Source: an optimization exercise on an open RTL-to-GDS flow (aim: small area). Production flows keep margins and buffers that such runs may drop.
At most, simulation tests tie the RTL to the original design; equivalence was not proved.
The series may have gaps, and a smaller design here may also do less where the tests do not look.
Only the layout flow was run in runs 2 to 6; the RTL was not checked for function there.
Power is estimated from default activity; no workload was simulated.

`design/flow/config.mk`:
```
export PLATFORM = sky130hd
export DESIGN_NAME = pwm
export DESIGN_NICKNAME = pwm
export VERILOG_FILES = /design/flow/design.v
export SDC_FILE = /design/flow/constraint.sdc
export NUM_CORES = 4
export LEC_CHECK = 0
export CAP_MARGIN = 20
export CORE_MARGIN = 2
export CORE_UTILIZATION = 55
export CTS_BUF_LIST = sky130_fd_sc_hd__clkbuf_16
export CTS_CLUSTER_DIAMETER = 70
export CTS_CLUSTER_SIZE = 24
export SETUP_SLACK_MARGIN = 0.05
export SLEW_MARGIN = 20
export SYNTH_HIERARCHICAL = 1
export SYNTH_MINIMUM_KEEP_SIZE = 0
```
`design/flow/constraint.sdc`:
```
create_clock -name core_clock -period 5.0 [get_ports {clk}]
set_input_delay 1.0000 -clock core_clock [delete_from_list [all_inputs] [get_ports {clk}]]
set_output_delay 1.0000 -clock core_clock [all_outputs]
set_load 0.01 [all_outputs]
```
`design/flow/design.v`:
```
module pwm_lt2 (
    input  wire [1:0] na,
    input  wire [1:0] b,
    input  wire       ci,
    output wire       co
);
    wire c1 = (na[0] & b[0]) | ((na[0] | b[0]) & ci);
    assign co = (na[1] & b[1]) | ((na[1] | b[1]) & c1);
endmodule
module pwm_lt6 (
    input  wire [5:0] na,
    input  wire [5:0] b,
    output wire       co
);
    integer k;
    reg c;
    always @* begin
        c = 1'b0;
        for (k = 0; k < 6; k = k + 1)
            c = (na[k] & b[k]) | ((na[k] | b[k]) & c);
    end
    assign co = c;
endmodule
module pwm_lt32 (
    input  wire [31:0] na,
    input  wire [31:0] b,
    output wire        lt
);
    wire [13:0] c;
    pwm_lt6 s0 (.na(na[5:0]), .b(b[5:0]), .co(c[0]));
    genvar k;
    generate
        for (k = 0; k < 13; k = k + 1) begin : g
            pwm_lt2 s (.na(na[2*k+7:2*k+6]), .b(b[2*k+7:2*k+6]), .ci(c[k]), .co(c[k+1]));
        end
    endgenerate
    assign lt = c[13];
endmodule
module pwm_aoi222 (
    input  wire [2:0] a,
    input  wire [2:0] b,
    output wire       y
);
    assign y = ~|(a & b);
endmodule
module pwm_rdbit (
    input  wire [15:0] q,
    input  wire [15:0] sel,
    input  wire        k,
    output wire        y
);
    wire [4:0] n;
    genvar j;
    generate
        for (j = 0; j < 5; j = j + 1) begin : g
            pwm_aoi222 m (.a(q[3*j+2:3*j]), .b(sel[3*j+2:3*j]), .y(n[j]));
        end
    endgenerate
    assign y = ~(&n & ~(q[15] & sel[15])) | k;
endmodule
module pwm_rdbit0 (
    input  wire [15:0] q,
    input  wire [15:0] sel,
    output wire        y
);
    wire [4:0] n;
    genvar j;
    generate
        for (j = 0; j < 5; j = j + 1) begin : g
            pwm_aoi222 m (.a(q[3*j+2:3*j]), .b(sel[3*j+2:3*j]), .y(n[j]));
        end
    endgenerate
    assign y = ~(&n & ~(q[15] & sel[15]));
endmodule
module pwm (
    input  wire        clk,
    input  wire        reset,        
    input  wire [4:0]  address,      
    input  wire        write,
    input  wire        chipselect,
    input  wire [31:0] writedata,
    output wire [31:0] readdata,
    output wire [7:0]  pwm_out
);
    reg [31:0] regs [15:0];
    reg [15:0] wrtn;
    wire we = chipselect & write;
    integer i;
    always @(posedge clk) begin
        for (i = 0; i < 16; i = i + 1)
            if (we && address[3:0] == i)
                regs[i] <= writedata;
    end
    always @(posedge clk or posedge reset) begin
        if (reset)
            wrtn <= 16'd0;
        else
            for (i = 0; i < 16; i = i + 1)
                if (we && address[3:0] == i)
                    wrtn[i] <= 1'b1;
    end
    reg [31:0] readdata_reg;
    assign readdata = readdata_reg;
    reg [15:0] sel;
    always @* begin
        for (i = 0; i < 16; i = i + 1)
            sel[i] = ~address[4] && address[3:0] == i && wrtn[i];
    end
    wire flag_rd = wrtn[address[3:0]];
    wire k_div   = ~address[4] & ~address[0] & ~flag_rd;    
    wire k_duty  = ~address[4] &  address[0] & ~flag_rd;    
    wire [31:0] kbits = {25'd0, k_div, k_div | k_duty, k_duty, 1'b0, k_div, k_duty, 1'b0};
    wire [31:0] rd_next;
    genvar b;
    generate
        for (b = 0; b < 32; b = b + 1) begin : rb
            wire [15:0] col;
            for (genvar r = 0; r < 16; r = r + 1) begin : rc
                assign col[r] = regs[r][b];
            end
            if (b == 1 || b == 2 || b == 4 || b == 5 || b == 6) begin : k
                pwm_rdbit m (.q(col), .sel(sel), .k(kbits[b]), .y(rd_next[b]));
            end else begin : n
                pwm_rdbit0 m (.q(col), .sel(sel), .y(rd_next[b]));
            end
        end
    endgenerate
    always @(posedge clk)
        readdata_reg <= rd_next;
    reg [31:0] counter;
    wire [31:0] ncounter = ~counter;
    wire lt_div0;
    pwm_lt32 cmp_div (.na(ncounter), .b(regs[0]), .lt(lt_div0));
    wire wrap = wrtn[0] ? ~lt_div0 : (counter >= 32'd100);
    always @(posedge clk or posedge reset) begin
        if (reset)
            counter <= 32'd0;
        else if (wrap)
            counter <= 32'd0;
        else
            counter <= counter + 32'd1;
    end
    reg [7:0] pwm_out_reg;
    assign pwm_out = ~pwm_out_reg;
    wire lt_rst = counter < 32'd50;
    wire [7:0] lt_duty;
    generate
        for (b = 0; b < 8; b = b + 1) begin : pc
            pwm_lt32 cmp (.na(ncounter), .b(regs[2*b+1]), .lt(lt_duty[b]));
        end
    endgenerate
    always @(posedge clk or posedge reset) begin
        if (reset)
            pwm_out_reg <= 8'b0;
        else
            for (i = 0; i < 8; i = i + 1)
                pwm_out_reg[i] <= wrtn[2*i+1] ? lt_duty[i] : lt_rst;
    end
endmodule
```
`design/flow/run.sh`:
```
#!/bin/bash
# synth_recipe.tcl (not shown) runs the flow's synth.tcl, then flattens the netlist and writes it again
# the make line also repeats each setting of config.mk as NAME=value (left out here)
make -C /OpenROAD-flow-scripts/flow DESIGN_CONFIG=/design/flow/config.mk WORK_HOME=/design/flow/orfs CLKGATE_MAP_FILE= SYNTH_SCRIPT=/design/flow/synth_recipe.tcl finish
```
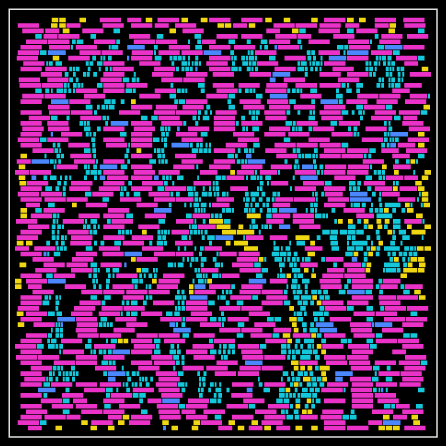
Figure 1: run 1, placed cells, one colour a class.
(2 px per um)
| colour | class | cells | share of their area |
|---|---|---|---|
| yellow | remaining buffers and delay cells | 159 | 5.7% |
| blue | clock drivers and dummy loads | 64 | 4.4% |
| cyan | combinational and other logic | 1075 | 25% |
| magenta | sequential cells | 600 | 64% |
fraction of area in registers: 62.8%
total non-filler cell area in the finished layout: 27700 um2
row count: 76
area of the core: 43100 um2
final core occ: 64.4%

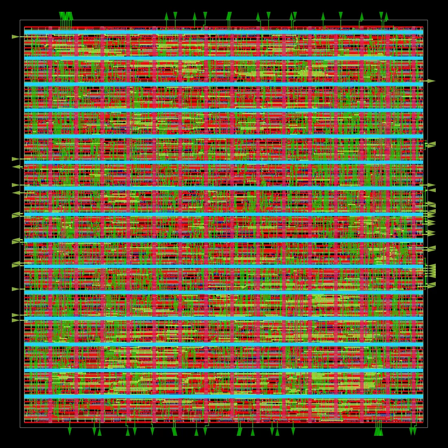
Figure 2: run 1, the whole layout, all layers.
number of cells in the finished layout apart from fillers: 2483
ports placed on the boundary: 81

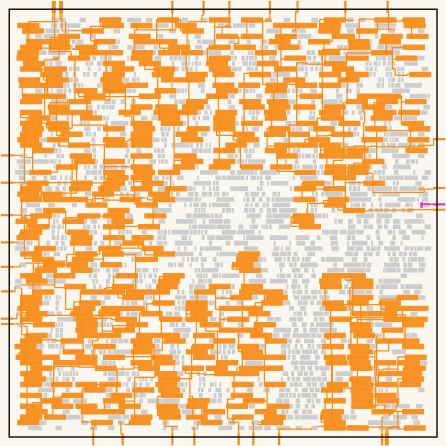
Figure 3: run 1, port wiring.
(2 px per um)
| colour | port | bits | direction | edge | end cells | wire |
|---|---|---|---|---|---|---|
| magenta | `reset` | 1 | input | right | 1 | 11.0 um |
| orange | `writedata` | 32 | input | 11 top, 10 bottom, 8 left, 3 right | 512 | 5580 um |

==> reports/qor.txt, run 1 <==
===========================================================================================
Outcome ......................................................................  no timing/DRC/antenna violations
Cell family with most CP delay ............................................... compound AO/OA/AOI/OAI gates
Setup repair after global routing missed its margin ..........................         true
Post-Syn Area per Cell .......................................................     14.3 um2
Register-to-register setup slack .............................................       200 ps
Count of input and output buffers ............................................           80
Count of inserted antenna diode cells ........................................            0
Area enclosed by the die boundary ............................................    45400 um2
CTS root buf ................................................................. sky130_fd_sc_hd__clkbuf_16
Number of synthesized register bits ..........................................          600
Maximum cell stage delay along the critical path .............................       410 ps
Critical Path Start Type .....................................................    flip-flop
Routed via count .............................................................        17036
Worst reg2reg path depth .....................................................           32
Clock skew ...................................................................      22.7 ps
Cell depth of the worst setup path ...........................................           32
RR Startpoint ................................................................ counter[2]$_DFF_PP0_
Slew Limit Fails .............................................................            0
Count of buffering cells on the critical path with inverters included ........            1
Power density over cell area .................................................   352 nW/um2
Depth of the CTS H-tree ......................................................            2
DRC violation count after routing ............................................            0
Dpl hpwl .....................................................................      42.4 mm
Fraction of the yosys area taken by sequential cells .........................        72.4%
Number of cells produced by synthesis ........................................         1682
Count of cells along the worst hold path .....................................            2
Hold path start .............................................................. regs[4][20]$_DFFE_PP_
Detailed-route wire length ...................................................      66.3 mm
HP Class .....................................................................      reg2reg
Source-to-sink clock delay at the later pin of the worst-skew pair ...........       580 ps
Top_reg_cell synth ........................................................... sky130_fd_sc_hd__edfxtp_1
Shortest period the worst path allows ........................................      4800 ps
Fraction of registers with async set or reset after synthesis ................        9.33%
Total leakage power ..........................................................      9.02 nW
Setup total negative slack ...................................................         0 ps
Portion of synthesized cell area occupied by the leading cell type ...........        63.9%
Number of design-rule violations left by the first detailed-router iteration .         3204
Fmax achieved ................................................................      208 MHz
Max_cap viols ................................................................            0
Number of flops mapped to enable cells by yosys ..............................          512
Worst VDD drop ...............................................................     0.326 mV
Post-detailed-route wirelength per cell ......................................      26.7 um
Post-synthesis instance area .................................................    24000 um2
Share of final-layout standard cells stronger than drive strength 1 ..........        12.0%
Largest net degree at the start of global routing ............................           34
Clock net sink count .........................................................          600
First-pass GRT wire length ...................................................      97.4 mm
Period Utilization, post-route ...............................................        96.0%
Largest register FFs .........................................................          512
Clock buffers created by TritonCTS ...........................................           36
Vias per Instance ............................................................         6.86
Horiz. Die Dim ...............................................................       213 um
Crit path DAT ................................................................      5280 ps
===========================================================================================
## run 1: tightest hold or removal path: cells and delay by family, from the launching register on
family	cells	cell delay (ps)
AO/OA/AOI/OAI	1	60
flip-flops	1	330
AND/OR/NAND/NOR	1	70
## run 1: per-module statistics from Yosys, one instance, submodules excluded, excerpt
module      cells inside  cell area, um2
pwm_rdbit              3            20.0
pwm_lt6                9            61.3
pwm_aoi222             1            10.0
pwm_rdbit0             3            16.3
pwm                  877           19000
pwm_lt2                4            20.0
## run 1: per-stage QoR
| stage | total power, mW | worst slack, ps |
|---|---|---|
| final | 9.78 | 200 |
| after global routing | 10.1 | -203 |
| after CTS | 9.72 | 37.4 |
| after detailed placement | 6.57 | -93.2 |
| after global placement | 6.56 | -67.1 |
| after floorplan | 6.14 | 631 |
## run 1: how the worst max path moves through the flow
stage                         start                        to  slack, ps
2_1_floorplan  counter[4]$_DFF_PP0_      counter[2]$_DFF_PP0_        630
3_3_place_gp   counter[4]$_DFF_PP0_      counter[2]$_DFF_PP0_        -70
3_5_place_dp   counter[4]$_DFF_PP0_      counter[2]$_DFF_PP0_        -90
4_1_cts        counter[4]$_DFF_PP0_      counter[2]$_DFF_PP0_         40
5_1_grt        counter[1]$_DFF_PP0_      counter[3]$_DFF_PP0_       -200
6_report       counter[2]$_DFF_PP0_  pwm_out_reg[3]$_DFF_PP0_        200
## run 1: cells by family after synthesis
| group | count (synthesis) | synth area share (%) |
|---|---|---|
| DFF | 600 | 72.4 |
| xor gates and xnor gates | 24 | 0.874 |
| adders and majority gates | 2 | 0.104 |
| and+or+nand+nor | 384 | 7.83 |
| AOI/OAI and AO/OA | 617 | 17.5 |
| muxes | 5 | 0.468 |
| buffers and inverters | 50 | 0.827 |
## run 1: layout by cell type (no fill, tap or decap), types with 38 or more instances in the layout
master	count
sky130_fd_sc_hd__edfxtp_1	512
sky130_fd_sc_hd__clkbuf_16	38
sky130_fd_sc_hd__nand4_1	49
sky130_fd_sc_hd__and3_1	43
sky130_fd_sc_hd__dfrtp_1	55
sky130_fd_sc_hd__a21oi_1	129
sky130_fd_sc_hd__inv_1	42
sky130_fd_sc_hd__o22ai_1	126
sky130_fd_sc_hd__a222oi_1	160
sky130_fd_sc_hd__o21ai_1	114
sky130_fd_sc_hd__buf_4	63
sky130_fd_sc_hd__nand2_1	168
sky130_fd_sc_hd__clkdlybuf4s50_1	80
## run 1: area by class of cell
class,count,area (um2)
Clock buffer,37,926
Clock inverter,27,254
Fill cell,3200,15300
Inverter,42,163
Multi-Input combinational cell,1032,6700
Sequential cell,600,17400
Tap cell,585,732
Timing Repair Buffer,159,1550
Timing Repair inverter,1,7.51
## run 1: power by group
part	internal, mW	switching (mW)
clock	1.51	1.68
combinational	0.420	0.502
sequential	5.57	0.0944
total	7.50	2.28
## run 1: repair_timing
| item | in CTS | in global routing |
|---|---|---|
| buffers inserted | 0 | 10 |
| gates cloned | 0 | 2 |
| resized for setup | 6 | 45 |
| hold buffers | 0 | 0 |
| pin swaps | 2 | 80 |
| setup endpoints to repair | 33 | 40 |
## run 1: routing by layer
| layer | vias to the layer above | track usage [%] | routed length, um |
|---|---|---|---|
| met5 | - | 0 | 0 |
| met4 | 0 | 8.61 | 1800 |
| met3 | 106 | 4.28 | 6270 |
| met2 | 946 | 44.4 | 30200 |
| met1 | 8493 | 43.6 | 28100 |
| li1 | 7491 | - | - |
Figure 4. Local utilization (run 1).
(2 px per um) The die is cut into 21 by 21 equal tiles; dark blue is low, red is high, 0 to 100% covered.
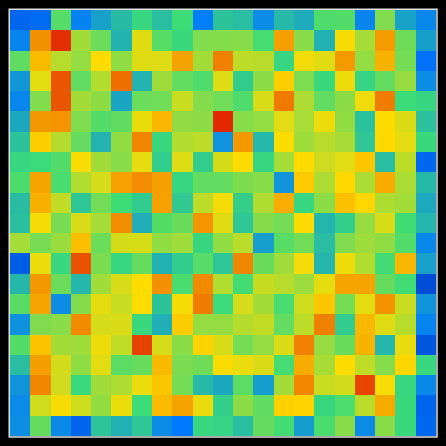

==> run 2, diff against run 1 <==
--- a/design/flow/design.v
+++ b/design/flow/design.v
@@ -9,16 +9,2 @@
 endmodule
-module pwm_lt6 (
-    input  wire [5:0] na,
-    input  wire [5:0] b,
-    output wire       co
-);
-    integer k;
-    reg c;
-    always @* begin
-        c = 1'b0;
-        for (k = 0; k < 6; k = k + 1)
-            c = (na[k] & b[k]) | ((na[k] | b[k]) & c);
-    end
-    assign co = c;
-endmodule
 module pwm_lt32 (
@@ -28,11 +14,11 @@
 );
-    wire [13:0] c;
-    pwm_lt6 s0 (.na(na[5:0]), .b(b[5:0]), .co(c[0]));
+    wire [16:0] c;
+    assign c[0] = 1'b0;
     genvar k;
     generate
-        for (k = 0; k < 13; k = k + 1) begin : g
-            pwm_lt2 s (.na(na[2*k+7:2*k+6]), .b(b[2*k+7:2*k+6]), .ci(c[k]), .co(c[k+1]));
+        for (k = 0; k < 16; k = k + 1) begin : g
+            pwm_lt2 s (.na(na[2*k+1:2*k]), .b(b[2*k+1:2*k]), .ci(c[k]), .co(c[k+1]));
         end
     endgenerate
-    assign lt = c[13];
+    assign lt = c[16];
 endmodule
@@ -108,3 +94,3 @@
     end
-    wire flag_rd = wrtn[address[3:0]];
+    wire flag_rd = |sel;
     wire k_div   = ~address[4] & ~address[0] & ~flag_rd;    
@@ -129,4 +115,4 @@
         readdata_reg <= rd_next;
-    reg [31:0] counter;
-    wire [31:0] ncounter = ~counter;
+    reg  [31:0] ncounter;
+    wire [31:0] counter = ~ncounter;
     wire lt_div0;
@@ -136,7 +122,7 @@
         if (reset)
-            counter <= 32'd0;
+            ncounter <= 32'hFFFFFFFF;
         else if (wrap)
-            counter <= 32'd0;
+            ncounter <= 32'hFFFFFFFF;
         else
-            counter <= counter + 32'd1;
+            ncounter <= ncounter - 32'd1;
     end
--- a/design/flow/config.mk
+++ b/design/flow/config.mk
@@ -9,3 +9,3 @@
 export CORE_MARGIN = 2
-export CORE_UTILIZATION = 55
+export CORE_UTILIZATION = 40
 export CTS_BUF_LIST = sky130_fd_sc_hd__clkbuf_16
@@ -13,3 +13,3 @@
 export CTS_CLUSTER_SIZE = 24
-export SETUP_SLACK_MARGIN = 0.05
+export SETUP_SLACK_MARGIN = 0.1
 export SLEW_MARGIN = 20
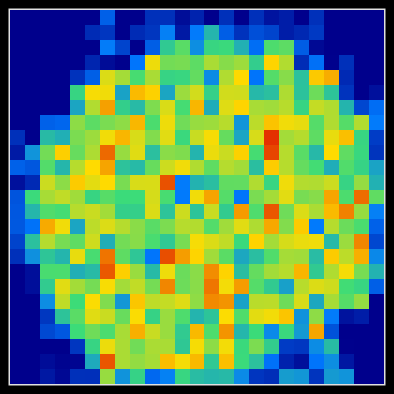
Figure 5: run 2, local utilization.
(1.5 px per um) The die is cut into 25 by 25 equal tiles; dark blue is low, red is high, 0 to 100% covered.
emptiest ninth of the die: upper left
mean over tiles: 44%
tiles over 75% full: 10%
fullest tile: 94%
nearly empty tiles: 15%

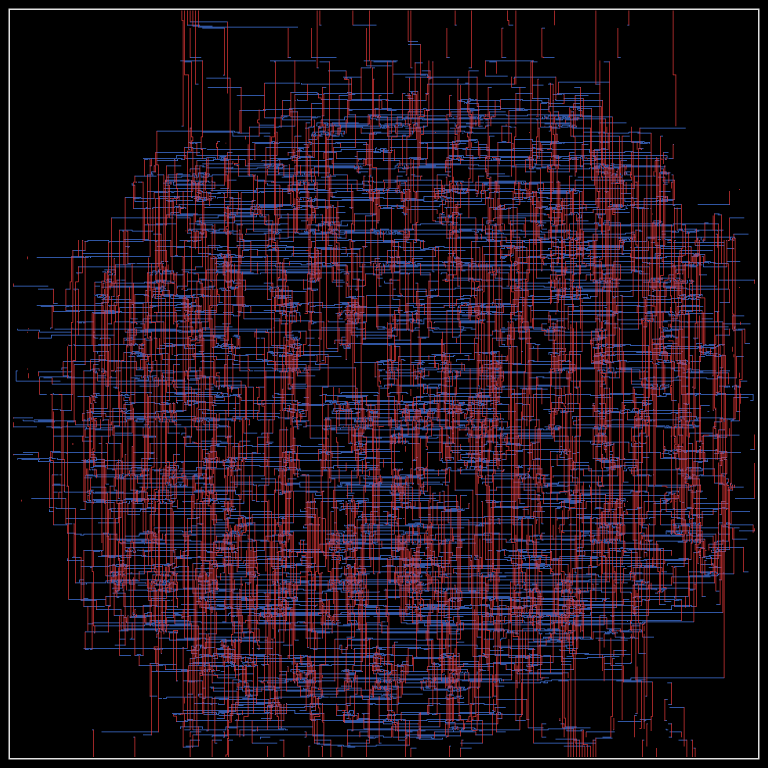
Figure 6: run 2, routed metal, one colour a layer.
(3 px per um) Two of the layers only.
| colour | layer | wire length |
|---|---|---|
| red | metal 2 | 33.5 mm |
| blue | metal 1 | 28.8 mm |
post-detailed-route wirelength per cell: 25.4 um
routed via count: 17018
detailed-route wire length: 68.4 mm

==> run 2 against run 1 <==
Now fails the layout checks on negative setup slack. Non-clock buffer count decreased by 4. Synthesized cell count increased by 1.4%. Global-route usage decreased by 7.8 points. Register-to-register slack got worse by 240 ps. Sequential share of layout area decreased by 0.53 points. First-iteration DRC count decreased by 31%. Synthesized area about the same. Core utilization decreased by 17 points. Worst hold slack got worse by 12 ps. Critical path type unchanged. Critical endpoint is now pwm_out_reg[0]$_DFF_PP0_. Largest cell class unchanged. Largest power group unchanged.
==> reports/qor.txt, run 2 <==
===========================================================================================
Final core occ ...............................................................        47.3%   -17 points
Dpl hpwl .....................................................................      43.2 mm   +1.9%
Fraction of registers with async set or reset after synthesis ................        9.33%   unchanged
Max_cap viols ................................................................            0   unchanged
Portion of synthesized cell area occupied by the leading cell type ...........        63.9%   about the same
Height of the die ............................................................       249 um
Fmax achieved ................................................................      199 MHz   -4.7%
Critical Path Start Type .....................................................    flip-flop
HP Class .....................................................................      reg2reg
Rel. slew slack ..............................................................        34.8%
Clock skew ...................................................................      26.4 ps   +3.64 ps
DRC violation count after routing ............................................            0   unchanged
Vias per Instance ............................................................         6.33   -7.7%
Top_reg_cell synth ........................................................... sky130_fd_sc_hd__edfxtp_1
Horiz. Die Dim ...............................................................       249 um   +17%
Setup repair after global routing missed its margin ..........................         true
Number of flops mapped to enable cells by yosys ..............................          512   unchanged
Count of input and output buffers ............................................           80   unchanged
Number of design-rule violations left by the first detailed-router iteration .         2203   -31%
Worst reg2reg path depth .....................................................           36   +13%
Iteration count of the initial detailed-routing pass .........................           10
Leading cell type in the layout, fill and taps excluded ...................... sky130_fd_sc_hd__edfxtp_1
Crit Path Max Fanout .........................................................            7
Slowest-stage cell, CP ....................................................... sky130_fd_sc_hd__dfstp_2
Cts-stage hold buffer count ..................................................            0   unchanged
Syn-to-layout area delta .....................................................        16.5%
Largest net degree at the start of global routing ............................           34   unchanged
Layout violations ............................................................ negative setup slack
Share of final-layout standard cells stronger than drive strength 1 ..........        13.4%   +1.4 points
Ports placed on the boundary .................................................           81   unchanged
Biggest area consumer among synthesized cells ................................ sky130_fd_sc_hd__edfxtp_1
Number of cells produced by synthesis ........................................         1706   +1.4%
Area of the core .............................................................    59200 um2   +38%
Shortest period the worst path allows ........................................      5040 ps   +237 ps
Largest register FFs .........................................................          512   unchanged
Row count ....................................................................           89   +17%
Outcome ...................................................................... failed layout checks
Total leakage power ..........................................................      9.00 nW   -0.23%
Count of cells along the worst hold path .....................................            1   -1
Number of synthesized register bits ..........................................          600   unchanged
Depth of the CTS H-tree ......................................................            2   unchanged
Leading cell types in the layout, fill and taps excluded ..................... 512 x sky130_fd_sc_hd__edfxtp_1, 206 x sky130_fd_sc_hd__nand2_1, 160 x sky130_fd_sc_hd__a222oi_1
Count of inserted antenna diode cells ........................................            0   unchanged
Source-to-sink clock delay at the later pin of the worst-skew pair ...........       590 ps   about the same
Register-to-register setup slack .............................................       -40 ps   -240 ps
First-pass GRT wire length ...................................................       101 mm   +4.0%
Hold path start .............................................................. wrtn[4]$_DFFE_PP0P_
Top cells by area in the synthesized netlist ................................. sky130_fd_sc_hd__edfxtp_1 64%, sky130_fd_sc_hd__a222oi_1 6.7%, sky130_fd_sc_hd__o22ai_1 3.7%
Count of endpoints failing setup in the final report .........................            1
Area enclosed by the die boundary ............................................    62200 um2   +37%
Maximum cell stage delay along the critical path .............................       580 ps   +170 ps
Worst VDD drop ...............................................................     0.181 mV   -45%
Crit path DAT ................................................................      5530 ps   +250 ps
Final worst-path setup slack .................................................     -37.0 ps   -237 ps
Power density over cell area .................................................   355 nW/um2   +0.66%
CTS root buf ................................................................. sky130_fd_sc_hd__clkbuf_16
Timing startpoint of the critical path ....................................... ncounter[1]$_DFF_PP1_
Period Utilization, post-route ...............................................         101%   +4.7 points
Clock net sink count .........................................................          600   unchanged
Post-synthesis instance area .................................................    24100 um2   about the same
Post-Syn Area per Cell .......................................................     14.1 um2   -1.3%
Clock buffers created by TritonCTS ...........................................           35   -2.8%
DRT antenna net count ........................................................            0
Worst Path Class, Setup ......................................................      reg2reg
RR Startpoint ................................................................ ncounter[1]$_DFF_PP1_
Fraction of the yosys area taken by sequential cells .........................        72.5%   +0.095 points
Number of antenna violations at the first check in global routing ............            0
Slew Limit Fails .............................................................            0   unchanged
===========================================================================================
==> run 2: changes by cell type after synthesis, sizes merged, moves of 15 or more <==
cell,delta
inv,-26
nor2,-31
a22oi,-19
xnor2,-20
dfstp,+32
dfrtp,-32
o22ai,+18
nand3,+15
or4,+15
nand2,+38
==> run 2: repair_timing <==
| action | CTS | global route |
|---|---|---|
| hold endpoints to repair | 0 | 0 |
| buffers inserted | 8 | 2 |
| pin swaps | 113 | 51 |
| cloned | 3 | 1 |
| resized for setup | 51 | 22 |
| endpoints found under the setup margin | 40 | 40 |
==> run 2: Yosys stat by module, one instance, submodules excluded <==
module      flops+latches  copies in the design  cells
pwm_lt2                 0                   144      4
pwm_rdbit               0                     5      3
pwm                   600                     1    865
pwm_aoi222              0                   160      1
pwm_rdbit0              0                    27      3
pwm_lt32                0                     9      1
==> run 2: stage by stage <==
| step | power (mW) | instances | worst slack [ps] | setup TNS [ps] | area (um2) |
|---|---|---|---|---|---|
| after CTS | 9.94 | 2684 | 24.7 | 0 | 27900 |
| after floorplan | 6.15 | 1706 | 826 | 0 | 24100 |
| after global routing | 10.2 | 2687 | -291 | -9070 | 28000 |
| final | 9.95 | 2687 | -37.0 | -37.0 | 28000 |
| after global placement | 6.56 | 2610 | -304 | -989 | 26400 |
| after detailed placement | 6.58 | 2610 | -319 | -1090 | 26400 |
==> run 2: how the worst max path moves through the flow <==
stage / cells past startpoint / end
after floorplan: 35 / ncounter[15]$_DFF_PP1_
after global placement: 35 / pwm_out_reg[7]$_DFF_PP0_
after detailed placement: 35 / pwm_out_reg[7]$_DFF_PP0_
after CTS: 36 / pwm_out_reg[3]$_DFF_PP0_
after global routing: 36 / pwm_out_reg[0]$_DFF_PP0_
final: 36 / pwm_out_reg[0]$_DFF_PP0_
==> run 2: logic make-up (layout without fill, tap and decap cells) <==
family,after synthesis,after routing,synth area share (%)
AO/OA/AOI/OAI,629,629,17.4
XOR/XNOR,10,10,0.364
multiplexers,1,1,0.0416
AND/OR/NAND/NOR,430,430,8.96
flip-flops,600,600,72.5
buffers and inverters,26,234,0.489
other,9,9,0.140
adder cells (fa/ha/maj),1,1,0.0520
==> run 2: worst max-delay path: cells and delay by family, from the launching register on <==
kind | cells | cell delay (ps)
flops | 1 | 580
buf+inv | 2 | 250
simple gates | 1 | 60
compound gates | 33 | 4030
==> run 2: layout make-up <==
| type | instances | area (um2) |
|---|---|---|
| tap | 773 | 967 |
| sequential | 600 | 17500 |
| multi-input combinational | 1080 | 6830 |
| inverter | 16 | 60.1 |
| fill | 5158 | 31200 |
| clock inverter | 26 | 263 |
| timing repair buffer | 155 | 1540 |
| clock buffer | 37 | 926 |
==> run 2: metal layers <==
layer	GRT usage (%)	routed length, um	vias to the layer above
met1	28.9	28800	8610
li1	-	-	7591
met4	5.39	1370	0
met3	2.57	4650	90
met2	36.2	33500	727
met5	0	0	-
==> run 2: power breakdown <==
part           internal [mW]  total (mW)  leakage [nW]  switching [mW]
Combinational          0.460       0.981          2.93           0.520
Sequential              5.58        5.69          5.48           0.112
Clock                   1.55        3.27         0.601            1.72
Figure 7. Placed cells, one colour a class (run 2).
(2 px per um)
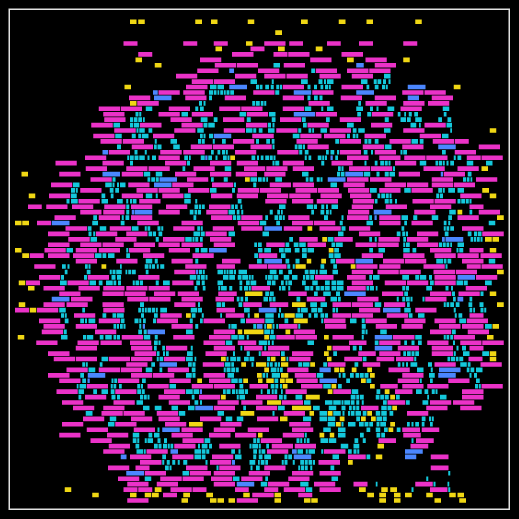

==> run 3, diff against run 2 <==
--- a/design/flow/design.v
+++ b/design/flow/design.v
@@ -24,9 +24,2 @@
 endmodule
-module pwm_aoi222 (
-    input  wire [2:0] a,
-    input  wire [2:0] b,
-    output wire       y
-);
-    assign y = ~|(a & b);
-endmodule
 module pwm_rdbit (
@@ -37,24 +30,3 @@
 );
-    wire [4:0] n;
-    genvar j;
-    generate
-        for (j = 0; j < 5; j = j + 1) begin : g
-            pwm_aoi222 m (.a(q[3*j+2:3*j]), .b(sel[3*j+2:3*j]), .y(n[j]));
-        end
-    endgenerate
-    assign y = ~(&n & ~(q[15] & sel[15])) | k;
-endmodule
-module pwm_rdbit0 (
-    input  wire [15:0] q,
-    input  wire [15:0] sel,
-    output wire        y
-);
-    wire [4:0] n;
-    genvar j;
-    generate
-        for (j = 0; j < 5; j = j + 1) begin : g
-            pwm_aoi222 m (.a(q[3*j+2:3*j]), .b(sel[3*j+2:3*j]), .y(n[j]));
-        end
-    endgenerate
-    assign y = ~(&n & ~(q[15] & sel[15]));
+    assign y = |(q & sel) | k;
 endmodule
@@ -94,3 +66,3 @@
     end
-    wire flag_rd = |sel;
+    wire flag_rd = wrtn[address[3:0]];
     wire k_div   = ~address[4] & ~address[0] & ~flag_rd;    
@@ -106,7 +78,3 @@
             end
-            if (b == 1 || b == 2 || b == 4 || b == 5 || b == 6) begin : k
-                pwm_rdbit m (.q(col), .sel(sel), .k(kbits[b]), .y(rd_next[b]));
-            end else begin : n
-                pwm_rdbit0 m (.q(col), .sel(sel), .y(rd_next[b]));
-            end
+            pwm_rdbit m (.q(col), .sel(sel), .k(kbits[b]), .y(rd_next[b]));
         end
@@ -115,4 +83,4 @@
         readdata_reg <= rd_next;
-    reg  [31:0] ncounter;
-    wire [31:0] counter = ~ncounter;
+    reg [31:0] counter;
+    wire [31:0] ncounter = ~counter;
     wire lt_div0;
@@ -122,7 +90,7 @@
         if (reset)
-            ncounter <= 32'hFFFFFFFF;
+            counter <= 32'd0;
         else if (wrap)
-            ncounter <= 32'hFFFFFFFF;
+            counter <= 32'd0;
         else
-            ncounter <= ncounter - 32'd1;
+            counter <= counter + 32'd1;
     end
--- a/design/flow/config.mk
+++ b/design/flow/config.mk
@@ -10,6 +10,2 @@
 export CORE_UTILIZATION = 40
-export CTS_BUF_LIST = sky130_fd_sc_hd__clkbuf_16
-export CTS_CLUSTER_DIAMETER = 70
-export CTS_CLUSTER_SIZE = 24
-export SETUP_SLACK_MARGIN = 0.1
 export SLEW_MARGIN = 20
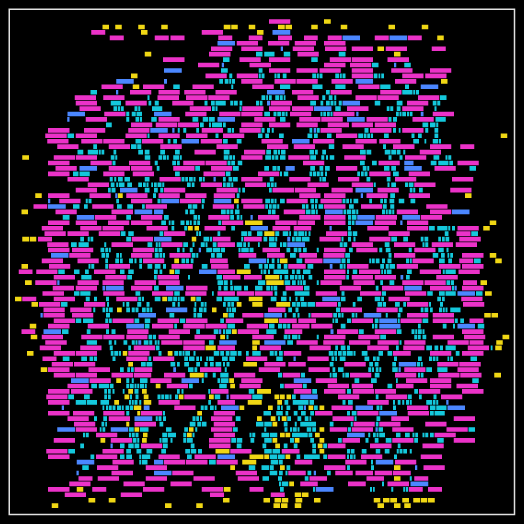
Figure 8: run 3, placed cells, one colour a class.
(2 px per um)
| colour | class | cells | share of their area |
|---|---|---|---|
| cyan | combinational and other logic | 1195 | 26% |
| magenta | sequential cells | 600 | 60% |
| blue | clock drivers and dummy loads | 120 | 7.3% |
| yellow | remaining buffers and delay cells | 167 | 5.8% |
row count: 90
total non-filler cell area in the finished layout: 29800 um2
final core occ: 49.1%
area of the core: 60600 um2
fraction of area in registers: 58.5%

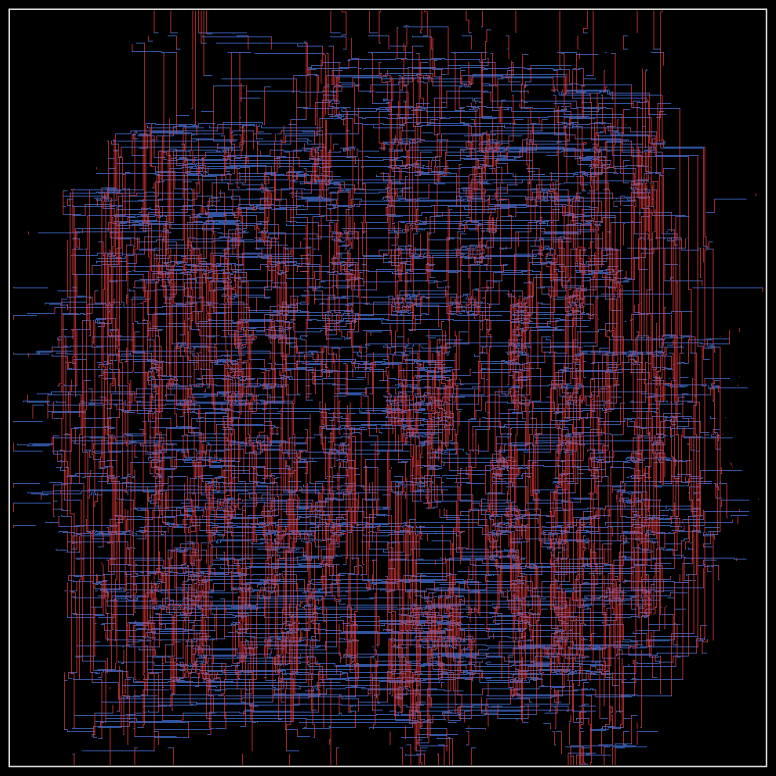
Figure 9: run 3, routed metal, one colour a layer.
(3 px per um) Two of the layers only.
| colour | layer | wire length |
|---|---|---|
| blue | metal 1 | 29.1 mm |
| red | metal 2 | 33.9 mm |
detailed-route wire length: 69.6 mm
routed via count: 17233
aggregate global-route resource usage: 21.6%
post-detailed-route wirelength per cell: 24.3 um

==> run 3 against run 2 <==
The run now finishes clean. Clock power rose by 45%. Count of clock-buffer cells in the layout rose by 56. Via count rose by 1.3%. Clock skew rose by 6.1 ps. First-iteration DRC count fell by 15%. Setup slack improved by 190 ps. Sequential power barely moved. Maximum frequency rose by 4.0%. Wire length rose by 1.8%. Design area rose by 6.2%. Final cell count rose by 6.6%. Critical endpoint is now pwm_out_reg[4]$_DFF_PP0_. Power rose by 15%.
==> reports/qor.txt, run 3 <==
===========================================================================================
Outcome ......................................................................  no timing/DRC/antenna violations
Post-Syn Area per Cell .......................................................     13.8 um2   -2.1%
Fmax achieved ................................................................      206 MHz   +4.0%
Clock buffers created by TritonCTS ...........................................           66   +89%
Crit path DAT ................................................................      5350 ps   -180 ps
Largest net degree at the start of global routing ............................           36   +5.9%
Depth of the CTS H-tree ......................................................            3   +1
Share of final-layout standard cells stronger than drive strength 1 ..........        15.2%   +1.9 points
Most repeated cell in the gate-level netlist after synthesis ................. sky130_fd_sc_hd__edfxtp_1
Final weighted congestion in routability-driven placement ....................        0.848
DRT antenna net count ........................................................            0   unchanged
Top_reg_cell synth ........................................................... sky130_fd_sc_hd__edfxtp_1
Remaining global-route overflow ..............................................            0
Slowest-stage cell, CP ....................................................... sky130_fd_sc_hd__dfrtp_1
Cts-stage hold buffer count ..................................................            0   unchanged
Rel. slew slack ..............................................................        32.3%   -2.6 points
Vias per Instance ............................................................         6.02   -5.0%
Period Utilization, post-route ...............................................        96.9%   -3.8 points
Slew at the pin closest to its max-slew limit ................................      1020 ps
Syn-to-layout area delta .....................................................        21.1%
RR Startpoint ................................................................ counter[1]$_DFF_PP0_
Horiz. Die Dim ...............................................................       252 um   +1.0%
Hold Crit Endpoint ........................................................... wrtn[6]$_DFFE_PP0P_
Iteration count of the initial detailed-routing pass .........................            9   -1
Leading cell types in the layout, fill and taps excluded ..................... 512 x sky130_fd_sc_hd__edfxtp_1, 166 x sky130_fd_sc_hd__a21oi_1, 161 x sky130_fd_sc_hd__nand2_1
Hold path start .............................................................. wrtn[6]$_DFFE_PP0P_
HP Class .....................................................................      reg2reg
Largest register FFs .........................................................          512   unchanged
Worst VDD drop ...............................................................     0.280 mV   +55%
Crit Path Max Fanout .........................................................            6   -1
Final hold violations ........................................................            0
Biggest area consumer among synthesized cells ................................ sky130_fd_sc_hd__edfxtp_1
Maximum cell stage delay along the critical path .............................       390 ps   -190 ps
Number of flops mapped to enable cells by yosys ..............................          512   unchanged
Clock skew ...................................................................      32.5 ps   +6.13 ps
Sort of element at the end of the critical path ..............................    flip-flop
Count of endpoints failing setup in the final report .........................            0   -1
Max Buffers Root-to-Sink .....................................................            3
Timing startpoint of the critical path ....................................... counter[1]$_DFF_PP0_
Slew Limit Fails .............................................................            0   unchanged
Final hold slack .............................................................       498 ps
Fraction of registers with async set or reset after synthesis ................        9.33%   unchanged
Height of the die ............................................................       252 um   +1.0%
Clock-pin slew of the registers on the worst-case setup and hold paths .......        60 ps
Leading cell types by count after synthesis .................................. 512 x sky130_fd_sc_hd__edfxtp_1, 178 x sky130_fd_sc_hd__a21oi_1, 161 x sky130_fd_sc_hd__nand2_1
Worst Path Class, Setup ......................................................      reg2reg
Fraction of the yosys area taken by sequential cells .........................        70.8%   -1.7 points
Count of cells along the worst hold path .....................................            1   unchanged
Number of design-rule violations left by the first detailed-router iteration .         1883   -15%
Vias in the first global route ...............................................        16966
Number of synthesized register bits ..........................................          600   unchanged
Leading cell type in the layout, fill and taps excluded ...................... sky130_fd_sc_hd__edfxtp_1
Cell mode on critical path ................................................... sky130_fd_sc_hd__a21oi_1
Post-synthesis instance area .................................................    24600 um2   +2.1%
Clock net sink count .........................................................          600   unchanged
Final-stage net count ........................................................         2073
Starting utilization of the core area ........................................        40.6%
Top cells by area in the synthesized netlist ................................. sky130_fd_sc_hd__edfxtp_1 63%, sky130_fd_sc_hd__dfrtp_1 5.7%, sky130_fd_sc_hd__a22oi_1 4.0%
Setup repair after global routing missed its margin ..........................         true
Total leakage power ..........................................................      9.78 nW   +8.6%
DRC violation count after routing ............................................            0   unchanged
Critical Path Start Type .....................................................    flip-flop
Count of warnings emitted by yosys ...........................................            9
Ports placed on the boundary .................................................           81   unchanged
Reg-to-reg critical path endpoint ............................................ pwm_out_reg[4]$_DFF_PP0_
Source-to-sink clock delay at the later pin of the worst-skew pair ...........       600 ps   about the same
CTS root buf ................................................................. sky130_fd_sc_hd__clkbuf_16
First-pass GRT wire length ...................................................       104 mm   +2.2%
Number of distinct standard cells referenced by the synthesized netlist ......           39
Number of antenna violations at the first check in global routing ............            0   unchanged
Endpoint required time on the critical path ..................................      5500 ps
Area enclosed by the die boundary ............................................    63500 um2   +2.1%
Worst reg2reg path depth .....................................................           37   +2.8%
Shortest period the worst path allows ........................................      4840 ps   -192 ps
Max_cap viols ................................................................            0   unchanged
Post-place instance area .....................................................    27200 um2   +3.1%
Clock tree from TritonCTS ....................................................        built
Number of cells produced by synthesis ........................................         1780   +4.3%
Count of input and output buffers ............................................           80   unchanged
Dpl hpwl .....................................................................      44.3 mm   +2.5%
Power density over cell area .................................................   383 nW/um2   +8.1%
Register-to-register setup slack .............................................       160 ps   +190 ps
Portion of synthesized cell area occupied by the leading cell type ...........        62.5%   -1.3 points
===========================================================================================
## run 3: cell count changes after synthesis, moves of 32 or more
cell	delta
sky130_fd_sc_hd__dfrtp_1	+32
sky130_fd_sc_hd__a22oi_1	+131
sky130_fd_sc_hd__a221oi_2	+32
sky130_fd_sc_hd__a222oi_1	-128
sky130_fd_sc_hd__nand2_1	-45
sky130_fd_sc_hd__dfstp_2	-32
sky130_fd_sc_hd__a21oi_1	+34
sky130_fd_sc_hd__a22o_1	+32
## run 3: cell type report
type                    instances  area (um2)
inverters                      42         158
fillers                      5235       30800
repair buffers                167        1670
well taps                     782         978
clock buffers                  93        1900
flip-flops and latches        600       17400
diodes                          1        2.50
clock inverters                27         198
multi-input cells            1153        7450
## run 3: per-module statistics from Yosys (local to each module, per instance)
module     copies in the design  cell area [um2]  flops+latches  cells
pwm_rdbit                    32             83.8              0     10
pwm_lt2                     144             20.0              0      4
pwm_lt32                      9             3.75              0      1
pwm                           1            19000            600    875
## run 3: timing repair
action | 4_1_cts | 5_1_grt
cloned | 0 | 6
pin swaps | 6 | 131
resized for setup | 7 | 88
buffers inserted | 1 | 8
setup endpoints to repair | 33 | 40
## run 3: critical path: cells and delay by family (launching register included)
family	cells	cell delay, ps
compound gates	33	3960
buf+inv	3	330
flops	1	390
simple gates	1	70
## run 3: worst max-delay path by stage
stage	cells after the start	slack, ps	end
final	37	160	pwm_out_reg[4]$_DFF_PP0_
after global routing	38	-330	counter[29]$_DFF_PP0_
after CTS	36	10	pwm_out_reg[7]$_DFF_PP0_
after detailed placement	37	-170	counter[26]$_DFF_PP0_
after global placement	37	-150	counter[23]$_DFF_PP0_
after floorplan	4	510	regs[2][0]$_DFFE_PP_
## run 3: where the power goes
part | internal [mW] | switching [mW]
sequential | 5.57 | 0.0922
combinational | 0.461 | 0.560
clock | 2.80 | 1.93
## run 3: logic make-up (layout without fill, tap and decap cells)
group,after synthesis,after routing,share of synthesized area (%)
buffers and inverters,53,329,0.829
XOR/XNOR,28,28,0.997
other,10,37,0.153
multiplexers,4,4,0.366
AND/OR/NAND/NOR,378,378,7.83
adder cells (fa/ha/maj),2,2,0.102
AO/OA/AOI/OAI,705,705,18.9
flip-flops,600,600,70.8
## run 3: routing by layer
metal  GRT usage (%)  wire length [um]  vias to the layer above  share of wire [%]
met5               0                 0                        -                  0
met4            7.13              1850                        0                2.7
met3            3.93              4710                      123                6.8
met2            36.0             33900                      622                 49
met1            28.6             29100                     8687                 42
li1                -                 -                     7801                  -
## run 3: stage by stage
| stage | total power, mW | setup TNS (ps) | util [%] | std cells | setup slack, ps |
|---|---|---|---|---|---|
| 2_1_floorplan | 6.15 | 0 | - | 1806 | 513 |
| 3_3_place_gp | 6.60 | -3850 | 44.9 | 2729 | -153 |
| 3_5_place_dp | 6.62 | -4020 | 44.9 | 2729 | -166 |
| 4_1_cts | 11.3 | 0 | 48.4 | 2850 | 12.0 |
| 5_1_grt | 11.8 | -10240 | 49.1 | 2864 | -332 |
| 6_report | 11.4 | 0 | 49.1 | 2865 | 155 |
Figure 10. Port wiring (run 3).
(1.5 px per um)
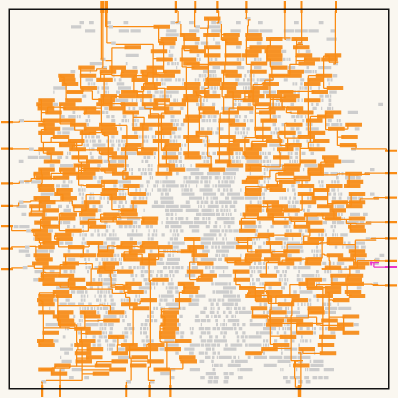

==> run 4, diff against run 3 <==
==> design/flow/design.v (replaced) <==
module pwm (
    input  wire        clk,
    input  wire        reset,        
    input  wire [4:0]  address,      
    input  wire        write,
    input  wire        chipselect,
    input  wire [31:0] writedata,
    output wire [31:0] readdata,
    output wire [7:0]  pwm_out
);
    reg [31:0] regs [15:0];
    reg [15:0] wrtn;
    wire we = chipselect & write;
    integer i;
    function automatic lt32(input [31:0] a, input [31:0] b);
        integer k;
        reg r;
        begin
            r = 1'b0;
            for (k = 0; k < 32; k = k + 1)
                r = (~a[k] & b[k]) | ((~a[k] | b[k]) & r);
            lt32 = r;
        end
    endfunction
    always @(posedge clk) begin
        for (i = 0; i < 16; i = i + 1)
            if (we && address[3:0] == i)
                regs[i] <= writedata;
    end
    always @(posedge clk or posedge reset) begin
        if (reset)
            wrtn <= 16'd0;
        else
            for (i = 0; i < 16; i = i + 1)
                if (we && address[3:0] == i)
                    wrtn[i] <= 1'b1;
    end
    reg [31:0] readdata_reg;
    assign readdata = readdata_reg;
    wire [31:0] raw_rd  = regs[address[3:0]];
    wire        flag_rd = wrtn[address[3:0]];
    wire [31:0] rst_rd  = address[0] ? 32'd50 : 32'd100;
    always @(posedge clk)
        readdata_reg <= address[4] ? 32'd0 : (flag_rd ? raw_rd : rst_rd);
    reg [31:0] counter;
    wire wrap = wrtn[0] ? ~lt32(counter, regs[0]) : (counter >= 32'd100);
    always @(posedge clk or posedge reset) begin
        if (reset)
            counter <= 32'd0;
        else if (wrap)
            counter <= 32'd0;
        else
            counter <= counter + 32'd1;
    end
    reg [7:0] pwm_out_reg;
    assign pwm_out = ~pwm_out_reg;
    wire lt_rst = counter < 32'd50;
    always @(posedge clk or posedge reset) begin
        if (reset)
            pwm_out_reg <= 8'b0;
        else
            for (i = 0; i < 8; i = i + 1)
                pwm_out_reg[i] <= wrtn[2*i+1] ? lt32(counter, regs[2*i+1]) : lt_rst;
    end
endmodule
--- a/design/flow/config.mk
+++ b/design/flow/config.mk
@@ -11,3 +11 @@
 export SLEW_MARGIN = 20
-export SYNTH_HIERARCHICAL = 1
-export SYNTH_MINIMUM_KEEP_SIZE = 0
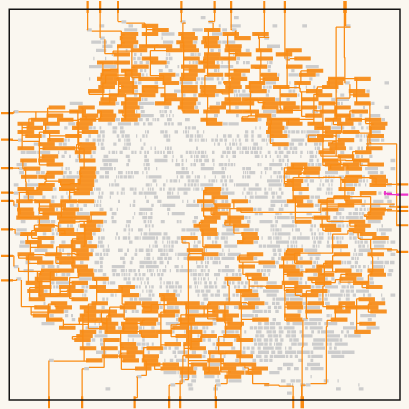
Figure 11: run 4, port wiring.
(1.5 px per um)
| colour | port | bits | direction | edge | end cells | wire |
|---|---|---|---|---|---|---|
| magenta | `reset` | 1 | input | right | 1 | 14.2 um |
| orange | `writedata` | 32 | input | 10 top, 9 bottom, 8 left, 5 right | 512 | 5540 um |
count of input and output buffers: 80

==> run 4 against run 3 <==
Still clean. Sequential share of layout area fell by 1.1 points. Final cell count is 4.9% higher. Global-route usage grew 5.9 points. Wire length increased by 33%. Largest cell class unchanged.
==> reports/qor.txt, run 4 <==
===========================================================================================
Slew at the pin closest to its max-slew limit ................................      1170 ps   +154 ps
DRC violation count after routing ............................................            0   unchanged
Clock skew ...................................................................      20.2 ps   -12.3 ps
Number of placed instances, taps included ....................................         2891   +5.9%
Count of endpoints failing setup in the final report .........................            0   unchanged
RR Startpoint ................................................................ counter[2]$_DFF_PP0_
Routed via count .............................................................        19452   +13%
Portion of synthesized cell area occupied by the leading cell type ...........        58.9%   -3.6 points
Endpoint required time on the critical path ..................................      5560 ps   +60 ps
Worst VDD drop ...............................................................     0.282 mV   +0.55%
Share of power burned in the clock network ...................................        41.2%   -0.2 points
First-pass GRT wire length ...................................................       134 mm   +30%
Fraction of the yosys area taken by sequential cells .........................        66.7%   -4.1 points
Vias per Instance ............................................................         6.47   +7.6%
Post-synthesis instance area .................................................    26100 um2   +6.2%
Syn-to-layout area delta .....................................................        16.2%
Slew Limit Fails .............................................................            0   unchanged
Hold path start .............................................................. wrtn[10]$_DFFE_PP0P_
HP Class .....................................................................      reg2reg
Cell mode on critical path ................................................... sky130_fd_sc_hd__a2111oi_0
Height of the die ............................................................       259 um   +3.0%
Fmax achieved ................................................................      235 MHz   +14%
Count of cells along the worst hold path .....................................            1   unchanged
Combinational group share of total power .....................................         8.0%   -0.9 points
Outcome ......................................................................  no timing/DRC/antenna violations
Share of final-layout standard cells stronger than drive strength 1 ..........        11.7%   -3.5 points
Worst Path Class, Setup ......................................................      reg2reg
Rel. slew slack ..............................................................        20.0%   -12 points
Remaining global-route overflow ..............................................            0   unchanged
Number of antenna violations at the first check in global routing ............            1   +1
Horiz. Die Dim ...............................................................       259 um   +3.0%
Vias in the first global route ...............................................        18915   +11%
Detailed-route wire length ...................................................      92.7 mm   +33%
Area enclosed by the die boundary ............................................    67300 um2   +6.1%
Crit path DAT ................................................................      4820 ps   -530 ps
Number of synthesized register bits ..........................................          600   unchanged
Max Buffers Root-to-Sink .....................................................            3   unchanged
Sort of element at the end of the critical path ..............................    flip-flop
Cell Int Power ...............................................................      8.61 mW   -2.5%
Starting utilization of the core area ........................................        40.5%   -0.093 points
Final weighted congestion in routability-driven placement ....................        0.956   +13%
Hold Crit Endpoint ........................................................... wrtn[10]$_DFFE_PP0P_
Setup repair after global routing missed its margin ..........................        false
Maximum cell stage delay along the critical path .............................       940 ps   +550 ps
Sw frac ......................................................................        23.6%   +0.94 points
DR top layer .................................................................         met5
Clock net sink count .........................................................          600   unchanged
Biggest area consumer among synthesized cells ................................ sky130_fd_sc_hd__edfxtp_1
Largest register FFs .........................................................          512   unchanged
Aggregate global-route resource usage ........................................        27.5%   +5.9 points
Top_reg_cell synth ........................................................... sky130_fd_sc_hd__edfxtp_1
Total leakage power ..........................................................      9.85 nW   +0.73%
Post-Syn Area per Cell .......................................................     13.0 um2   -6.0%
Register-to-register setup slack .............................................       750 ps   +590 ps
Final hold violations ........................................................            0   unchanged
Largest net degree at the start of global routing ............................           57   +58%
Final-stage net count ........................................................         2142   +3.3%
Clock tree from TritonCTS ....................................................        built
Count of inserted antenna diode cells ........................................            0   -1
Post-detailed-route wirelength per cell ......................................      30.8 um   +27%
Iteration count of the initial detailed-routing pass .........................            6   -3
Number of cells in the finished layout apart from fillers ....................         3006   +4.9%
Leading cell type in the layout, fill and taps excluded ...................... sky130_fd_sc_hd__edfxtp_1
Clock buffers created by TritonCTS ...........................................           61   -7.6%
Depth of the CTS H-tree ......................................................            2   -1
Shortest period the worst path allows ........................................      4250 ps   -591 ps
Power share of the sequential group ..........................................        50.8%   +1.2 points
Number of fillers in the final layout ........................................         5744   +9.7%
Number of design-rule violations left by the first detailed-router iteration .         2670   +42%
Setup total negative slack ...................................................         0 ps   unchanged
Dpl hpwl .....................................................................      60.8 mm   +37%
Ports placed on the boundary .................................................           81   unchanged
Leading cell types by count after synthesis .................................. 512 x sky130_fd_sc_hd__edfxtp_1, 175 x sky130_fd_sc_hd__a22oi_1, 147 x sky130_fd_sc_hd__nor2_1
Fraction of registers with async set or reset after synthesis ................        9.33%   unchanged
Post-place instance area .....................................................    28300 um2   +4.0%
Reg-to-reg critical path endpoint ............................................ pwm_out_reg[2]$_DFF_PP0_
Cts-stage hold buffer count ..................................................            0   unchanged
Critical Path Start Type .....................................................    flip-flop
Most repeated cell in the gate-level netlist after synthesis ................. sky130_fd_sc_hd__edfxtp_1
Detailed-routed wire length on met3 ..........................................      8.10 mm   +72%
Leading cell types in the layout, fill and taps excluded ..................... 512 x sky130_fd_sc_hd__edfxtp_1, 175 x sky130_fd_sc_hd__a22oi_1, 137 x sky130_fd_sc_hd__nor2_1
Met2 wire len ................................................................      44.1 mm   +30%
Psw ..........................................................................      2.65 mW   +2.8%
Source-to-sink clock delay at the later pin of the worst-skew pair ...........       640 ps   +40 ps
Max_cap viols ................................................................            0   unchanged
Top cells by area in the synthesized netlist ................................. sky130_fd_sc_hd__edfxtp_1 59%, sky130_fd_sc_hd__dfrtp_1 5.4%, sky130_fd_sc_hd__a22oi_1 5.0%
Number of distinct standard cells referenced by the synthesized netlist ......           71   +82%
DRT antenna net count ........................................................            0   unchanged
Total routed wire length on the met1 layer ...................................      36.7 mm   +26%
Count of warnings emitted by yosys ...........................................            2   -7
Worst reg2reg path depth .....................................................           13   -65%
Crit Path Max Fanout .........................................................           11   +5
===========================================================================================
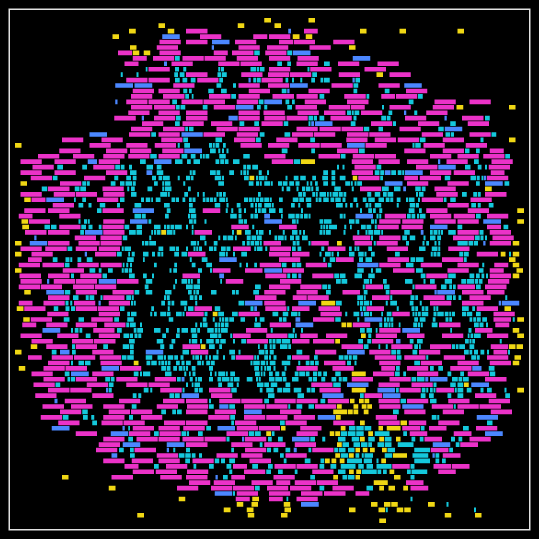
Figure 12: run 4, placed cells, one colour a class.
(2 px per um)
| colour | class | cells | share of their area |
|---|---|---|---|
| yellow | remaining buffers and delay cells | 142 | 4.7% |
| magenta | sequential cells | 600 | 60% |
| cyan | combinational and other logic | 1294 | 29% |
| blue | clock drivers and dummy loads | 115 | 6.9% |
total non-filler cell area in the finished layout: 30300 um2
area of the core: 64500 um2
row count: 93

## run 4: cell count changes after synthesis, moves of 40 or more
cell and delta:
sky130_fd_sc_hd__o21ai_1 -131, sky130_fd_sc_hd__a22oi_1 +44, sky130_fd_sc_hd__nand2b_1 +49, sky130_fd_sc_hd__a221oi_1 +40, sky130_fd_sc_hd__nand2_1 -91, sky130_fd_sc_hd__a21oi_1 -80, sky130_fd_sc_hd__clkbuf_1 +76, sky130_fd_sc_hd__nor2_1 +94
sky130_fd_sc_hd__inv_1 +40, sky130_fd_sc_hd__maj3_1 +45, sky130_fd_sc_hd__o22ai_1 -73
## run 4: cells by family (layout without fill, tap and decap cells)
| logic type | after synthesis | after routing | share of synthesized area, % |
|---|---|---|---|
| AO/OA/AOI/OAI | 631 | 631 | 17.4 |
| XOR/XNOR | 30 | 30 | 1.01 |
| adder cells (fa/ha/maj) | 63 | 63 | 2.51 |
| buffers and inverters | 217 | 358 | 3.24 |
| flip-flops | 600 | 600 | 66.7 |
| multiplexers | 5 | 5 | 0.431 |
| AND/OR/NAND/NOR | 464 | 464 | 8.73 |
## run 4: metal layers
| metal | track usage, % | vias up |
|---|---|---|
| met4 | 10.7 | 2 |
| li1 | - | 8123 |
| met5 | 0 | - |
| met2 | 44.8 | 1243 |
| met1 | 37.4 | 9864 |
| met3 | 3.74 | 220 |
## run 4: how the worst max path moves through the flow
| stage | to | from | cells past startpoint |
|---|---|---|---|
| final | pwm_out_reg[2]$_DFF_PP0_ | counter[2]$_DFF_PP0_ | 13 |
| after global routing | pwm_out_reg[2]$_DFF_PP0_ | counter[2]$_DFF_PP0_ | 13 |
| after CTS | pwm_out_reg[1]$_DFF_PP0_ | counter[1]$_DFF_PP0_ | 13 |
| after detailed placement | readdata_reg[19]$_SDFF_PP0_ | address[2] | 10 |
| after global placement | readdata_reg[8]$_SDFF_PP0_ | address[0] | 9 |
| after floorplan | regs[1][0]$_DFFE_PP_ | address[0] | 4 |
## run 4: layout make-up
| cell class | instances | area (um2) | share of cell area, % |
|---|---|---|---|
| Clock inverter | 35 | 360 | 1.19 |
| Multi-Input combinational cell | 1193 | 8080 | 26.7 |
| Inverter | 101 | 379 | 1.25 |
| Sequential cell | 600 | 17400 | 57.4 |
| Tap cell | 855 | 1070 | 3.53 |
| Timing Repair Buffer | 142 | 1370 | 4.51 |
| Clock buffer | 80 | 1650 | 5.43 |
## run 4: power groups by stage
stage               Combinational (mW)  Clock [mW]  Sequential (mW)
global placement                 0.879           0             5.82
detailed placement               0.889           0             5.82
floorplan                        0.509           0             5.76
CTS                              0.895        4.68             5.72
finish                           0.902        4.64             5.72
global route                     0.973        4.88             5.74
## run 4: per-stage QoR
stage | utilization (%) | power (mW) | worst slack (ps) | hold WS, ps
detailed placement | 43.9 | 6.71 | 894 | 447
global placement | 43.9 | 6.70 | 920 | 451
CTS | 47.0 | 11.3 | 975 | 462
floorplan | - | 6.27 | -165 | 434
finish | 47.0 | 11.3 | 746 | 465
global route | 47.0 | 11.6 | 631 | 493
## run 4: worst max-delay path: cells and delay by family, from the launching register on
family / cells / cell delay [ps]
AO/OA/AOI/OAI: 9 / 2730
adder cells (fa/ha/maj): 1 / 300
AND/OR/NAND/NOR: 2 / 390
buffers and inverters: 1 / 230
flip-flops: 1 / 520
Figure 13. The whole layout, all layers (run 4).
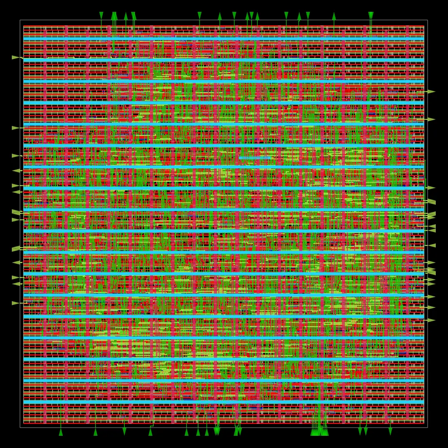

==> run 5, diff against run 4 <==
--- a/design/flow/config.mk
+++ b/design/flow/config.mk
@@ -7,5 +7,6 @@
 export LEC_CHECK = 0
-export CAP_MARGIN = 20
+export CAP_MARGIN = 0
 export CORE_MARGIN = 2
 export CORE_UTILIZATION = 40
-export SLEW_MARGIN = 20
+export CTS_BUF_LIST = sky130_fd_sc_hd__clkbuf_4
+export SLEW_MARGIN = 0
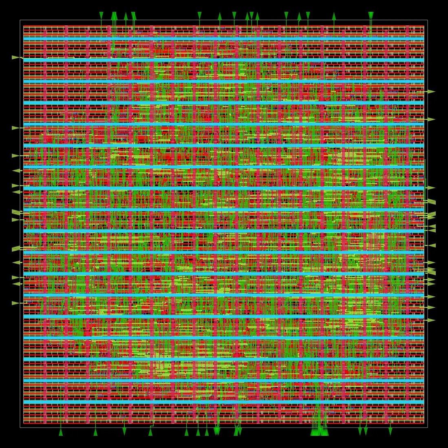
Figure 14: run 5, the whole layout, all layers.
area enclosed by the die boundary: 67300 um2
detailed-route wire length: 93.8 mm
number of cells in the finished layout apart from fillers: 3185
Horiz. Die Dim: 259 um
final core occ: 47.2%

==> run 5 against run 4 <==
Register-to-register slack worse by 30 ps. Count of clock-buffer cells in the layout is 158 higher. Clock skew is 48 ps higher. Synthesized area stayed put.
==> reports/qor.txt, run 5 <==
===========================================================================================
Outcome ......................................................................  no timing/DRC/antenna violations
Routed via count .............................................................        20007   +2.9%
Max Buffers Root-to-Sink .....................................................            3   unchanged
Area of the core .............................................................    64500 um2   unchanged
Number of cells produced by synthesis ........................................         2010
Final hold violations ........................................................            0   unchanged
Max_cap viols ................................................................            0   unchanged
Setup repair after global routing missed its margin ..........................        false
Top_reg_cell synth ........................................................... sky130_fd_sc_hd__edfxtp_1
RR Startpoint ................................................................ counter[2]$_DFF_PP0_
Post-place instance area .....................................................    28300 um2   unchanged
Post-Syn Area per Cell .......................................................     13.0 um2   unchanged
Clock skew ...................................................................      68.7 ps   +48.5 ps
Worst Path Class, Setup ......................................................      reg2reg
Period Utilization, post-route ...............................................        85.7%
Fraction of registers with async set or reset after synthesis ................        9.33%   unchanged
Number of design-rule violations left by the first detailed-router iteration .         2678   +0.30%
Top cells by area in the synthesized netlist ................................. sky130_fd_sc_hd__edfxtp_1 59%, sky130_fd_sc_hd__dfrtp_1 5.4%, sky130_fd_sc_hd__a22oi_1 5.0%
Combinational group share of total power .....................................         8.2%   +0.2 points
DRC violation count after routing ............................................            0   unchanged
Number of antenna violations at the first check in global routing ............            2   +1
Sort of element at the end of the critical path ..............................    flip-flop
Dpl hpwl .....................................................................      60.8 mm   unchanged
Biggest area consumer among synthesized cells ................................ sky130_fd_sc_hd__edfxtp_1
Remaining global-route overflow ..............................................            0   unchanged
Share of the synthesized area in compound gates (AO/OA/AOI/OAI) ..............        17.4%   unchanged
Endpoint required time on the critical path ..................................      5950 ps   +390 ps
Starting utilization of the core area ........................................        40.5%   unchanged
Final weighted congestion in routability-driven placement ....................        0.956   unchanged
Aggregate global-route resource usage ........................................        28.0%   +0.51 points
Portion of synthesized cell area occupied by the leading cell type ...........        58.9%   unchanged
Total non-filler cell area in the finished layout ............................    30400 um2   +0.33%
Leading cell type in the layout, fill and taps excluded ...................... sky130_fd_sc_hd__edfxtp_1
Largest family of logic cells by synthesized area ............................ compound AO/OA/AOI/OAI gates
CTS root buf ................................................................. sky130_fd_sc_hd__clkbuf_4
First-pass GRT wire length ...................................................       136 mm   +1.3%
Worst VDD drop ...............................................................     0.193 mV   -32%
Maximum cell stage delay along the critical path .............................       910 ps   -30 ps
Slew at the pin closest to its max-slew limit ................................      1130 ps   -37.1 ps
Sequence of cells on the critical path ....................................... inv_2 -> o221ai_1 -> a2bb2oi_1 -> a221oi_1 -> maj3_1 -> o2bb2ai_1 -> a2111oi_0 -> a2111oi_0 -> nor2_1 -> o2111ai_1 -> a21oi_1 -> o32ai_1 -> nand2_1
Largest net degree at the start of global routing ............................           57   unchanged
Depth of the CTS H-tree ......................................................            4   +2
Final-stage net count ........................................................         2236   +4.4%
Cell family with most CP delay ............................................... compound AO/OA/AOI/OAI gates
Count of input and output buffers ............................................           80   unchanged
Overall Power ................................................................      11.0 mW   -1.9%
Slew Limit Fails .............................................................            0   unchanged
Fmax achieved ................................................................      233 MHz   -0.68%
Post-synthesis instance area .................................................    26100 um2   unchanged
Synth Area in XOR/XNOR .......................................................        1.01%   unchanged
Clock tree from TritonCTS ....................................................        built
Leading cell types in the layout, fill and taps excluded ..................... 512 x sky130_fd_sc_hd__edfxtp_1, 238 x sky130_fd_sc_hd__clkbuf_4, 175 x sky130_fd_sc_hd__a22oi_1
Worst reg2reg path depth .....................................................           13   unchanged
Syn-to-layout area delta .....................................................        16.6%
Post-CTS Setup Repair Bufs ...................................................            0
Multiplexer area fraction after synthesis ....................................       0.431%   unchanged
Post-detailed-route wirelength per cell ......................................      29.4 um   -4.6%
Register-to-register setup slack .............................................       720 ps   -30 ps
DRT antenna net count ........................................................            0   unchanged
Clock buffers created by TritonCTS ...........................................          155   +150%
Post-Synth Adder-Cell Area ...................................................        2.51%   unchanged
Clock net sink count .........................................................          600   unchanged
Total leakage power ..........................................................      10.1 nW   +2.6%
Shortest period the worst path allows ........................................      4280 ps   +29.3 ps
Clock-pin slew of the registers on the worst-case setup and hold paths .......        60 ps
Sw frac ......................................................................        25.1%   +1.6 points
Number of flops mapped to enable cells by yosys ..............................          512
Quantity of gates resized following cts ......................................            0
Critical Path Sink ........................................................... pwm_out_reg[2]$_DFF_PP0_
Row count ....................................................................           93   unchanged
Rel. slew slack ..............................................................        22.5%   +2.5 points
Cell depth of the worst setup path ...........................................           13   unchanged
Share of final-layout standard cells stronger than drive strength 1 ..........        18.0%   +6.3 points
Psw ..........................................................................      2.78 mW   +4.6%
Most repeated cell in the gate-level netlist after synthesis ................. sky130_fd_sc_hd__edfxtp_1
Count of warnings emitted by yosys ...........................................            2   unchanged
Power share of the sequential group ..........................................        51.8%   +1.0 points
Count of endpoints failing setup in the final report .........................            0   unchanged
Cell mode on critical path ................................................... sky130_fd_sc_hd__a2111oi_0
Count of buffering cells on the critical path with inverters included ........            1   unchanged
Iteration count of the initial detailed-routing pass .........................            6   unchanged
Ports placed on the boundary .................................................           81   unchanged
Crit Path Max Fanout .........................................................           11   unchanged
Cell Int Power ...............................................................      8.27 mW   -3.9%
Timing startpoint of the critical path ....................................... counter[2]$_DFF_PP0_
HP Class .....................................................................      reg2reg
Critical Path Start Type .....................................................    flip-flop
Area share of and/or/nand/nor cells after synthesis ..........................        8.73%   unchanged
Source-to-sink clock delay at the later pin of the worst-skew pair ...........      1020 ps   +380 ps
Vias per Instance ............................................................         6.28   -2.9%
Cts-stage hold buffer count ..................................................            0   unchanged
Number of distinct standard cells referenced by the synthesized netlist ......           71   unchanged
Share of power burned in the clock network ...................................        40.0%   -1.2 points
Slowest-stage cell, CP ....................................................... sky130_fd_sc_hd__a2111oi_0
Reg-to-reg critical path endpoint ............................................ pwm_out_reg[2]$_DFF_PP0_
Power density over cell area .................................................   363 nW/um2
Crit path DAT ................................................................      5230 ps   +410 ps
Fraction of the yosys area taken by sequential cells .........................        66.7%   unchanged
Number of synthesized register bits ..........................................          600   unchanged
Leading cell types by count after synthesis .................................. 512 x sky130_fd_sc_hd__edfxtp_1, 175 x sky130_fd_sc_hd__a22oi_1, 147 x sky130_fd_sc_hd__nor2_1
Largest register FFs .........................................................          512   unchanged
Vias in the first global route ...............................................        19718   +4.2%
===========================================================================================
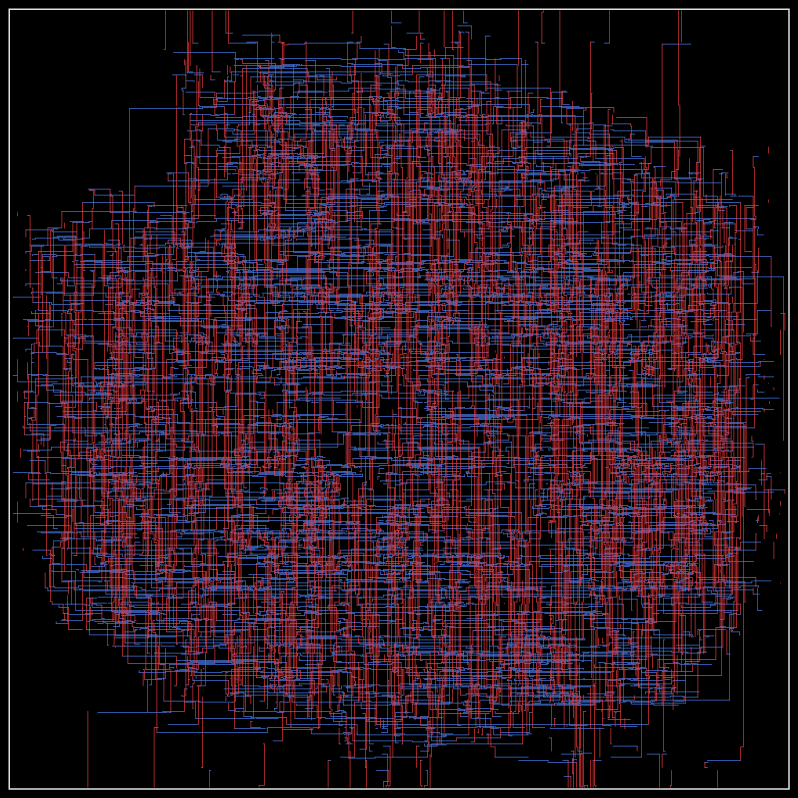
Figure 15: run 5, routed metal, one colour a layer.
(3 px per um) Two of the layers only.
| colour | layer | wire length |
|---|---|---|
| red | metal 2 | 44.8 mm |
| blue | metal 1 | 36.7 mm |

-- run 5: cell counts after synthesis --
Identical to the previous run, type by type.
-- run 5: how the worst min path moves through the flow --
stage | cells after the start | end | startpoint
after floorplan | 1 | wrtn[10]$_DFFE_PP0P_ | wrtn[10]$_DFFE_PP0P_
after global placement | 1 | wrtn[10]$_DFFE_PP0P_ | wrtn[10]$_DFFE_PP0P_
after detailed placement | 1 | wrtn[10]$_DFFE_PP0P_ | wrtn[10]$_DFFE_PP0P_
after CTS | 1 | wrtn[10]$_DFFE_PP0P_ | wrtn[10]$_DFFE_PP0P_
after global routing | 1 | wrtn[4]$_DFFE_PP0P_ | wrtn[4]$_DFFE_PP0P_
final | 1 | wrtn[10]$_DFFE_PP0P_ | wrtn[10]$_DFFE_PP0P_
-- run 5: metal layers --
layer,up-vias,track usage (%),share of wire [%]
met5,-,0,0
met4,0,12.5,3.9
met3,238,5.14,9.1
met2,1300,45.2,48
met1,10038,36.9,39
li1,8431,-,-
-- run 5: worst reg2reg max path, cell delays in order, from the launching register on --
cell and delay [ps]:
sky130_fd_sc_hd__dfrtp_1 520, sky130_fd_sc_hd__inv_2 230, sky130_fd_sc_hd__o221ai_1 160, sky130_fd_sc_hd__a2bb2oi_1 170, sky130_fd_sc_hd__a221oi_1 570, sky130_fd_sc_hd__maj3_1 310, sky130_fd_sc_hd__o2bb2ai_1 120, sky130_fd_sc_hd__a2111oi_0 910
sky130_fd_sc_hd__a2111oi_0 200, sky130_fd_sc_hd__nor2_1 290, sky130_fd_sc_hd__o2111ai_1 320, sky130_fd_sc_hd__a21oi_1 230, sky130_fd_sc_hd__o32ai_1 100, sky130_fd_sc_hd__nand2_1 90
-- run 5: power by group through the flow --
stage	clock network, mW	logic (mW)	registers [mW]
2_1_floorplan	0	0.509	5.76
4_1_cts	4.50	0.894	5.72
3_3_place_gp	0	0.879	5.82
3_5_place_dp	0	0.889	5.82
5_1_grt	4.77	0.972	5.73
6_report	4.42	0.902	5.72
-- run 5: cell families (layout without fill, tap and decap cells) --
group	after synthesis	count (layout)
compound gates	631	631
flops	600	600
simple gates	464	464
buf+inv	217	529
fa+ha+maj	63	63
xor+xnor	30	30
mux	5	5
other cells	0	8
-- run 5: through the flow --
| stage | setup slack [ps] | cells | setup TNS [ps] | hold slack [ps] |
|---|---|---|---|---|
| final | 717 | 3185 | 0 | 469 |
| after global routing | 617 | 3185 | 0 | 483 |
| after CTS | 973 | 3177 | 0 | 460 |
| after detailed placement | 894 | 2891 | 0 | 447 |
| after global placement | 920 | 2891 | 0 | 451 |
| after floorplan | -165 | 2010 | -5430 | 434 |
-- run 5: area by class of cell --
| class | instances | area, um2 |
|---|---|---|
| fill | 5823 | 34000 |
| sequential | 600 | 17400 |
| multi-input combinational | 1193 | 8080 |
| clock buffer | 238 | 1790 |
| timing repair buffer | 142 | 1370 |
| tap | 855 | 1070 |
| inverter | 101 | 379 |
| clock inverter | 48 | 302 |
| antenna | 8 | 20.0 |
Figure 16. Placed cells, one colour a class (run 5).
(2 px per um)
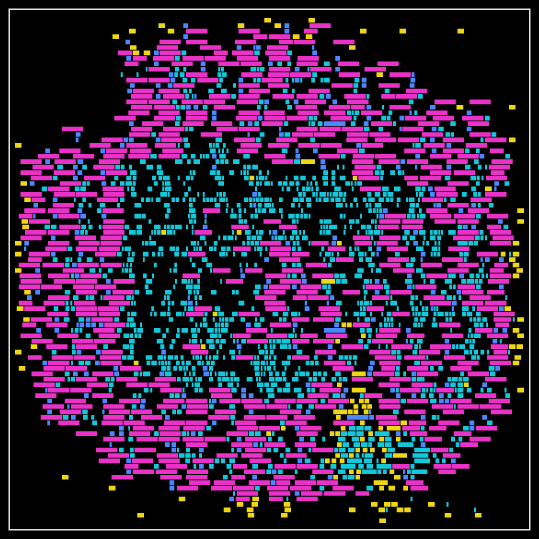

==> run 6, diff against run 5 <==
==> design/flow/design.v (replaced) <==
module pwm (
    input  wire        clk,
    input  wire        reset,        
    input  wire [4:0]  address,      
    input  wire        write,
    input  wire        chipselect,
    input  wire [31:0] writedata,
    output wire [31:0] readdata,
    output wire [7:0]  pwm_out
);
    reg [31:0] div  [7:0];     
    reg [31:0] duty [7:0];     
    reg [31:0] readdata_reg;
    assign readdata = readdata_reg;
    reg [31:0] counter;
    reg [7:0] pwm_out_reg;
    assign pwm_out = ~pwm_out_reg;   
    integer i;
    always @(posedge clk or posedge reset) begin
        if (reset) begin
            for (i = 0; i < 8; i = i + 1) begin
                div[i]  <= 32'd100;
                duty[i] <= 32'd50;
            end
        end
        else if (chipselect && write) begin
            if (address[0] == 1'b0)
                div[address[3:1]]  <= writedata;    
            else
                duty[address[3:1]] <= writedata;
        end
    end
    always @(posedge clk) begin
        if (address[4:1] < 8) begin
            if (address[0] == 1'b0)
                readdata_reg <= div[address[4:1]];
            else
                readdata_reg <= duty[address[4:1]];
        end
        else begin
            readdata_reg <= 32'd0;
        end
    end
    always @(posedge clk or posedge reset) begin
        if (reset) begin
            counter <= 0;
        end
        else if (counter >= div[0]) begin
            counter <= 0;
        end
        else begin
            counter <= counter + 1;
        end
    end
    always @(posedge clk or posedge reset) begin
        if (reset) begin
            pwm_out_reg <= 8'b0;
        end
        else begin
            for (i = 0; i < 8; i = i + 1) begin
                pwm_out_reg[i] <= (counter < duty[i]) ? 1'b1 : 1'b0;
            end
        end
    end
endmodule
--- a/design/flow/config.mk
+++ b/design/flow/config.mk
@@ -7,6 +7,5 @@
 export LEC_CHECK = 0
-export CAP_MARGIN = 0
+export CAP_MARGIN = 20
 export CORE_MARGIN = 2
 export CORE_UTILIZATION = 40
-export CTS_BUF_LIST = sky130_fd_sc_hd__clkbuf_4
-export SLEW_MARGIN = 0
+export SLEW_MARGIN = 20
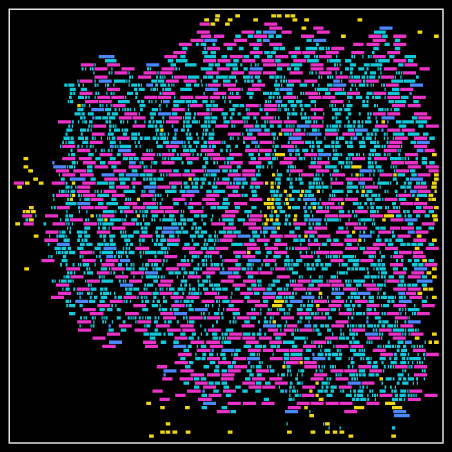
Figure 17: run 6, placed cells, one colour a class.
(1.5 px per um)
| colour | class | cells | share of their area |
|---|---|---|---|
| yellow | remaining buffers and delay cells | 149 | 4.0% |
| magenta | sequential cells | 584 | 41% |
| cyan | combinational and other logic | 2242 | 48% |
| blue | clock drivers and dummy loads | 125 | 6.5% |

==> run 6 against run 5 <==
Still clean. Combinational power grew to 3.0 times the previous value. Clock skew is 39 ps lower. Final cell count grew 31%. Power up 28%. First-iteration DRC count fell by 32%. Register-to-register slack gained 740 ps. Design area increased by 20%. Count of clock-buffer cells in the layout down 134. Highest routed layer is now met5.
==> reports/qor.txt, run 6 <==
===========================================================================================
Depth of the CTS H-tree ......................................................            3   -1
CTS root buf ................................................................. sky130_fd_sc_hd__clkbuf_16
Post-Syn Area per Cell .......................................................     10.8 um2   -17%
Clock buffers created by TritonCTS ...........................................           68   -56%
Total non-filler cell area in the finished layout ............................    36600 um2   +20%
First-pass GRT wire length ...................................................       149 mm   +9.8%
Outcome ......................................................................  no timing/DRC/antenna violations
Top_reg_cell synth ........................................................... sky130_fd_sc_hd__dfrtp_1
Fmax achieved ................................................................      282 MHz   +21%
HP Class .....................................................................      reg2reg
Clock tree from TritonCTS ....................................................        built
Count of input and output buffers ............................................           80   unchanged
Number of synthesized register bits ..........................................          584   -2.7%
Post-detailed-route wirelength per cell ......................................      23.2 um   -21%
Post-CTS Setup Repair Bufs ...................................................            0   unchanged
Horiz. Die Dim ...............................................................       288 um   +11%
Maximum cell stage delay along the critical path .............................       940 ps   +30 ps
Power density over cell area .................................................   386 nW/um2   +6.2%
Final weighted congestion in routability-driven placement ....................        0.869   -9.2%
Syn-to-layout area delta .....................................................        13.3%
Fraction of registers with async set or reset after synthesis ................        94.5%   +85 points
Clock net sink count .........................................................          584   -2.7%
Worst Path Class, Setup ......................................................      reg2reg
Remaining global-route overflow ..............................................            0   unchanged
Final hold violations ........................................................            0   unchanged
Dpl hpwl .....................................................................      66.0 mm   +8.6%
Vias in the first global route ...............................................        23949   +21%
Number of flops mapped to enable cells by yosys ..............................            0   -100%
Crit Path Max Fanout .........................................................           12   +1
Share of final-layout standard cells stronger than drive strength 1 ..........        20.4%   +2.4 points
Shortest period the worst path allows ........................................      3540 ps   -739 ps
Cts-stage hold buffer count ..................................................            0   unchanged
Aggregate global-route resource usage ........................................        23.8%   -4.2 points
Final-stage net count ........................................................         3367   +51%
Number of design-rule violations left by the first detailed-router iteration .         1824   -32%
Slew Limit Fails .............................................................            0   unchanged
Detailed-route wire length ...................................................      96.7 mm   +3.1%
Top cells by area in the synthesized netlist ................................. sky130_fd_sc_hd__dfrtp_1 39%, sky130_fd_sc_hd__ha_1 11%, sky130_fd_sc_hd__mux2_2 9.3%
Crit path DAT ................................................................      4080 ps   -1150 ps
DRC violation count after routing ............................................            0   unchanged
Slowest-stage cell, CP ....................................................... sky130_fd_sc_hd__a211oi_1
Sort of element at the end of the critical path ..............................    flip-flop
Post-place instance area .....................................................    34300 um2   +21%
Largest net degree at the start of global routing ............................          126   +120%
Routed via count .............................................................        23359   +17%
Source-to-sink clock delay at the later pin of the worst-skew pair ...........       620 ps   -400 ps
Most repeated cell in the gate-level netlist after synthesis ................. sky130_fd_sc_hd__dfrtp_1
Overall Power ................................................................      14.1 mW   +28%
===========================================================================================
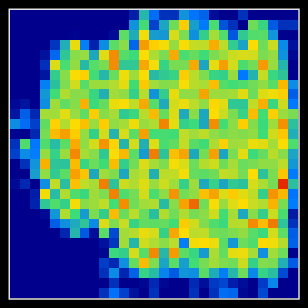
Figure 18: run 6, local utilization.
(1 px per um) The die is cut into 29 by 29 equal tiles; dark blue is low, red is high, 0 to 100% covered.
emptiest ninth of the die: lower left
fullest tile: 95%
nearly empty tiles: 20%
mean over tiles: 43%
tiles over 75% full: 9.6%
area of the core: 80300 um2
starting utilization of the core area: 40.2%
final core occ: 45.6%

==> run 6: stage by stage <==
step	utilization, %	instances	hold slack (ps)
finish	45.6	4160	489
CTS	45.6	4160	489
global route	45.6	4160	509
detailed placement	42.7	4035	476
floorplan	-	3004	457
global placement	42.7	4035	469
==> run 6: cell type report <==
| type | count | area (um2) |
|---|---|---|
| inverters | 298 | 1120 |
| clock buffers | 104 | 2030 |
| fillers | 7493 | 43700 |
| well taps | 1060 | 1330 |
| flip-flops and latches | 584 | 14500 |
| repair buffers | 149 | 1420 |
| clock inverters | 21 | 265 |
| multi-input cells | 1944 | 15900 |
==> run 6: final timing paths <==
path / end / start / depth (start not counted)
max: pwm_out_reg[5]$_DFF_PP0_ / counter[6]$_DFF_PP0_ / 7
max reg2reg: pwm_out_reg[5]$_DFF_PP0_ / counter[6]$_DFF_PP0_ / 7
min reg2reg: div[2][22]$_DFFE_PP0P_ / div[2][22]$_DFFE_PP0P_ / 1
min: div[2][22]$_DFFE_PP0P_ / div[2][22]$_DFFE_PP0P_ / 1
min in group asynchronous: duty[4][31]$_DFFE_PP0P_ / reset / 2
max in group asynchronous: counter[11]$_DFF_PP0_ / reset / 3
==> run 6: critical path: cells and delay by family, from the launching register on <==
kind | cells | cell delay (ps)
adder cells (fa/ha/maj) | 1 | 370
AO/OA/AOI/OAI | 6 | 2380
flip-flops | 1 | 720
==> run 6: power breakdown <==
group	switching [mW]	leakage, nW	total, mW	internal (mW)
logic	1.43	9.32	2.73	1.30
clock network	2.09	1.13	5.16	3.07
registers	0.517	6.91	6.22	5.70
==> run 6: routing by layer <==
layer | global-route usage, % | routed length (um)
met1 | 32.9 | 43200
met2 | 37.9 | 44300
met3 | 4.19 | 5890
met4 | 7.86 | 3260
met5 | 0 | 9
==> run 6: cell families (layout without fill, tap and decap cells) <==
logic type / Yosys count / count (layout) / share of synthesized area, %
multiplexers: 399 / 399 / 16.7
XOR/XNOR: 30 / 30 / 0.814
adder cells (fa/ha/maj): 281 / 281 / 10.9
buffers and inverters: 476 / 572 / 6.06
flip-flops: 584 / 584 / 44.9
AND/OR/NAND/NOR: 563 / 563 / 7.87
AO/OA/AOI/OAI: 671 / 671 / 12.7
Figure 19. Port wiring (run 6).
(1 px per um)
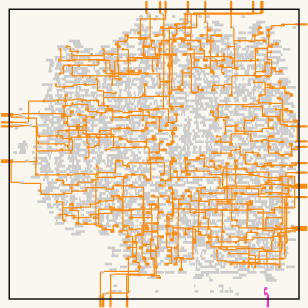

## Run 7: files that changed since run 6, shown whole
removed: design/flow/run.sh
==> design/flow/design.v <==
module pwm_lt2 (
    input  wire [1:0] na,
    input  wire [1:0] b,
    input  wire       ci,
    output wire       co
);
    wire c1 = (na[0] & b[0]) | ((na[0] | b[0]) & ci);
    assign co = (na[1] & b[1]) | ((na[1] | b[1]) & c1);
endmodule
module pwm_lt6 (
    input  wire [5:0] na,
    input  wire [5:0] b,
    output wire       co
);
    integer k;
    reg c;
    always @* begin
        c = 1'b0;
        for (k = 0; k < 6; k = k + 1)
            c = (na[k] & b[k]) | ((na[k] | b[k]) & c);
    end
    assign co = c;
endmodule
module pwm_lt32 (
    input  wire [31:0] na,
    input  wire [31:0] b,
    output wire        lt
);
    wire [13:0] c;
    pwm_lt6 s0 (.na(na[5:0]), .b(b[5:0]), .co(c[0]));
    genvar k;
    generate
        for (k = 0; k < 13; k = k + 1) begin : g
            pwm_lt2 s (.na(na[2*k+7:2*k+6]), .b(b[2*k+7:2*k+6]), .ci(c[k]), .co(c[k+1]));
        end
    endgenerate
    assign lt = c[13];
endmodule
module pwm_aoi222 (
    input  wire [2:0] a,
    input  wire [2:0] b,
    output wire       y
);
    assign y = ~|(a & b);
endmodule
module pwm_rdbit (
    input  wire [15:0] q,
    input  wire [15:0] sel,
    input  wire        k,
    output wire        y
);
    wire [4:0] n;
    genvar j;
    generate
        for (j = 0; j < 5; j = j + 1) begin : g
            pwm_aoi222 m (.a(q[3*j+2:3*j]), .b(sel[3*j+2:3*j]), .y(n[j]));
        end
    endgenerate
    assign y = ~(&n & ~(q[15] & sel[15])) | k;
endmodule
module pwm_rdbit0 (
    input  wire [15:0] q,
    input  wire [15:0] sel,
    output wire        y
);
    wire [4:0] n;
    genvar j;
    generate
        for (j = 0; j < 5; j = j + 1) begin : g
            pwm_aoi222 m (.a(q[3*j+2:3*j]), .b(sel[3*j+2:3*j]), .y(n[j]));
        end
    endgenerate
    assign y = ~(&n & ~(q[15] & sel[15]));
endmodule
module pwm (
    input  wire        clk,
    input  wire        reset,        
    input  wire [4:0]  address,      
    input  wire        write,
    input  wire        chipselect,
    input  wire [31:0] writedata,
    output wire [31:0] readdata,
    output wire [7:0]  pwm_out
);
    reg [31:0] regs [15:0];
    reg [15:0] wrtn;
    wire we = chipselect & write;
    integer i;
    always @(posedge clk) begin
        for (i = 0; i < 16; i = i + 1)
            if (we && address[3:0] == i)
                regs[i] <= writedata;
    end
    always @(posedge clk or posedge reset) begin
        if (reset)
            wrtn <= 16'd0;
        else
            for (i = 0; i < 16; i = i + 1)
                if (we && address[3:0] == i)
                    wrtn[i] <= 1'b1;
    end
    reg [31:0] readdata_reg;
    assign readdata = readdata_reg;
    reg [15:0] sel;
    always @* begin
        for (i = 0; i < 16; i = i + 1)
            sel[i] = ~address[4] && address[3:0] == i && wrtn[i];
    end
    wire flag_rd = wrtn[address[3:0]];
    wire k_div   = ~address[4] & ~address[0] & ~flag_rd;    
    wire k_duty  = ~address[4] &  address[0] & ~flag_rd;    
    wire [31:0] kbits = {25'd0, k_div, k_div | k_duty, k_duty, 1'b0, k_div, k_duty, 1'b0};
    wire [31:0] rd_next;
    genvar b;
    generate
        for (b = 0; b < 32; b = b + 1) begin : rb
            wire [15:0] col;
            for (genvar r = 0; r < 16; r = r + 1) begin : rc
                assign col[r] = regs[r][b];
            end
            if (b == 1 || b == 2 || b == 4 || b == 5 || b == 6) begin : k
                pwm_rdbit m (.q(col), .sel(sel), .k(kbits[b]), .y(rd_next[b]));
            end else begin : n
                pwm_rdbit0 m (.q(col), .sel(sel), .y(rd_next[b]));
            end
        end
    endgenerate
    always @(posedge clk)
        readdata_reg <= rd_next;
    reg [31:0] counter;
    wire [31:0] ncounter = ~counter;
    wire lt_div0;
    pwm_lt32 cmp_div (.na(ncounter), .b(regs[0]), .lt(lt_div0));
    wire wrap = wrtn[0] ? ~lt_div0 : (counter >= 32'd100);
    always @(posedge clk or posedge reset) begin
        if (reset)
            counter <= 32'd0;
        else if (wrap)
            counter <= 32'd0;
        else
            counter <= counter + 32'd1;
    end
    reg [7:0] pwm_out_reg;
    assign pwm_out = ~pwm_out_reg;
    wire lt_rst = counter < 32'd50;
    wire [7:0] lt_duty;
    generate
        for (b = 0; b < 8; b = b + 1) begin : pc
            pwm_lt32 cmp (.na(ncounter), .b(regs[2*b+1]), .lt(lt_duty[b]));
        end
    endgenerate
    always @(posedge clk or posedge reset) begin
        if (reset)
            pwm_out_reg <= 8'b0;
        else
            for (i = 0; i < 8; i = i + 1)
                pwm_out_reg[i] <= wrtn[2*i+1] ? lt_duty[i] : lt_rst;
    end
endmodule
==> design/flow/flow/run.sh <==
#!/bin/bash
# Layout flow: the standard layout (standard.sh, all ORFS steps unchanged)
# with two settings added to its config.mk:
#  - port buffers: every input and output port still gets a buffer, but a
#    sky130_fd_sc_hd__buf_1 instead of the default delay cell;
#  - clock tree: the same clustering as config.mk asks for, without the dummy
#    loads CTS otherwise adds for balancing.
# The full make output goes to standard.log in the work folder; ORFS's own
# per-step logs are under orfs/logs/.
set -euo pipefail
cat >> config.mk <<'EOF'
export BUFFER_PORTS_ARGS = -buffer_cell sky130_fd_sc_hd__buf_1
export CTS_ARGS = -sink_clustering_enable -repair_clock_nets -buf_list sky130_fd_sc_hd__clkbuf_16 -sink_clustering_size 24 -sink_clustering_max_diameter 70 -dont_use_dummy_load
EOF
bash standard.sh > standard.log 2>&1
==> design/flow/standard.sh <==
#!/bin/bash
# synth_recipe.tcl (not shown) runs the flow's synth.tcl, then flattens the netlist and writes it again
# the make line also repeats each setting of config.mk as NAME=value (left out here)
make -C /OpenROAD-flow-scripts/flow DESIGN_CONFIG=/design/flow/config.mk WORK_HOME=/design/flow/orfs CLKGATE_MAP_FILE= SYNTH_SCRIPT=/design/flow/synth_recipe.tcl "${@:-finish}"
==> design/flow/config.mk <==
export PLATFORM = sky130hd
export DESIGN_NAME = pwm
export DESIGN_NICKNAME = pwm
export VERILOG_FILES = /design/flow/design.v
export SDC_FILE = /design/flow/constraint.sdc
export NUM_CORES = 4
export LEC_CHECK = 0
export CAP_MARGIN = 0
export CORE_MARGIN = 2
export CORE_UTILIZATION = 65
export CTS_BUF_LIST = sky130_fd_sc_hd__clkbuf_16
export CTS_CLUSTER_DIAMETER = 70
export CTS_CLUSTER_SIZE = 24
export SETUP_SLACK_MARGIN = 0.05
export SLEW_MARGIN = 0
export SYNTH_HIERARCHICAL = 1
export SYNTH_MINIMUM_KEEP_SIZE = 0
export BUFFER_PORTS_ARGS = -buffer_cell sky130_fd_sc_hd__buf_1
export CTS_ARGS = -sink_clustering_enable -repair_clock_nets -buf_list sky130_fd_sc_hd__clkbuf_16 -sink_clustering_size 24 -sink_clustering_max_diameter 70 -dont_use_dummy_load
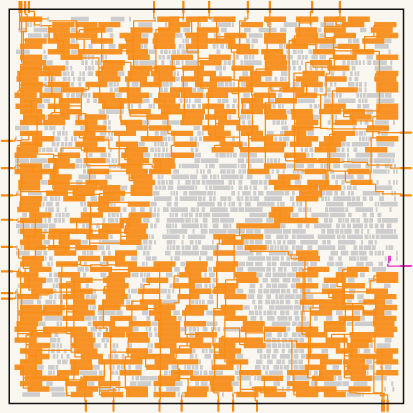
Figure 20: run 7, port wiring.
(2 px per um)
| colour | port | bits | direction | edge | end cells | wire |
|---|---|---|---|---|---|---|
| magenta | `reset` | 1 | input | right | 1 | 10.5 um |
| orange | `writedata` | 32 | input | 11 top, 10 bottom, 8 left, 3 right | 512 | 5150 um |

==> run 7 against run 6 <==
Non-clock buffer count up 3. Maximum frequency down 25%. Setup slack worse by 1200 ps. Clock skew up 13 ps. Sequential power down 9.0%. Worst hold slack worse by 37 ps. Clock power down 46%. Die area down 54%. Final cell count down 44%. Global-route usage up 9.1 points. Via count down 27%. First-iteration DRC count up 55%. Critical path type unchanged. Critical endpoint is now pwm_out_reg[3]$_DFF_PP0_. Highest routed layer is now met4.
==> reports/qor.txt, run 7 <==
===========================================================================================
Number of cells produced by synthesis ........................................         1682
Area share of and/or/nand/nor cells after synthesis ..........................        7.83%   -0.042 points
Combinational group share of total power .....................................         9.8%   -9.6 points
Routed via count .............................................................        17093   -27%
Remaining global-route overflow ..............................................            0   unchanged
Share of the synthesized area in compound gates (AO/OA/AOI/OAI) ..............        17.5%   +4.8 points
Source-to-sink clock delay at the later pin of the worst-skew pair ...........       580 ps   -40 ps
Area of the core .............................................................    36500 um2   -55%
First-pass GRT wire length ...................................................      94.5 mm   -37%
Final core occ ...............................................................        73.4%   +28 points
Rel. slew slack ..............................................................        15.9%
Depth of the CTS H-tree ......................................................            2   -1
Number of distinct standard cells referenced by the synthesized netlist ......           40
Count of input and output buffers ............................................           80   unchanged
Number of design-rule violations left by the first detailed-router iteration .         2832   +55%
Count of warnings emitted by yosys ...........................................           10
Worst Path Class, Setup ......................................................      reg2reg
Post-Synth Adder-Cell Area ...................................................       0.104%   -11 points
Largest net degree at the start of global routing ............................           57   -55%
Shortest period the worst path allows ........................................      4740 ps   +1200 ps
Vias in the first global route ...............................................        15600   -35%
Top cells by area in the synthesized netlist ................................. sky130_fd_sc_hd__edfxtp_1 64%, sky130_fd_sc_hd__a222oi_1 6.7%, sky130_fd_sc_hd__dfrtp_1 5.8%
Crit Path Max Fanout .........................................................            5   -7
Final hold slack .............................................................       452 ps   -36.8 ps
Detailed-route wire length ...................................................      63.8 mm   -34%
DRC violation count after routing ............................................            0   unchanged
Clock net sink count .........................................................          600   +2.7%
Outcome ......................................................................  no timing/DRC/antenna violations
Cts-stage hold buffer count ..................................................            0   unchanged
Cell Int Power ...............................................................      7.24 mW   -28%
Flip-flop and latch area .....................................................    17400 um2   +20%
Psw ..........................................................................      2.11 mW   -48%
Leading cell types by count after synthesis .................................. 512 x sky130_fd_sc_hd__edfxtp_1, 168 x sky130_fd_sc_hd__nand2_1, 160 x sky130_fd_sc_hd__a222oi_1
Slew Limit Fails .............................................................            0   unchanged
Aggregate global-route resource usage ........................................        32.9%   +9.1 points
Busiest layer in global routing ..............................................         met1
Dpl hpwl .....................................................................      40.1 mm   -39%
Largest family of logic cells by synthesized area ............................ compound AO/OA/AOI/OAI gates
Sort of element at the end of the critical path ..............................    flip-flop
Met1 Usage GRT ...............................................................        49.6%   +17 points
Starting utilization of the core area ........................................        65.8%   +26 points
Met3 track demand over resource ..............................................        5.78%   +1.6 points
Share of final-layout standard cells stronger than drive strength 1 ..........        11.6%   -8.8 points
Number of fillers in the final layout ........................................         2402   -68%
Number of flops mapped to enable cells by yosys ..............................          512   +512
Fraction of registers with async set or reset after synthesis ................        9.33%   -85 points
Clock buffers created by TritonCTS ...........................................           36   -47%
Sw frac ......................................................................        22.6%   -6.0 points
Synth Area in XOR/XNOR .......................................................       0.874%   +0.061 points
Fmax achieved ................................................................      211 MHz   -25%
Share of power burned in the clock network ...................................        29.7%   -6.9 points
Multiplexer area fraction after synthesis ....................................       0.468%   -16 points
Syn-to-layout area delta .....................................................        11.6%
Most repeated cell in the gate-level netlist after synthesis ................. sky130_fd_sc_hd__edfxtp_1
Number of antenna violations at the first check in global routing ............            1
Power share of the sequential group ..........................................        60.5%   +16 points
Final weighted congestion in routability-driven placement ....................        0.876   +0.85%
Post-Syn Area per Cell .......................................................     14.3 um2   +33%
Clock tree from TritonCTS ....................................................        built
HP Class .....................................................................      reg2reg
Horiz. Die Dim ...............................................................       196 um   -32%
Power density over cell area .................................................   349 nW/um2   -9.6%
CTS root buf ................................................................. sky130_fd_sc_hd__clkbuf_16
Count of endpoints failing setup in the final report .........................            0
Global routing usage on met2 .................................................        49.5%   +12 points
Final hold violations ........................................................            0   unchanged
Number of synthesized register bits ..........................................          600   +2.7%
Crit path DAT ................................................................      5210 ps   +1130 ps
===========================================================================================
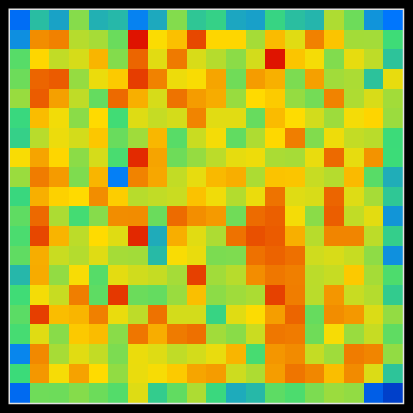
Figure 21: run 7, local utilization.
(2 px per um) The die is cut into 20 by 20 equal tiles; dark blue is low, red is high, 0 to 100% covered.
mean over tiles: 68%
fullest tile: 98%
tiles over 75% full: 35%

[run 7: layer usage]
layer	up-vias	wire (um)
li1	7437	-
met1	8456	25300
met2	1091	28900
met3	109	7760
met4	0	1890
met5	-	0
[run 7: power groups by stage]
| stage | Clock (mW) | Sequential [mW] | Combinational, mW |
|---|---|---|---|
| 2_1_floorplan | 0 | 5.76 | 0.385 |
| 3_3_place_gp | 0 | 5.76 | 0.710 |
| 3_5_place_dp | 0 | 5.76 | 0.722 |
| 4_1_cts | 2.80 | 5.65 | 0.728 |
| 5_1_grt | 2.95 | 5.67 | 0.978 |
| 6_report | 2.78 | 5.66 | 0.917 |
[run 7: metrics by stage]
| stage | total power [mW] | cell area, um2 | TNS, ps | setup WS [ps] | cells |
|---|---|---|---|---|---|
| 3_5_place_dp | 6.48 | 25500 | -45.1 | -45.1 | 2277 |
| 3_3_place_gp | 6.47 | 25500 | 0 | 43.9 | 2277 |
| 5_1_grt | 9.60 | 26800 | -1570 | -74.2 | 2331 |
| 6_report | 9.36 | 26800 | 0 | 258 | 2331 |
| 2_1_floorplan | 6.14 | 24000 | 0 | 631 | 1682 |
| 4_1_cts | 9.19 | 26400 | 0 | 43.5 | 2313 |
[run 7: final timing paths]
check | start | end | slack (ps) | depth (start not counted)
hold / removal | regs[4][10]$_DFFE_PP_ | readdata_reg[10]$_DFF_P_ | 450 | 2
setup reg to reg | counter[1]$_DFF_PP0_ | pwm_out_reg[3]$_DFF_PP0_ | 260 | 33
setup / recovery | counter[1]$_DFF_PP0_ | pwm_out_reg[3]$_DFF_PP0_ | 260 | 33
max in group asynchronous | reset | counter[2]$_DFF_PP0_ | 3800 | 3
hold reg to reg | regs[4][10]$_DFFE_PP_ | readdata_reg[10]$_DFF_P_ | 450 | 2
min in group asynchronous | reset | pwm_out_reg[1]$_DFF_PP0_ | 640 | 3
[run 7: timing repair]
| action | CTS | global route |
|---|---|---|
| gates cloned | 0 | 3 |
| pin swaps | 0 | 112 |
| hold endpoints to repair | 0 | 0 |
| buffers inserted | 0 | 15 |
| gates resized for setup | 4 | 77 |
| setup endpoints to repair | 27 | 40 |
[run 7: final cells by class]
type	count	share of cell area, %
Clock buffer	36	3.36
Inverter	42	0.648
Multi-Input combinational cell	1032	25.3
Sequential cell	600	64.9
Tap cell	468	2.18
Timing Repair Buffer	152	3.52
Timing Repair inverter	1	0.0280
[run 7: cell families (layout without fill, tap and decap cells)]
group	Yosys count	in the layout
muxes	5	5
adders and majority gates	2	2
and+or+nand+nor	384	384
xor gates and xnor gates	24	24
AOI/OAI and AO/OA	617	617
DFF	600	600
buffers and inverters	50	231
[run 7: worst max-delay path, delay by kind of cell, from the launching register on]
kind | cells | cell delay (ps)
flops | 1 | 410
compound gates | 30 | 4000
simple gates | 1 | 60
buf+inv | 2 | 200
[run 7: per-module statistics from Yosys (local to each module, per instance), a selection]
module	area [um2]	copies in the design	flip-flops and latches
pwm_aoi222	10.0	160	0
pwm_rdbit0	16.3	27	0
pwm	19000	1	600
pwm_lt6	61.3	9	0
pwm_rdbit	20.0	5	0
pwm_lt2	20.0	117	0
Figure 22. The whole layout, all layers (run 7).
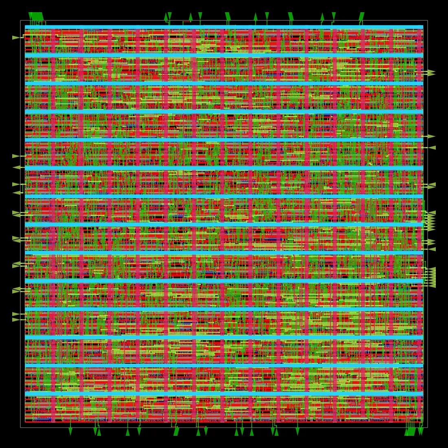

==> run 8, diff against run 7 <==
--- a/design/flow/config.mk
+++ b/design/flow/config.mk
@@ -7,5 +7,5 @@
 export LEC_CHECK = 0
-export CAP_MARGIN = 0
+export CAP_MARGIN = 20
 export CORE_MARGIN = 2
-export CORE_UTILIZATION = 65
+export CORE_UTILIZATION = 55
 export CTS_BUF_LIST = sky130_fd_sc_hd__clkbuf_16
@@ -14,3 +14,3 @@
 export SETUP_SLACK_MARGIN = 0.05
-export SLEW_MARGIN = 0
+export SLEW_MARGIN = 20
 export SYNTH_HIERARCHICAL = 1
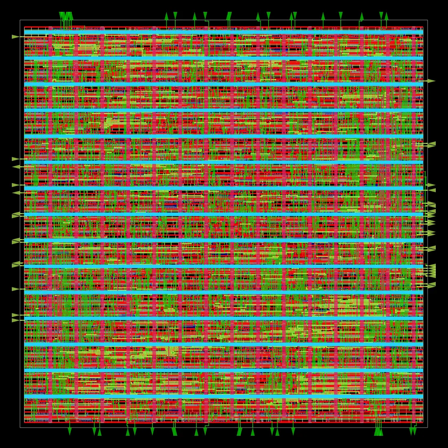
Figure 23: run 8, the whole layout, all layers.
detailed-route wire length: 66.8 mm
area enclosed by the die boundary: 45400 um2

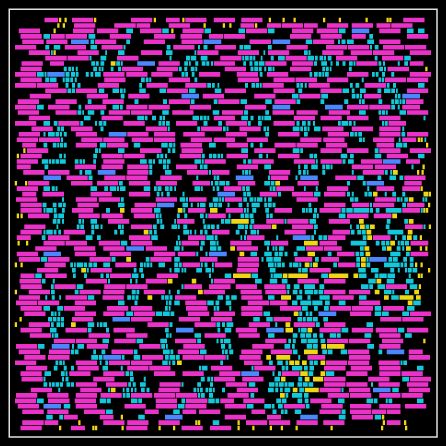
Figure 24: run 8, placed cells, one colour a class.
(2 px per um)
| colour | class | cells | share of their area |
|---|---|---|---|
| yellow | remaining buffers and delay cells | 157 | 4.0% |
| magenta | sequential cells | 600 | 66% |
| blue | clock drivers | 36 | 3.4% |
| cyan | combinational and other logic | 1075 | 26% |

==> run 8 against run 7 <==
Critical endpoint is now counter[4]$_DFF_PP0_. Count of clock-buffer cells in the layout unchanged. Wire length up 4.7%. Largest power group unchanged. Critical path depth up 2. Highest routed layer unchanged. Final cell count up 5.2%. Sequential cell count unchanged. Register-to-register slack worse by 80 ps. Power about the same. Design area up 0.65%. Maximum frequency down 1.6%. Worst hold slack better by 18 ps. Core utilization down 11 points.
==> reports/qor.txt, run 8 <==
===========================================================================================
DRC violation count after routing ............................................            0   unchanged
Count of input and output buffers ............................................           80   unchanged
Fraction of the yosys area taken by sequential cells .........................        72.4%
Number of fillers in the final layout ........................................         3309   +38%
CTS root buf ................................................................. sky130_fd_sc_hd__clkbuf_16
Shortest period the worst path allows ........................................      4820 ps   +76.8 ps
Number of distinct standard cells referenced by the synthesized netlist ......           40   unchanged
Post-Syn Area per Cell .......................................................     14.3 um2   unchanged
Final core occ ...............................................................        62.7%   -11 points
Share of final-layout standard cells stronger than drive strength 1 ..........        11.0%   -0.62 points
Number of flops mapped to enable cells by yosys ..............................          512   unchanged
Syn-to-layout area delta .....................................................        12.3%
Count of warnings emitted by yosys ...........................................           10   unchanged
Clock net sink count .........................................................          600   unchanged
Register-to-register setup slack .............................................       180 ps   -80 ps
Aggregate global-route resource usage ........................................        29.2%   -3.7 points
Worst Path Class, Setup ......................................................      reg2reg
Combinational group share of total power .....................................         9.6%   -0.2 points
Slew Limit Fails .............................................................            0   unchanged
Sort of element at the end of the critical path ..............................    flip-flop
Depth of the CTS H-tree ......................................................            2   unchanged
Cell family with most CP delay ............................................... compound AO/OA/AOI/OAI gates
Rel. slew slack ..............................................................        32.6%   +17 points
Area of the core .............................................................    43100 um2   +18%
Power density over cell area .................................................   346 nW/um2   -0.64%
Cell Int Power ...............................................................      7.24 mW   about the same
Dpl hpwl .....................................................................      42.3 mm   +5.3%
Crit path DAT ................................................................      5250 ps   +40 ps
First-pass GRT wire length ...................................................      97.9 mm   +3.5%
Sw frac ......................................................................        22.6%   +0.061 points
Remaining global-route overflow ..............................................            0   unchanged
HP Class .....................................................................      reg2reg
Fraction of registers with async set or reset after synthesis ................        9.33%   unchanged
Count of endpoints failing setup in the final report .........................            0   unchanged
Post-place instance area .....................................................    25700 um2   +0.96%
Number of synthesized register bits ..........................................          600   unchanged
Number of design-rule violations left by the first detailed-router iteration .         2979   +5.2%
Final weighted congestion in routability-driven placement ....................        0.834   -4.8%
Power share of the sequential group ..........................................        60.5%   about the same
Starting utilization of the core area ........................................        55.8%   -10 points
Total non-filler cell area in the finished layout ............................    27000 um2   +0.65%
Most repeated cell in the gate-level netlist after synthesis ................. sky130_fd_sc_hd__edfxtp_1
Share of power burned in the clock network ...................................        29.9%   +0.2 points
Outcome ......................................................................  no timing/DRC/antenna violations
Vias in the first global route ...............................................        15383   -1.4%
Source-to-sink clock delay at the later pin of the worst-skew pair ...........       580 ps   about the same
Largest net degree at the start of global routing ............................           57   unchanged
Number of cells produced by synthesis ........................................         1682   unchanged
Psw ..........................................................................      2.12 mW   +0.27%
Clock tree from TritonCTS ....................................................        built
Final hold violations ........................................................            0   unchanged
Iteration count of the initial detailed-routing pass .........................           10
Horiz. Die Dim ...............................................................       213 um   +8.5%
Crit Path Max Fanout .........................................................           10   +5
Routed via count .............................................................        17040   -0.31%
===========================================================================================
==> run 8: cell counts after synthesis <==
No cell type changed its count.
==> run 8: repair_timing <==
action                     CTS  global route
setup buffers                0             7
setup endpoints to repair   35            40
hold buffers                 0             0
pin swaps                    2            92
gates cloned                 0             5
resized for setup           14            45
==> run 8: kinds of logic after synthesis <==
| logic type | Yosys count | share of synthesized area (%) |
|---|---|---|
| fa+ha+maj | 2 | 0.104 |
| flops | 600 | 72.4 |
| simple gates | 384 | 7.83 |
| mux | 5 | 0.468 |
| xor+xnor | 24 | 0.874 |
| buf+inv | 50 | 0.827 |
| compound gates | 617 | 17.5 |
==> run 8: modules after synthesis (local to each module, per instance), excerpt <==
module / flops+latches / cells
pwm: 600 / 877
pwm_aoi222: 0 / 1
pwm_lt2: 0 / 4
pwm_lt6: 0 / 9
pwm_rdbit: 0 / 3
pwm_rdbit0: 0 / 3
==> run 8: cell type report <==
class	count	share of cell area [%]
clock buffer	36	3.34
tap	585	2.71
multi-input combinational	1032	24.9
timing repair buffer	157	3.94
timing repair inverter	1	0.0278
inverter	42	0.602
sequential	600	64.5
==> run 8: power by group through the flow <==
stage	clock network (mW)	logic, mW	registers [mW]
after floorplan	0	0.385	5.76
after global placement	0	0.719	5.76
after detailed placement	0	0.731	5.76
after CTS	2.86	0.749	5.65
after global routing	3.00	0.959	5.67
final	2.80	0.897	5.66
==> run 8: routing by layer <==
layer	GRT usage, %	vias to the layer above	wire [um]
met5	0	-	0
met4	8.87	0	1740
met3	4.24	101	6580
met2	44.8	970	30400
met1	43.7	8523	28100
li1	-	7446	-
==> run 8: final timing paths <==
kind                                             from  depth (start not counted)                        to
max in group asynchronous                       reset                          3      counter[4]$_DFF_PP0_
worst max-delay path             counter[4]$_DFF_PP0_                         35      counter[4]$_DFF_PP0_
min in group asynchronous                       reset                          3       wrtn[5]$_DFFE_PP0P_
worst min register to register  regs[4][24]$_DFFE_PP_                          2  readdata_reg[24]$_DFF_P_
worst min-delay path            regs[4][24]$_DFFE_PP_                          2  readdata_reg[24]$_DFF_P_
worst max register to register   counter[4]$_DFF_PP0_                         35      counter[4]$_DFF_PP0_
==> run 8: through the flow <==
stage                     setup slack, ps  TNS [ps]  hold slack (ps)  power (mW)  std cells
after floorplan                       631         0              447        6.14       1682
after global placement               -166     -1710              462        6.48       2403
after detailed placement             -226     -3440              463        6.49       2405
after CTS                            64.3         0              470        9.26       2441
after global routing                 -210     -4710              497        9.63       2453
final                                 181         0              470        9.36       2453
==> run 8: worst min-delay path, cell delays in order, from the launching register on <==
cell                       delay (ps)
sky130_fd_sc_hd__edfxtp_1         330
sky130_fd_sc_hd__a222oi_1          60
sky130_fd_sc_hd__nand4_1           70
Figure 25. Port wiring (run 8).
(2 px per um)
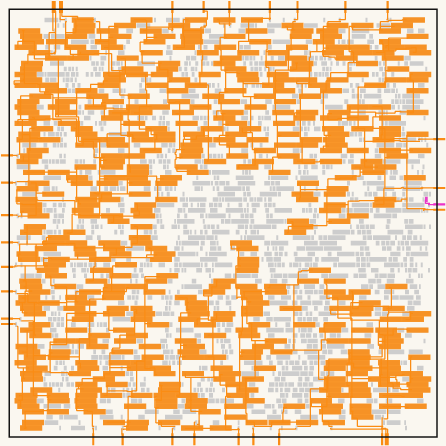

==> run 9, diff against run 8 <==
--- a/design/flow/flow/run.sh
+++ b/design/flow/flow/run.sh
@@ -12,3 +12,3 @@
 export BUFFER_PORTS_ARGS = -buffer_cell sky130_fd_sc_hd__buf_1
-export CTS_ARGS = -sink_clustering_enable -repair_clock_nets -buf_list sky130_fd_sc_hd__clkbuf_16 -sink_clustering_size 24 -sink_clustering_max_diameter 70 -dont_use_dummy_load
+export CTS_ARGS = -sink_clustering_enable -repair_clock_nets -buf_list sky130_fd_sc_hd__clkbuf_16 -sink_clustering_size 32 -sink_clustering_max_diameter 80 -dont_use_dummy_load
 EOF
==> design/flow/config.mk (replaced) <==
export PLATFORM = sky130hd
export DESIGN_NAME = pwm
export DESIGN_NICKNAME = pwm
export VERILOG_FILES = /design/flow/design.v
export SDC_FILE = /design/flow/constraint.sdc
export NUM_CORES = 4
export LEC_CHECK = 0
export CAP_MARGIN = 0
export CORE_MARGIN = 2
export CORE_UTILIZATION = 65
export CTS_BUF_LIST = sky130_fd_sc_hd__clkbuf_16
export CTS_CLUSTER_DIAMETER = 80
export CTS_CLUSTER_SIZE = 32
export SETUP_SLACK_MARGIN = 0
export SLEW_MARGIN = 0
export SYNTH_HIERARCHICAL = 1
export SYNTH_MINIMUM_KEEP_SIZE = 0
export BUFFER_PORTS_ARGS = -buffer_cell sky130_fd_sc_hd__buf_1
export CTS_ARGS = -sink_clustering_enable -repair_clock_nets -buf_list sky130_fd_sc_hd__clkbuf_16 -sink_clustering_size 32 -sink_clustering_max_diameter 80 -dont_use_dummy_load
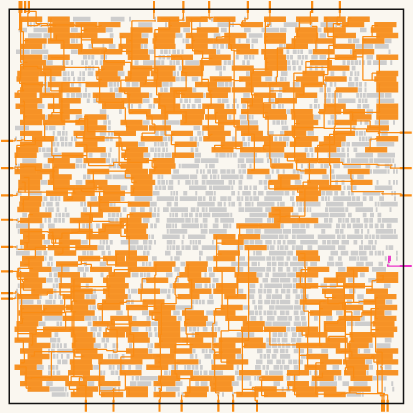
Figure 26: run 9, port wiring.
(2 px per um)
| colour | port | bits | direction | edge | end cells | wire |
|---|---|---|---|---|---|---|
| magenta | `reset` | 1 | input | right | 1 | 10.5 um |
| orange | `writedata` | 32 | input | 11 top, 10 bottom, 8 left, 3 right | 512 | 5140 um |

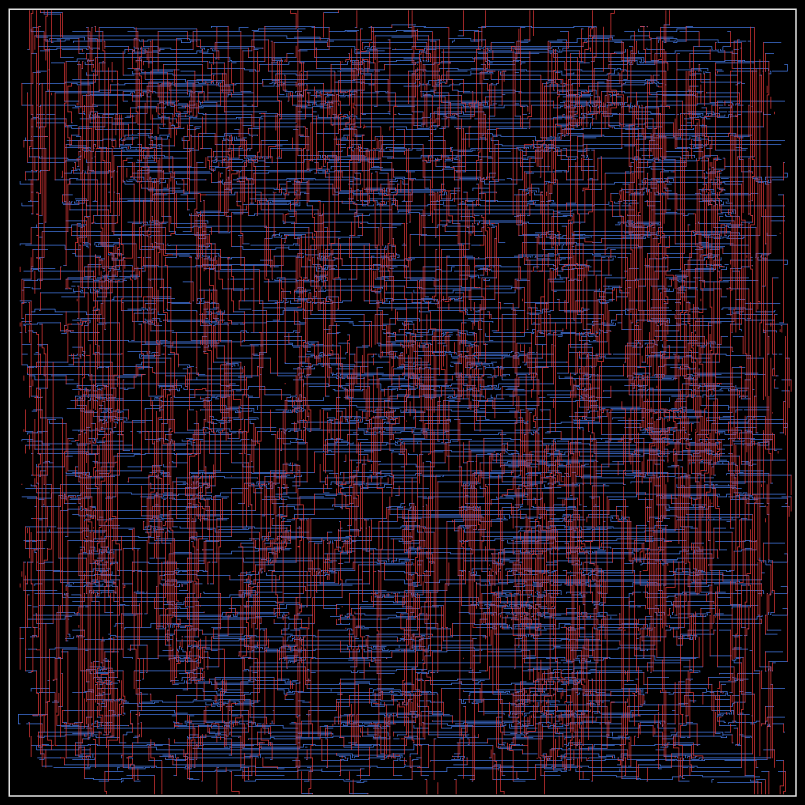
Figure 27: run 9, routed metal, one colour a layer.
(4 px per um) Two of the layers only.
| colour | layer | wire length |
|---|---|---|
| blue | metal 1 | 25.5 mm |
| red | metal 2 | 28.9 mm |

==> run 9 against run 8 <==
Still clean on timing, DRC and antenna. Combinational power rose by 0.9%. Synthesized cell count did not move. Final cell count fell by 5.3%. Clock skew rose by 14 ps. Wire length fell by 5.1%. Largest power group unchanged.
==> reports/qor.txt, run 9 <==
===========================================================================================
Count of input and output buffers ............................................           80   unchanged
Overall Power ................................................................      8.89 mW   -5.0%
Final hold violations ........................................................            0   unchanged
Largest register FFs .........................................................          512
Slew at the pin closest to its max-slew limit ................................      1240 ps
Cell Int Power ...............................................................      6.89 mW   -4.8%
Slew Limit Fails .............................................................            0   unchanged
Shortest period the worst path allows ........................................      4810 ps   -9.41 ps
Rel. slew slack ..............................................................        16.9%   -16 points
Area enclosed by the die boundary ............................................    38500 um2   -15%
Fmax achieved ................................................................      208 MHz
Number of distinct standard cells referenced by the synthesized netlist ......           40   unchanged
Met1 Usage GRT ...............................................................        49.7%   +6.0 points
Number of cells in the finished layout apart from fillers ....................         2324   -5.3%
Vias in the first global route ...............................................        15473   +0.59%
Number of cells produced by synthesis ........................................         1682   unchanged
DRC violation count after routing ............................................            0   unchanged
Worst VDD drop ...............................................................     0.352 mV
Vias per Instance ............................................................         7.29
Outcome ......................................................................  no timing/DRC/antenna violations
Area of the core .............................................................    36500 um2   -15%
Number of synthesized register bits ..........................................          600   unchanged
Leading cell type in the layout, fill and taps excluded ...................... sky130_fd_sc_hd__edfxtp_1
Global routing usage on met2 .................................................        49.5%   +4.7 points
Aggregate global-route resource usage ........................................        32.4%   +3.1 points
Most repeated cell in the gate-level netlist after synthesis ................. sky130_fd_sc_hd__edfxtp_1
Top cells by area in the synthesized netlist ................................. sky130_fd_sc_hd__edfxtp_1 64%, sky130_fd_sc_hd__a222oi_1 6.7%, sky130_fd_sc_hd__dfrtp_1 5.8%
Fraction of the yosys area taken by sequential cells .........................        72.4%   unchanged
Period Utilization, post-route ...............................................        96.2%
Biggest area consumer among synthesized cells ................................ sky130_fd_sc_hd__edfxtp_1
Top_reg_cell synth ........................................................... sky130_fd_sc_hd__edfxtp_1
First-pass GRT wire length ...................................................      93.7 mm   -4.2%
Post-synthesis instance area .................................................    24000 um2
Number of design-rule violations left by the first detailed-router iteration .         2846   -4.5%
Busiest layer in global routing ..............................................         met1
Psw ..........................................................................      1.99 mW   -5.8%
Syn-to-layout area delta .....................................................        10.3%
Largest net degree at the start of global routing ............................           57   unchanged
Clock tree from TritonCTS ....................................................        built
Max_cap viols ................................................................            0
Clock net sink count .........................................................          600   unchanged
Endpoint required time on the critical path ..................................      5430 ps
Worst Path Class, Setup ......................................................      reg2reg
Number of flops mapped to enable cells by yosys ..............................          512   unchanged
Crit Path Max Fanout .........................................................            9   -1
Number of antenna violations at the first check in global routing ............            1
Count of endpoints failing setup in the final report .........................            0   unchanged
Detailed-route wire length ...................................................      63.4 mm   -5.1%
CTS root buf ................................................................. sky130_fd_sc_hd__clkbuf_16
Crit path DAT ................................................................      5240 ps   about the same
Count of warnings emitted by yosys ...........................................           10   unchanged
Share of power burned in the clock network ...................................        26.1%   -3.8 points
Remaining global-route overflow ..............................................            0   unchanged
Final weighted congestion in routability-driven placement ....................        0.876   +5.1%
Portion of synthesized cell area occupied by the leading cell type ...........        63.9%
Clock buffers created by TritonCTS ...........................................           26
Sw frac ......................................................................        22.4%   -0.19 points
Met3 track demand over resource ..............................................        4.43%   +0.20 points
Power share of the sequential group ..........................................        63.7%   +3.2 points
Dpl hpwl .....................................................................      40.1 mm   -5.0%
Cts-stage hold buffer count ..................................................            0   unchanged
Routed via count .............................................................        16936   -0.61%
Share of final-layout standard cells stronger than drive strength 1 ..........        10.4%   -0.62 points
Leading cell types by count after synthesis .................................. 512 x sky130_fd_sc_hd__edfxtp_1, 168 x sky130_fd_sc_hd__nand2_1, 160 x sky130_fd_sc_hd__a222oi_1
Depth of the CTS H-tree ......................................................            1   -1
Combinational group share of total power .....................................        10.2%   +0.6 points
Fraction of registers with async set or reset after synthesis ................        9.33%   unchanged
Ports placed on the boundary .................................................           81
Maximum cell stage delay along the critical path .............................       420 ps
Number of placed instances, taps included ....................................         2277   -5.3%
HP Class .....................................................................      reg2reg
Sort of element at the end of the critical path ..............................    flip-flop
Power density over cell area .................................................   335 nW/um2   -3.3%
Height of the die ............................................................       196 um
Iteration count of the initial detailed-routing pass .........................            9   -1
Horiz. Die Dim ...............................................................       196 um   -7.9%
Post-Syn Area per Cell .......................................................     14.3 um2   unchanged
Starting utilization of the core area ........................................        65.8%   +10 points
Source-to-sink clock delay at the later pin of the worst-skew pair ...........       590 ps   about the same
===========================================================================================
==> run 9: cell counts after synthesis <==
Identical to the previous run, type by type.
==> run 9: path summary, 6_finish.rpt <==
kind | from | to | cells after the start | slack (ps)
max in group asynchronous | reset | counter[8]$_DFF_PP0_ | 3 | 3830
min reg2reg | regs[4][21]$_DFFE_PP_ | readdata_reg[21]$_DFF_P_ | 2 | 470
max reg2reg | counter[2]$_DFF_PP0_ | pwm_out_reg[5]$_DFF_PP0_ | 34 | 190
min | regs[4][21]$_DFFE_PP_ | readdata_reg[21]$_DFF_P_ | 2 | 470
min in group asynchronous | reset | pwm_out_reg[1]$_DFF_PP0_ | 3 | 620
max | counter[2]$_DFF_PP0_ | pwm_out_reg[5]$_DFF_PP0_ | 34 | 190
==> run 9: metal layers <==
metal	share of wire [%]	vias to the layer above
met2	46	1038
met5	0	-
met3	11	108
met1	40	8384
met4	2.8	0
li1	-	7406
==> run 9: final cells by class <==
cell class              count  area, um2
flip-flops and latches    600      17400
fillers                  2418      10000
multi-input cells        1032       6700
repair buffers            155        992
clock buffers              26        651
well taps                 468        586
inverters                  42        174
diodes                      1       2.50
==> run 9: cells by family after synthesis <==
group	share of synthesized area (%)
and+or+nand+nor	7.83
buffers and inverters	0.827
muxes	0.468
xor gates and xnor gates	0.874
AOI/OAI and AO/OA	17.5
adders and majority gates	0.104
DFF	72.4
==> run 9: per-stage QoR <==
stage	setup TNS (ps)	instance area, um2	hold WS (ps)	util [%]	setup WS (ps)
5_1_grt	-1480	26500	491	72.6	-105
6_report	0	26500	466	72.6	191
3_5_place_dp	-45.1	25500	461	69.7	-45.1
2_1_floorplan	0	24000	447	-	631
3_3_place_gp	0	25500	465	69.7	43.9
4_1_cts	0	26100	474	71.5	11.8
==> run 9: what timing repair did <==
item | CTS | global route
gates resized for setup | 3 | 54
endpoints found under the setup margin | 2 | 40
pin swaps | 0 | 93
cloned | 0 | 4
setup buffers | 0 | 17
==> run 9: power by group through the flow <==
| stage | Combinational [mW] | Clock (mW) | Sequential (mW) |
|---|---|---|---|
| after floorplan | 0.385 | 0 | 5.76 |
| after global placement | 0.710 | 0 | 5.76 |
| after detailed placement | 0.722 | 0 | 5.76 |
| after CTS | 0.727 | 2.35 | 5.65 |
| after global routing | 0.967 | 2.49 | 5.67 |
| final | 0.905 | 2.32 | 5.66 |
==> run 9: Yosys stat by module (local to each module, per instance), excerpt <==
module | flops+latches | area (um2) | cells | copies in the design
pwm_rdbit | 0 | 20.0 | 3 | 5
pwm_lt2 | 0 | 20.0 | 4 | 117
pwm_rdbit0 | 0 | 16.3 | 3 | 27
pwm_lt6 | 0 | 61.3 | 9 | 9
pwm_aoi222 | 0 | 10.0 | 1 | 160
pwm | 600 | 19000 | 877 | 1
==> run 9: critical path, delay by kind of cell (launching register included) <==
| family | cells | cell delay [ps] |
|---|---|---|
| and+or+nand+nor | 1 | 70 |
| DFF | 1 | 420 |
| buffers and inverters | 3 | 370 |
| AOI/OAI and AO/OA | 30 | 3850 |
Figure 28. The whole layout, all layers (run 9).
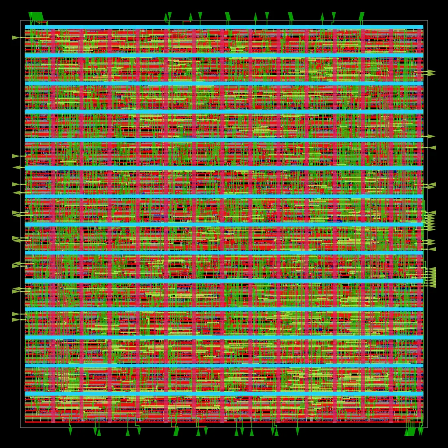

==> run 10, diff against run 9 <==
--- a/design/flow/config.mk
+++ b/design/flow/config.mk
@@ -13,3 +13,3 @@
 export CTS_CLUSTER_SIZE = 32
-export SETUP_SLACK_MARGIN = 0
+export SETUP_SLACK_MARGIN = 0.05
 export SLEW_MARGIN = 0
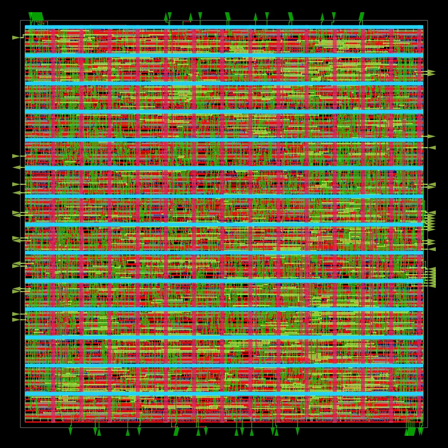
Figure 29: run 10, the whole layout, all layers.
row count: 70
Horiz. Die Dim: 196 um
number of cells in the finished layout apart from fillers: 2319
final core occ: 72.7%
height of the die: 196 um

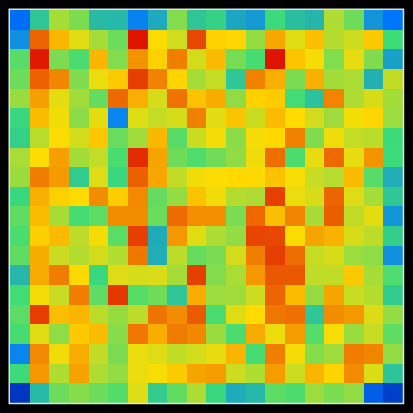
Figure 30: run 10, local utilization.
(2 px per um) The die is cut into 20 by 20 equal tiles; dark blue is low, red is high, 0 to 100% covered.
fullest tile: 98%
tiles over 75% full: 35%
mean over tiles: 67%

==> run 10 against run 9 <==
Worst hold slack improved by 2.1 ps. First-iteration DRC count decreased by 0.49%. Synthesized cell count unchanged. Wire length decreased by 0.26%. Register-to-register slack improved by 80 ps. Critical path type unchanged. Largest cell class unchanged. Largest power group unchanged.
==> reports/qor.txt, run 10 <==
===========================================================================================
Hold Crit Endpoint ........................................................... readdata_reg[4]$_DFF_P_
Fmax achieved ................................................................      211 MHz   +1.7%
Detailed-route wire length ...................................................      63.2 mm   -0.26%
Endpoint required time on the critical path ..................................      5460 ps   +30 ps
Max Buffers Root-to-Sink .....................................................            3
Area of the core .............................................................    36500 um2   unchanged
Critical Path Start Type .....................................................    flip-flop
Clock skew ...................................................................      47.9 ps
Worst VDD drop ...............................................................     0.350 mV   -0.67%
Vias per Instance ............................................................         7.34   +0.79%
Top_reg_cell synth ........................................................... sky130_fd_sc_hd__edfxtp_1
Final hold slack .............................................................       468 ps   +2.07 ps
Crit path DAT ................................................................      5180 ps   -60 ps
Post-synthesis instance area .................................................    24000 um2   unchanged
Iteration count of the initial detailed-routing pass .........................           10   +1
Largest net degree at the start of global routing ............................           57   unchanged
Crit Path Max Fanout .........................................................            8   -1
Vias in the first global route ...............................................        15473   unchanged
Max_cap viols ................................................................            0   unchanged
Ports placed on the boundary .................................................           81   unchanged
Sort of element at the end of the critical path ..............................    flip-flop
Post-detailed-route wirelength per cell ......................................      27.3 um
HP Class .....................................................................      reg2reg
Depth of the CTS H-tree ......................................................            1   unchanged
Slew at the pin closest to its max-slew limit ................................      1240 ps   -7.60 ps
Share of final-layout standard cells stronger than drive strength 1 ..........        11.0%   +0.62 points
Cell mode on critical path ................................................... sky130_fd_sc_hd__a21oi_1
Dpl hpwl .....................................................................      40.1 mm   unchanged
Number of placed instances, taps included ....................................         2277   unchanged
Number of fillers in the final layout ........................................         2412   -0.25%
Outcome ......................................................................  no timing/DRC/antenna violations
Total leakage power ..........................................................      8.49 nW
Final-stage net count ........................................................         1895
Setup repair after global routing missed its margin ..........................         true
Slew Limit Fails .............................................................            0   unchanged
Area enclosed by the die boundary ............................................    38500 um2   unchanged
Leading cell types by count after synthesis .................................. 512 x sky130_fd_sc_hd__edfxtp_1, 168 x sky130_fd_sc_hd__nand2_1, 160 x sky130_fd_sc_hd__a222oi_1
Worst reg2reg path depth .....................................................           33   -2.9%
CTS root buf ................................................................. sky130_fd_sc_hd__clkbuf_16
Count of warnings emitted by yosys ...........................................           10   unchanged
RR Startpoint ................................................................ counter[4]$_DFF_PP0_
Register-to-register setup slack .............................................       270 ps   +80 ps
Biggest area consumer among synthesized cells ................................ sky130_fd_sc_hd__edfxtp_1
Leading cell type in the layout, fill and taps excluded ...................... sky130_fd_sc_hd__edfxtp_1
Number of distinct standard cells referenced by the synthesized netlist ......           40   unchanged
Largest register FFs .........................................................          512   unchanged
Reg-to-reg critical path endpoint ............................................ pwm_out_reg[7]$_DFF_PP0_
Number of design-rule violations left by the first detailed-router iteration .         2832   -0.49%
Period Utilization, post-route ...............................................        94.6%   -1.6 points
Leading cell types in the layout, fill and taps excluded ..................... 512 x sky130_fd_sc_hd__edfxtp_1, 168 x sky130_fd_sc_hd__nand2_1, 160 x sky130_fd_sc_hd__a222oi_1
Maximum cell stage delay along the critical path .............................       410 ps   about the same
Top cells by area in the synthesized netlist ................................. sky130_fd_sc_hd__edfxtp_1 64%, sky130_fd_sc_hd__a222oi_1 6.7%, sky130_fd_sc_hd__dfrtp_1 5.8%
Final weighted congestion in routability-driven placement ....................        0.876   unchanged
Remaining global-route overflow ..............................................            0   unchanged
Aggregate global-route resource usage ........................................        32.4%   unchanged
Routed via count .............................................................        17033   +0.57%
Number of antenna violations at the first check in global routing ............            1   unchanged
Power density over cell area .................................................   334 nW/um2   -0.27%
DRT antenna net count ........................................................            0
Fraction of registers with async set or reset after synthesis ................        9.33%   unchanged
Most repeated cell in the gate-level netlist after synthesis ................. sky130_fd_sc_hd__edfxtp_1
Number of synthesized register bits ..........................................          600   unchanged
Fraction of the yosys area taken by sequential cells .........................        72.4%   unchanged
First-pass GRT wire length ...................................................      93.7 mm   unchanged
DRC violation count after routing ............................................            0   unchanged
Starting utilization of the core area ........................................        65.8%   unchanged
Clock buffers created by TritonCTS ...........................................           26   unchanged
Final hold violations ........................................................            0   unchanged
Rel. slew slack ..............................................................        17.4%   +0.51 points
Shortest period the worst path allows ........................................      4730 ps   -80.1 ps
Count of endpoints failing setup in the final report .........................            0   unchanged
Count of cells along the worst hold path .....................................            2   unchanged
Number of cells produced by synthesis ........................................         1682   unchanged
Clock tree from TritonCTS ....................................................        built
Hold path start .............................................................. regs[4][4]$_DFFE_PP_
Clock-pin slew of the registers on the worst-case setup and hold paths .......       120 ps
Clock net sink count .........................................................          600   unchanged
Syn-to-layout area delta .....................................................        10.4%
Portion of synthesized cell area occupied by the leading cell type ...........        63.9%   unchanged
Number of flops mapped to enable cells by yosys ..............................          512   unchanged
Worst Path Class, Setup ......................................................      reg2reg
Source-to-sink clock delay at the later pin of the worst-skew pair ...........       590 ps   about the same
Slowest-stage cell, CP ....................................................... sky130_fd_sc_hd__dfrtp_1
Count of input and output buffers ............................................           80   unchanged
Post-Syn Area per Cell .......................................................     14.3 um2   unchanged
===========================================================================================
==> run 10: cell counts after synthesis <==
No cell type changed its count.
==> run 10: worst max-delay path: cells and delay by family (launching register included) <==
kind	cells	cell delay, ps
flip-flops	1	410
buffers and inverters	2	270
AND/OR/NAND/NOR	1	60
AO/OA/AOI/OAI	30	3890
==> run 10: through the flow <==
stage	total power [mW]	setup slack (ps)	instance area [um2]	TNS (ps)
6_report	8.87	271	26600	0
5_1_grt	9.12	-75.3	26600	-1740
4_1_cts	8.73	29.7	26100	0
3_5_place_dp	6.48	-45.1	25500	-45.1
3_3_place_gp	6.47	43.9	25500	0
2_1_floorplan	6.14	631	24000	0
==> run 10: kinds of logic (layout without fill, tap and decap cells) <==
family	after synthesis	in the layout	share of synthesized area (%)
compound gates	617	617	17.5
xor+xnor	24	24	0.874
fa+ha+maj	2	2	0.104
buf+inv	50	218	0.827
flops	600	600	72.4
mux	5	5	0.468
other cells	0	1	0
simple gates	384	384	7.83
==> run 10: repair_timing <==
action / in CTS / in global routing
hold endpoints to repair: 0 / 0
hold buffers: 0 / 0
gates cloned: 0 / 3
endpoints found under the setup margin: 9 / 40
buffers inserted: 0 / 12
pin swaps: 0 / 120
gates resized for setup: 4 / 75
==> run 10: modules after synthesis (local to each module, per instance), excerpt <==
module      cells  cell area, um2  flip-flops and latches  times used
pwm_lt2         4            20.0                       0         117
pwm_aoi222      1            10.0                       0         160
pwm_lt6         9            61.3                       0           9
pwm           877           19000                     600           1
pwm_rdbit       3            20.0                       0           5
pwm_rdbit0      3            16.3                       0          27
==> run 10: how the worst max path moves through the flow <==
| stage | start | endpoint | depth (start not counted) |
|---|---|---|---|
| detailed placement | counter[4]$_DFF_PP0_ | pwm_out_reg[7]$_DFF_PP0_ | 33 |
| CTS | counter[4]$_DFF_PP0_ | pwm_out_reg[7]$_DFF_PP0_ | 33 |
| finish | counter[4]$_DFF_PP0_ | pwm_out_reg[7]$_DFF_PP0_ | 33 |
| floorplan | counter[4]$_DFF_PP0_ | counter[2]$_DFF_PP0_ | 33 |
| global route | counter[2]$_DFF_PP0_ | counter[26]$_DFF_PP0_ | 35 |
| global placement | counter[4]$_DFF_PP0_ | counter[2]$_DFF_PP0_ | 34 |
==> run 10: final cells by class <==
cell class              instances  area [um2]  area share (%)
diodes                          1        2.50         0.00942
clock buffers                  26         651            2.45
multi-input cells            1032        6780            25.5
inverters                      42         174           0.655
repair buffers                150         947            3.57
well taps                     468         586            2.20
flip-flops and latches        600       17400            65.6
==> run 10: report_power, final <==
part	leakage, nW	switching (mW)	internal [mW]
Clock	0.320	1.39	0.932
Combinational	2.59	0.510	0.381
Sequential	5.58	0.0907	5.57
Total	8.49	1.99	6.88
==> run 10: layer usage <==
layer | wire length [um] | vias to the layer above | global-route usage (%)
met4 | 1860 | 0 | 9.06
met3 | 7740 | 113 | 4.43
met5 | 0 | - | 0
li1 | - | 7408 | -
met1 | 24900 | 8382 | 49.7
met2 | 28800 | 1130 | 49.5

[re-timing with driven ports]
No port has a modelled driver above. Below, the same layouts with a new extraction and two added sets of constraints. Step 1 sets driving cells, clkbuf_16 on the clock port and buf_2 on the other inputs (assumed; they add their load-dependent delay and slew). Step 2 also shifts input and output timing later by t, the mid clock arrival at the registers, as if the neighbouring blocks saw the same clock. Three values: ideal, step 1, step 2; two values: the first two.
run | t (ns) | setup slack, ns | cell pins on the clock port's net
run 1 | 0.630 | 0.200 / 0.200 / 0.200 | 1
run 2 | 0.627 | -0.037 / -0.037 / -0.037 | 1
run 3 | 0.643 | 0.155 / 0.155 / 0.155 | 1
run 4 | 0.689 | 0.746 / 0.746 / 0.746 | 1
run 5 | 1.057 | 0.717 / 0.717 / 0.717 | 1
run 6 | 0.676 | 1.456 / 1.456 / 1.161 | 1
run 7 | 0.616 | 0.258 / 0.258 / 0.258 | 1
run 8 | 0.608 | 0.181 / 0.181 / 0.181 | 1
run 9 | 0.621 | 0.191 / 0.191 / 0.191 | 1
run 10 | 0.625 | 0.271 / 0.271 / 0.271 | 1
The setup slack of run 6, which loses most, moves by 0.000 ns with the drivers and by -0.295 ns with both steps.
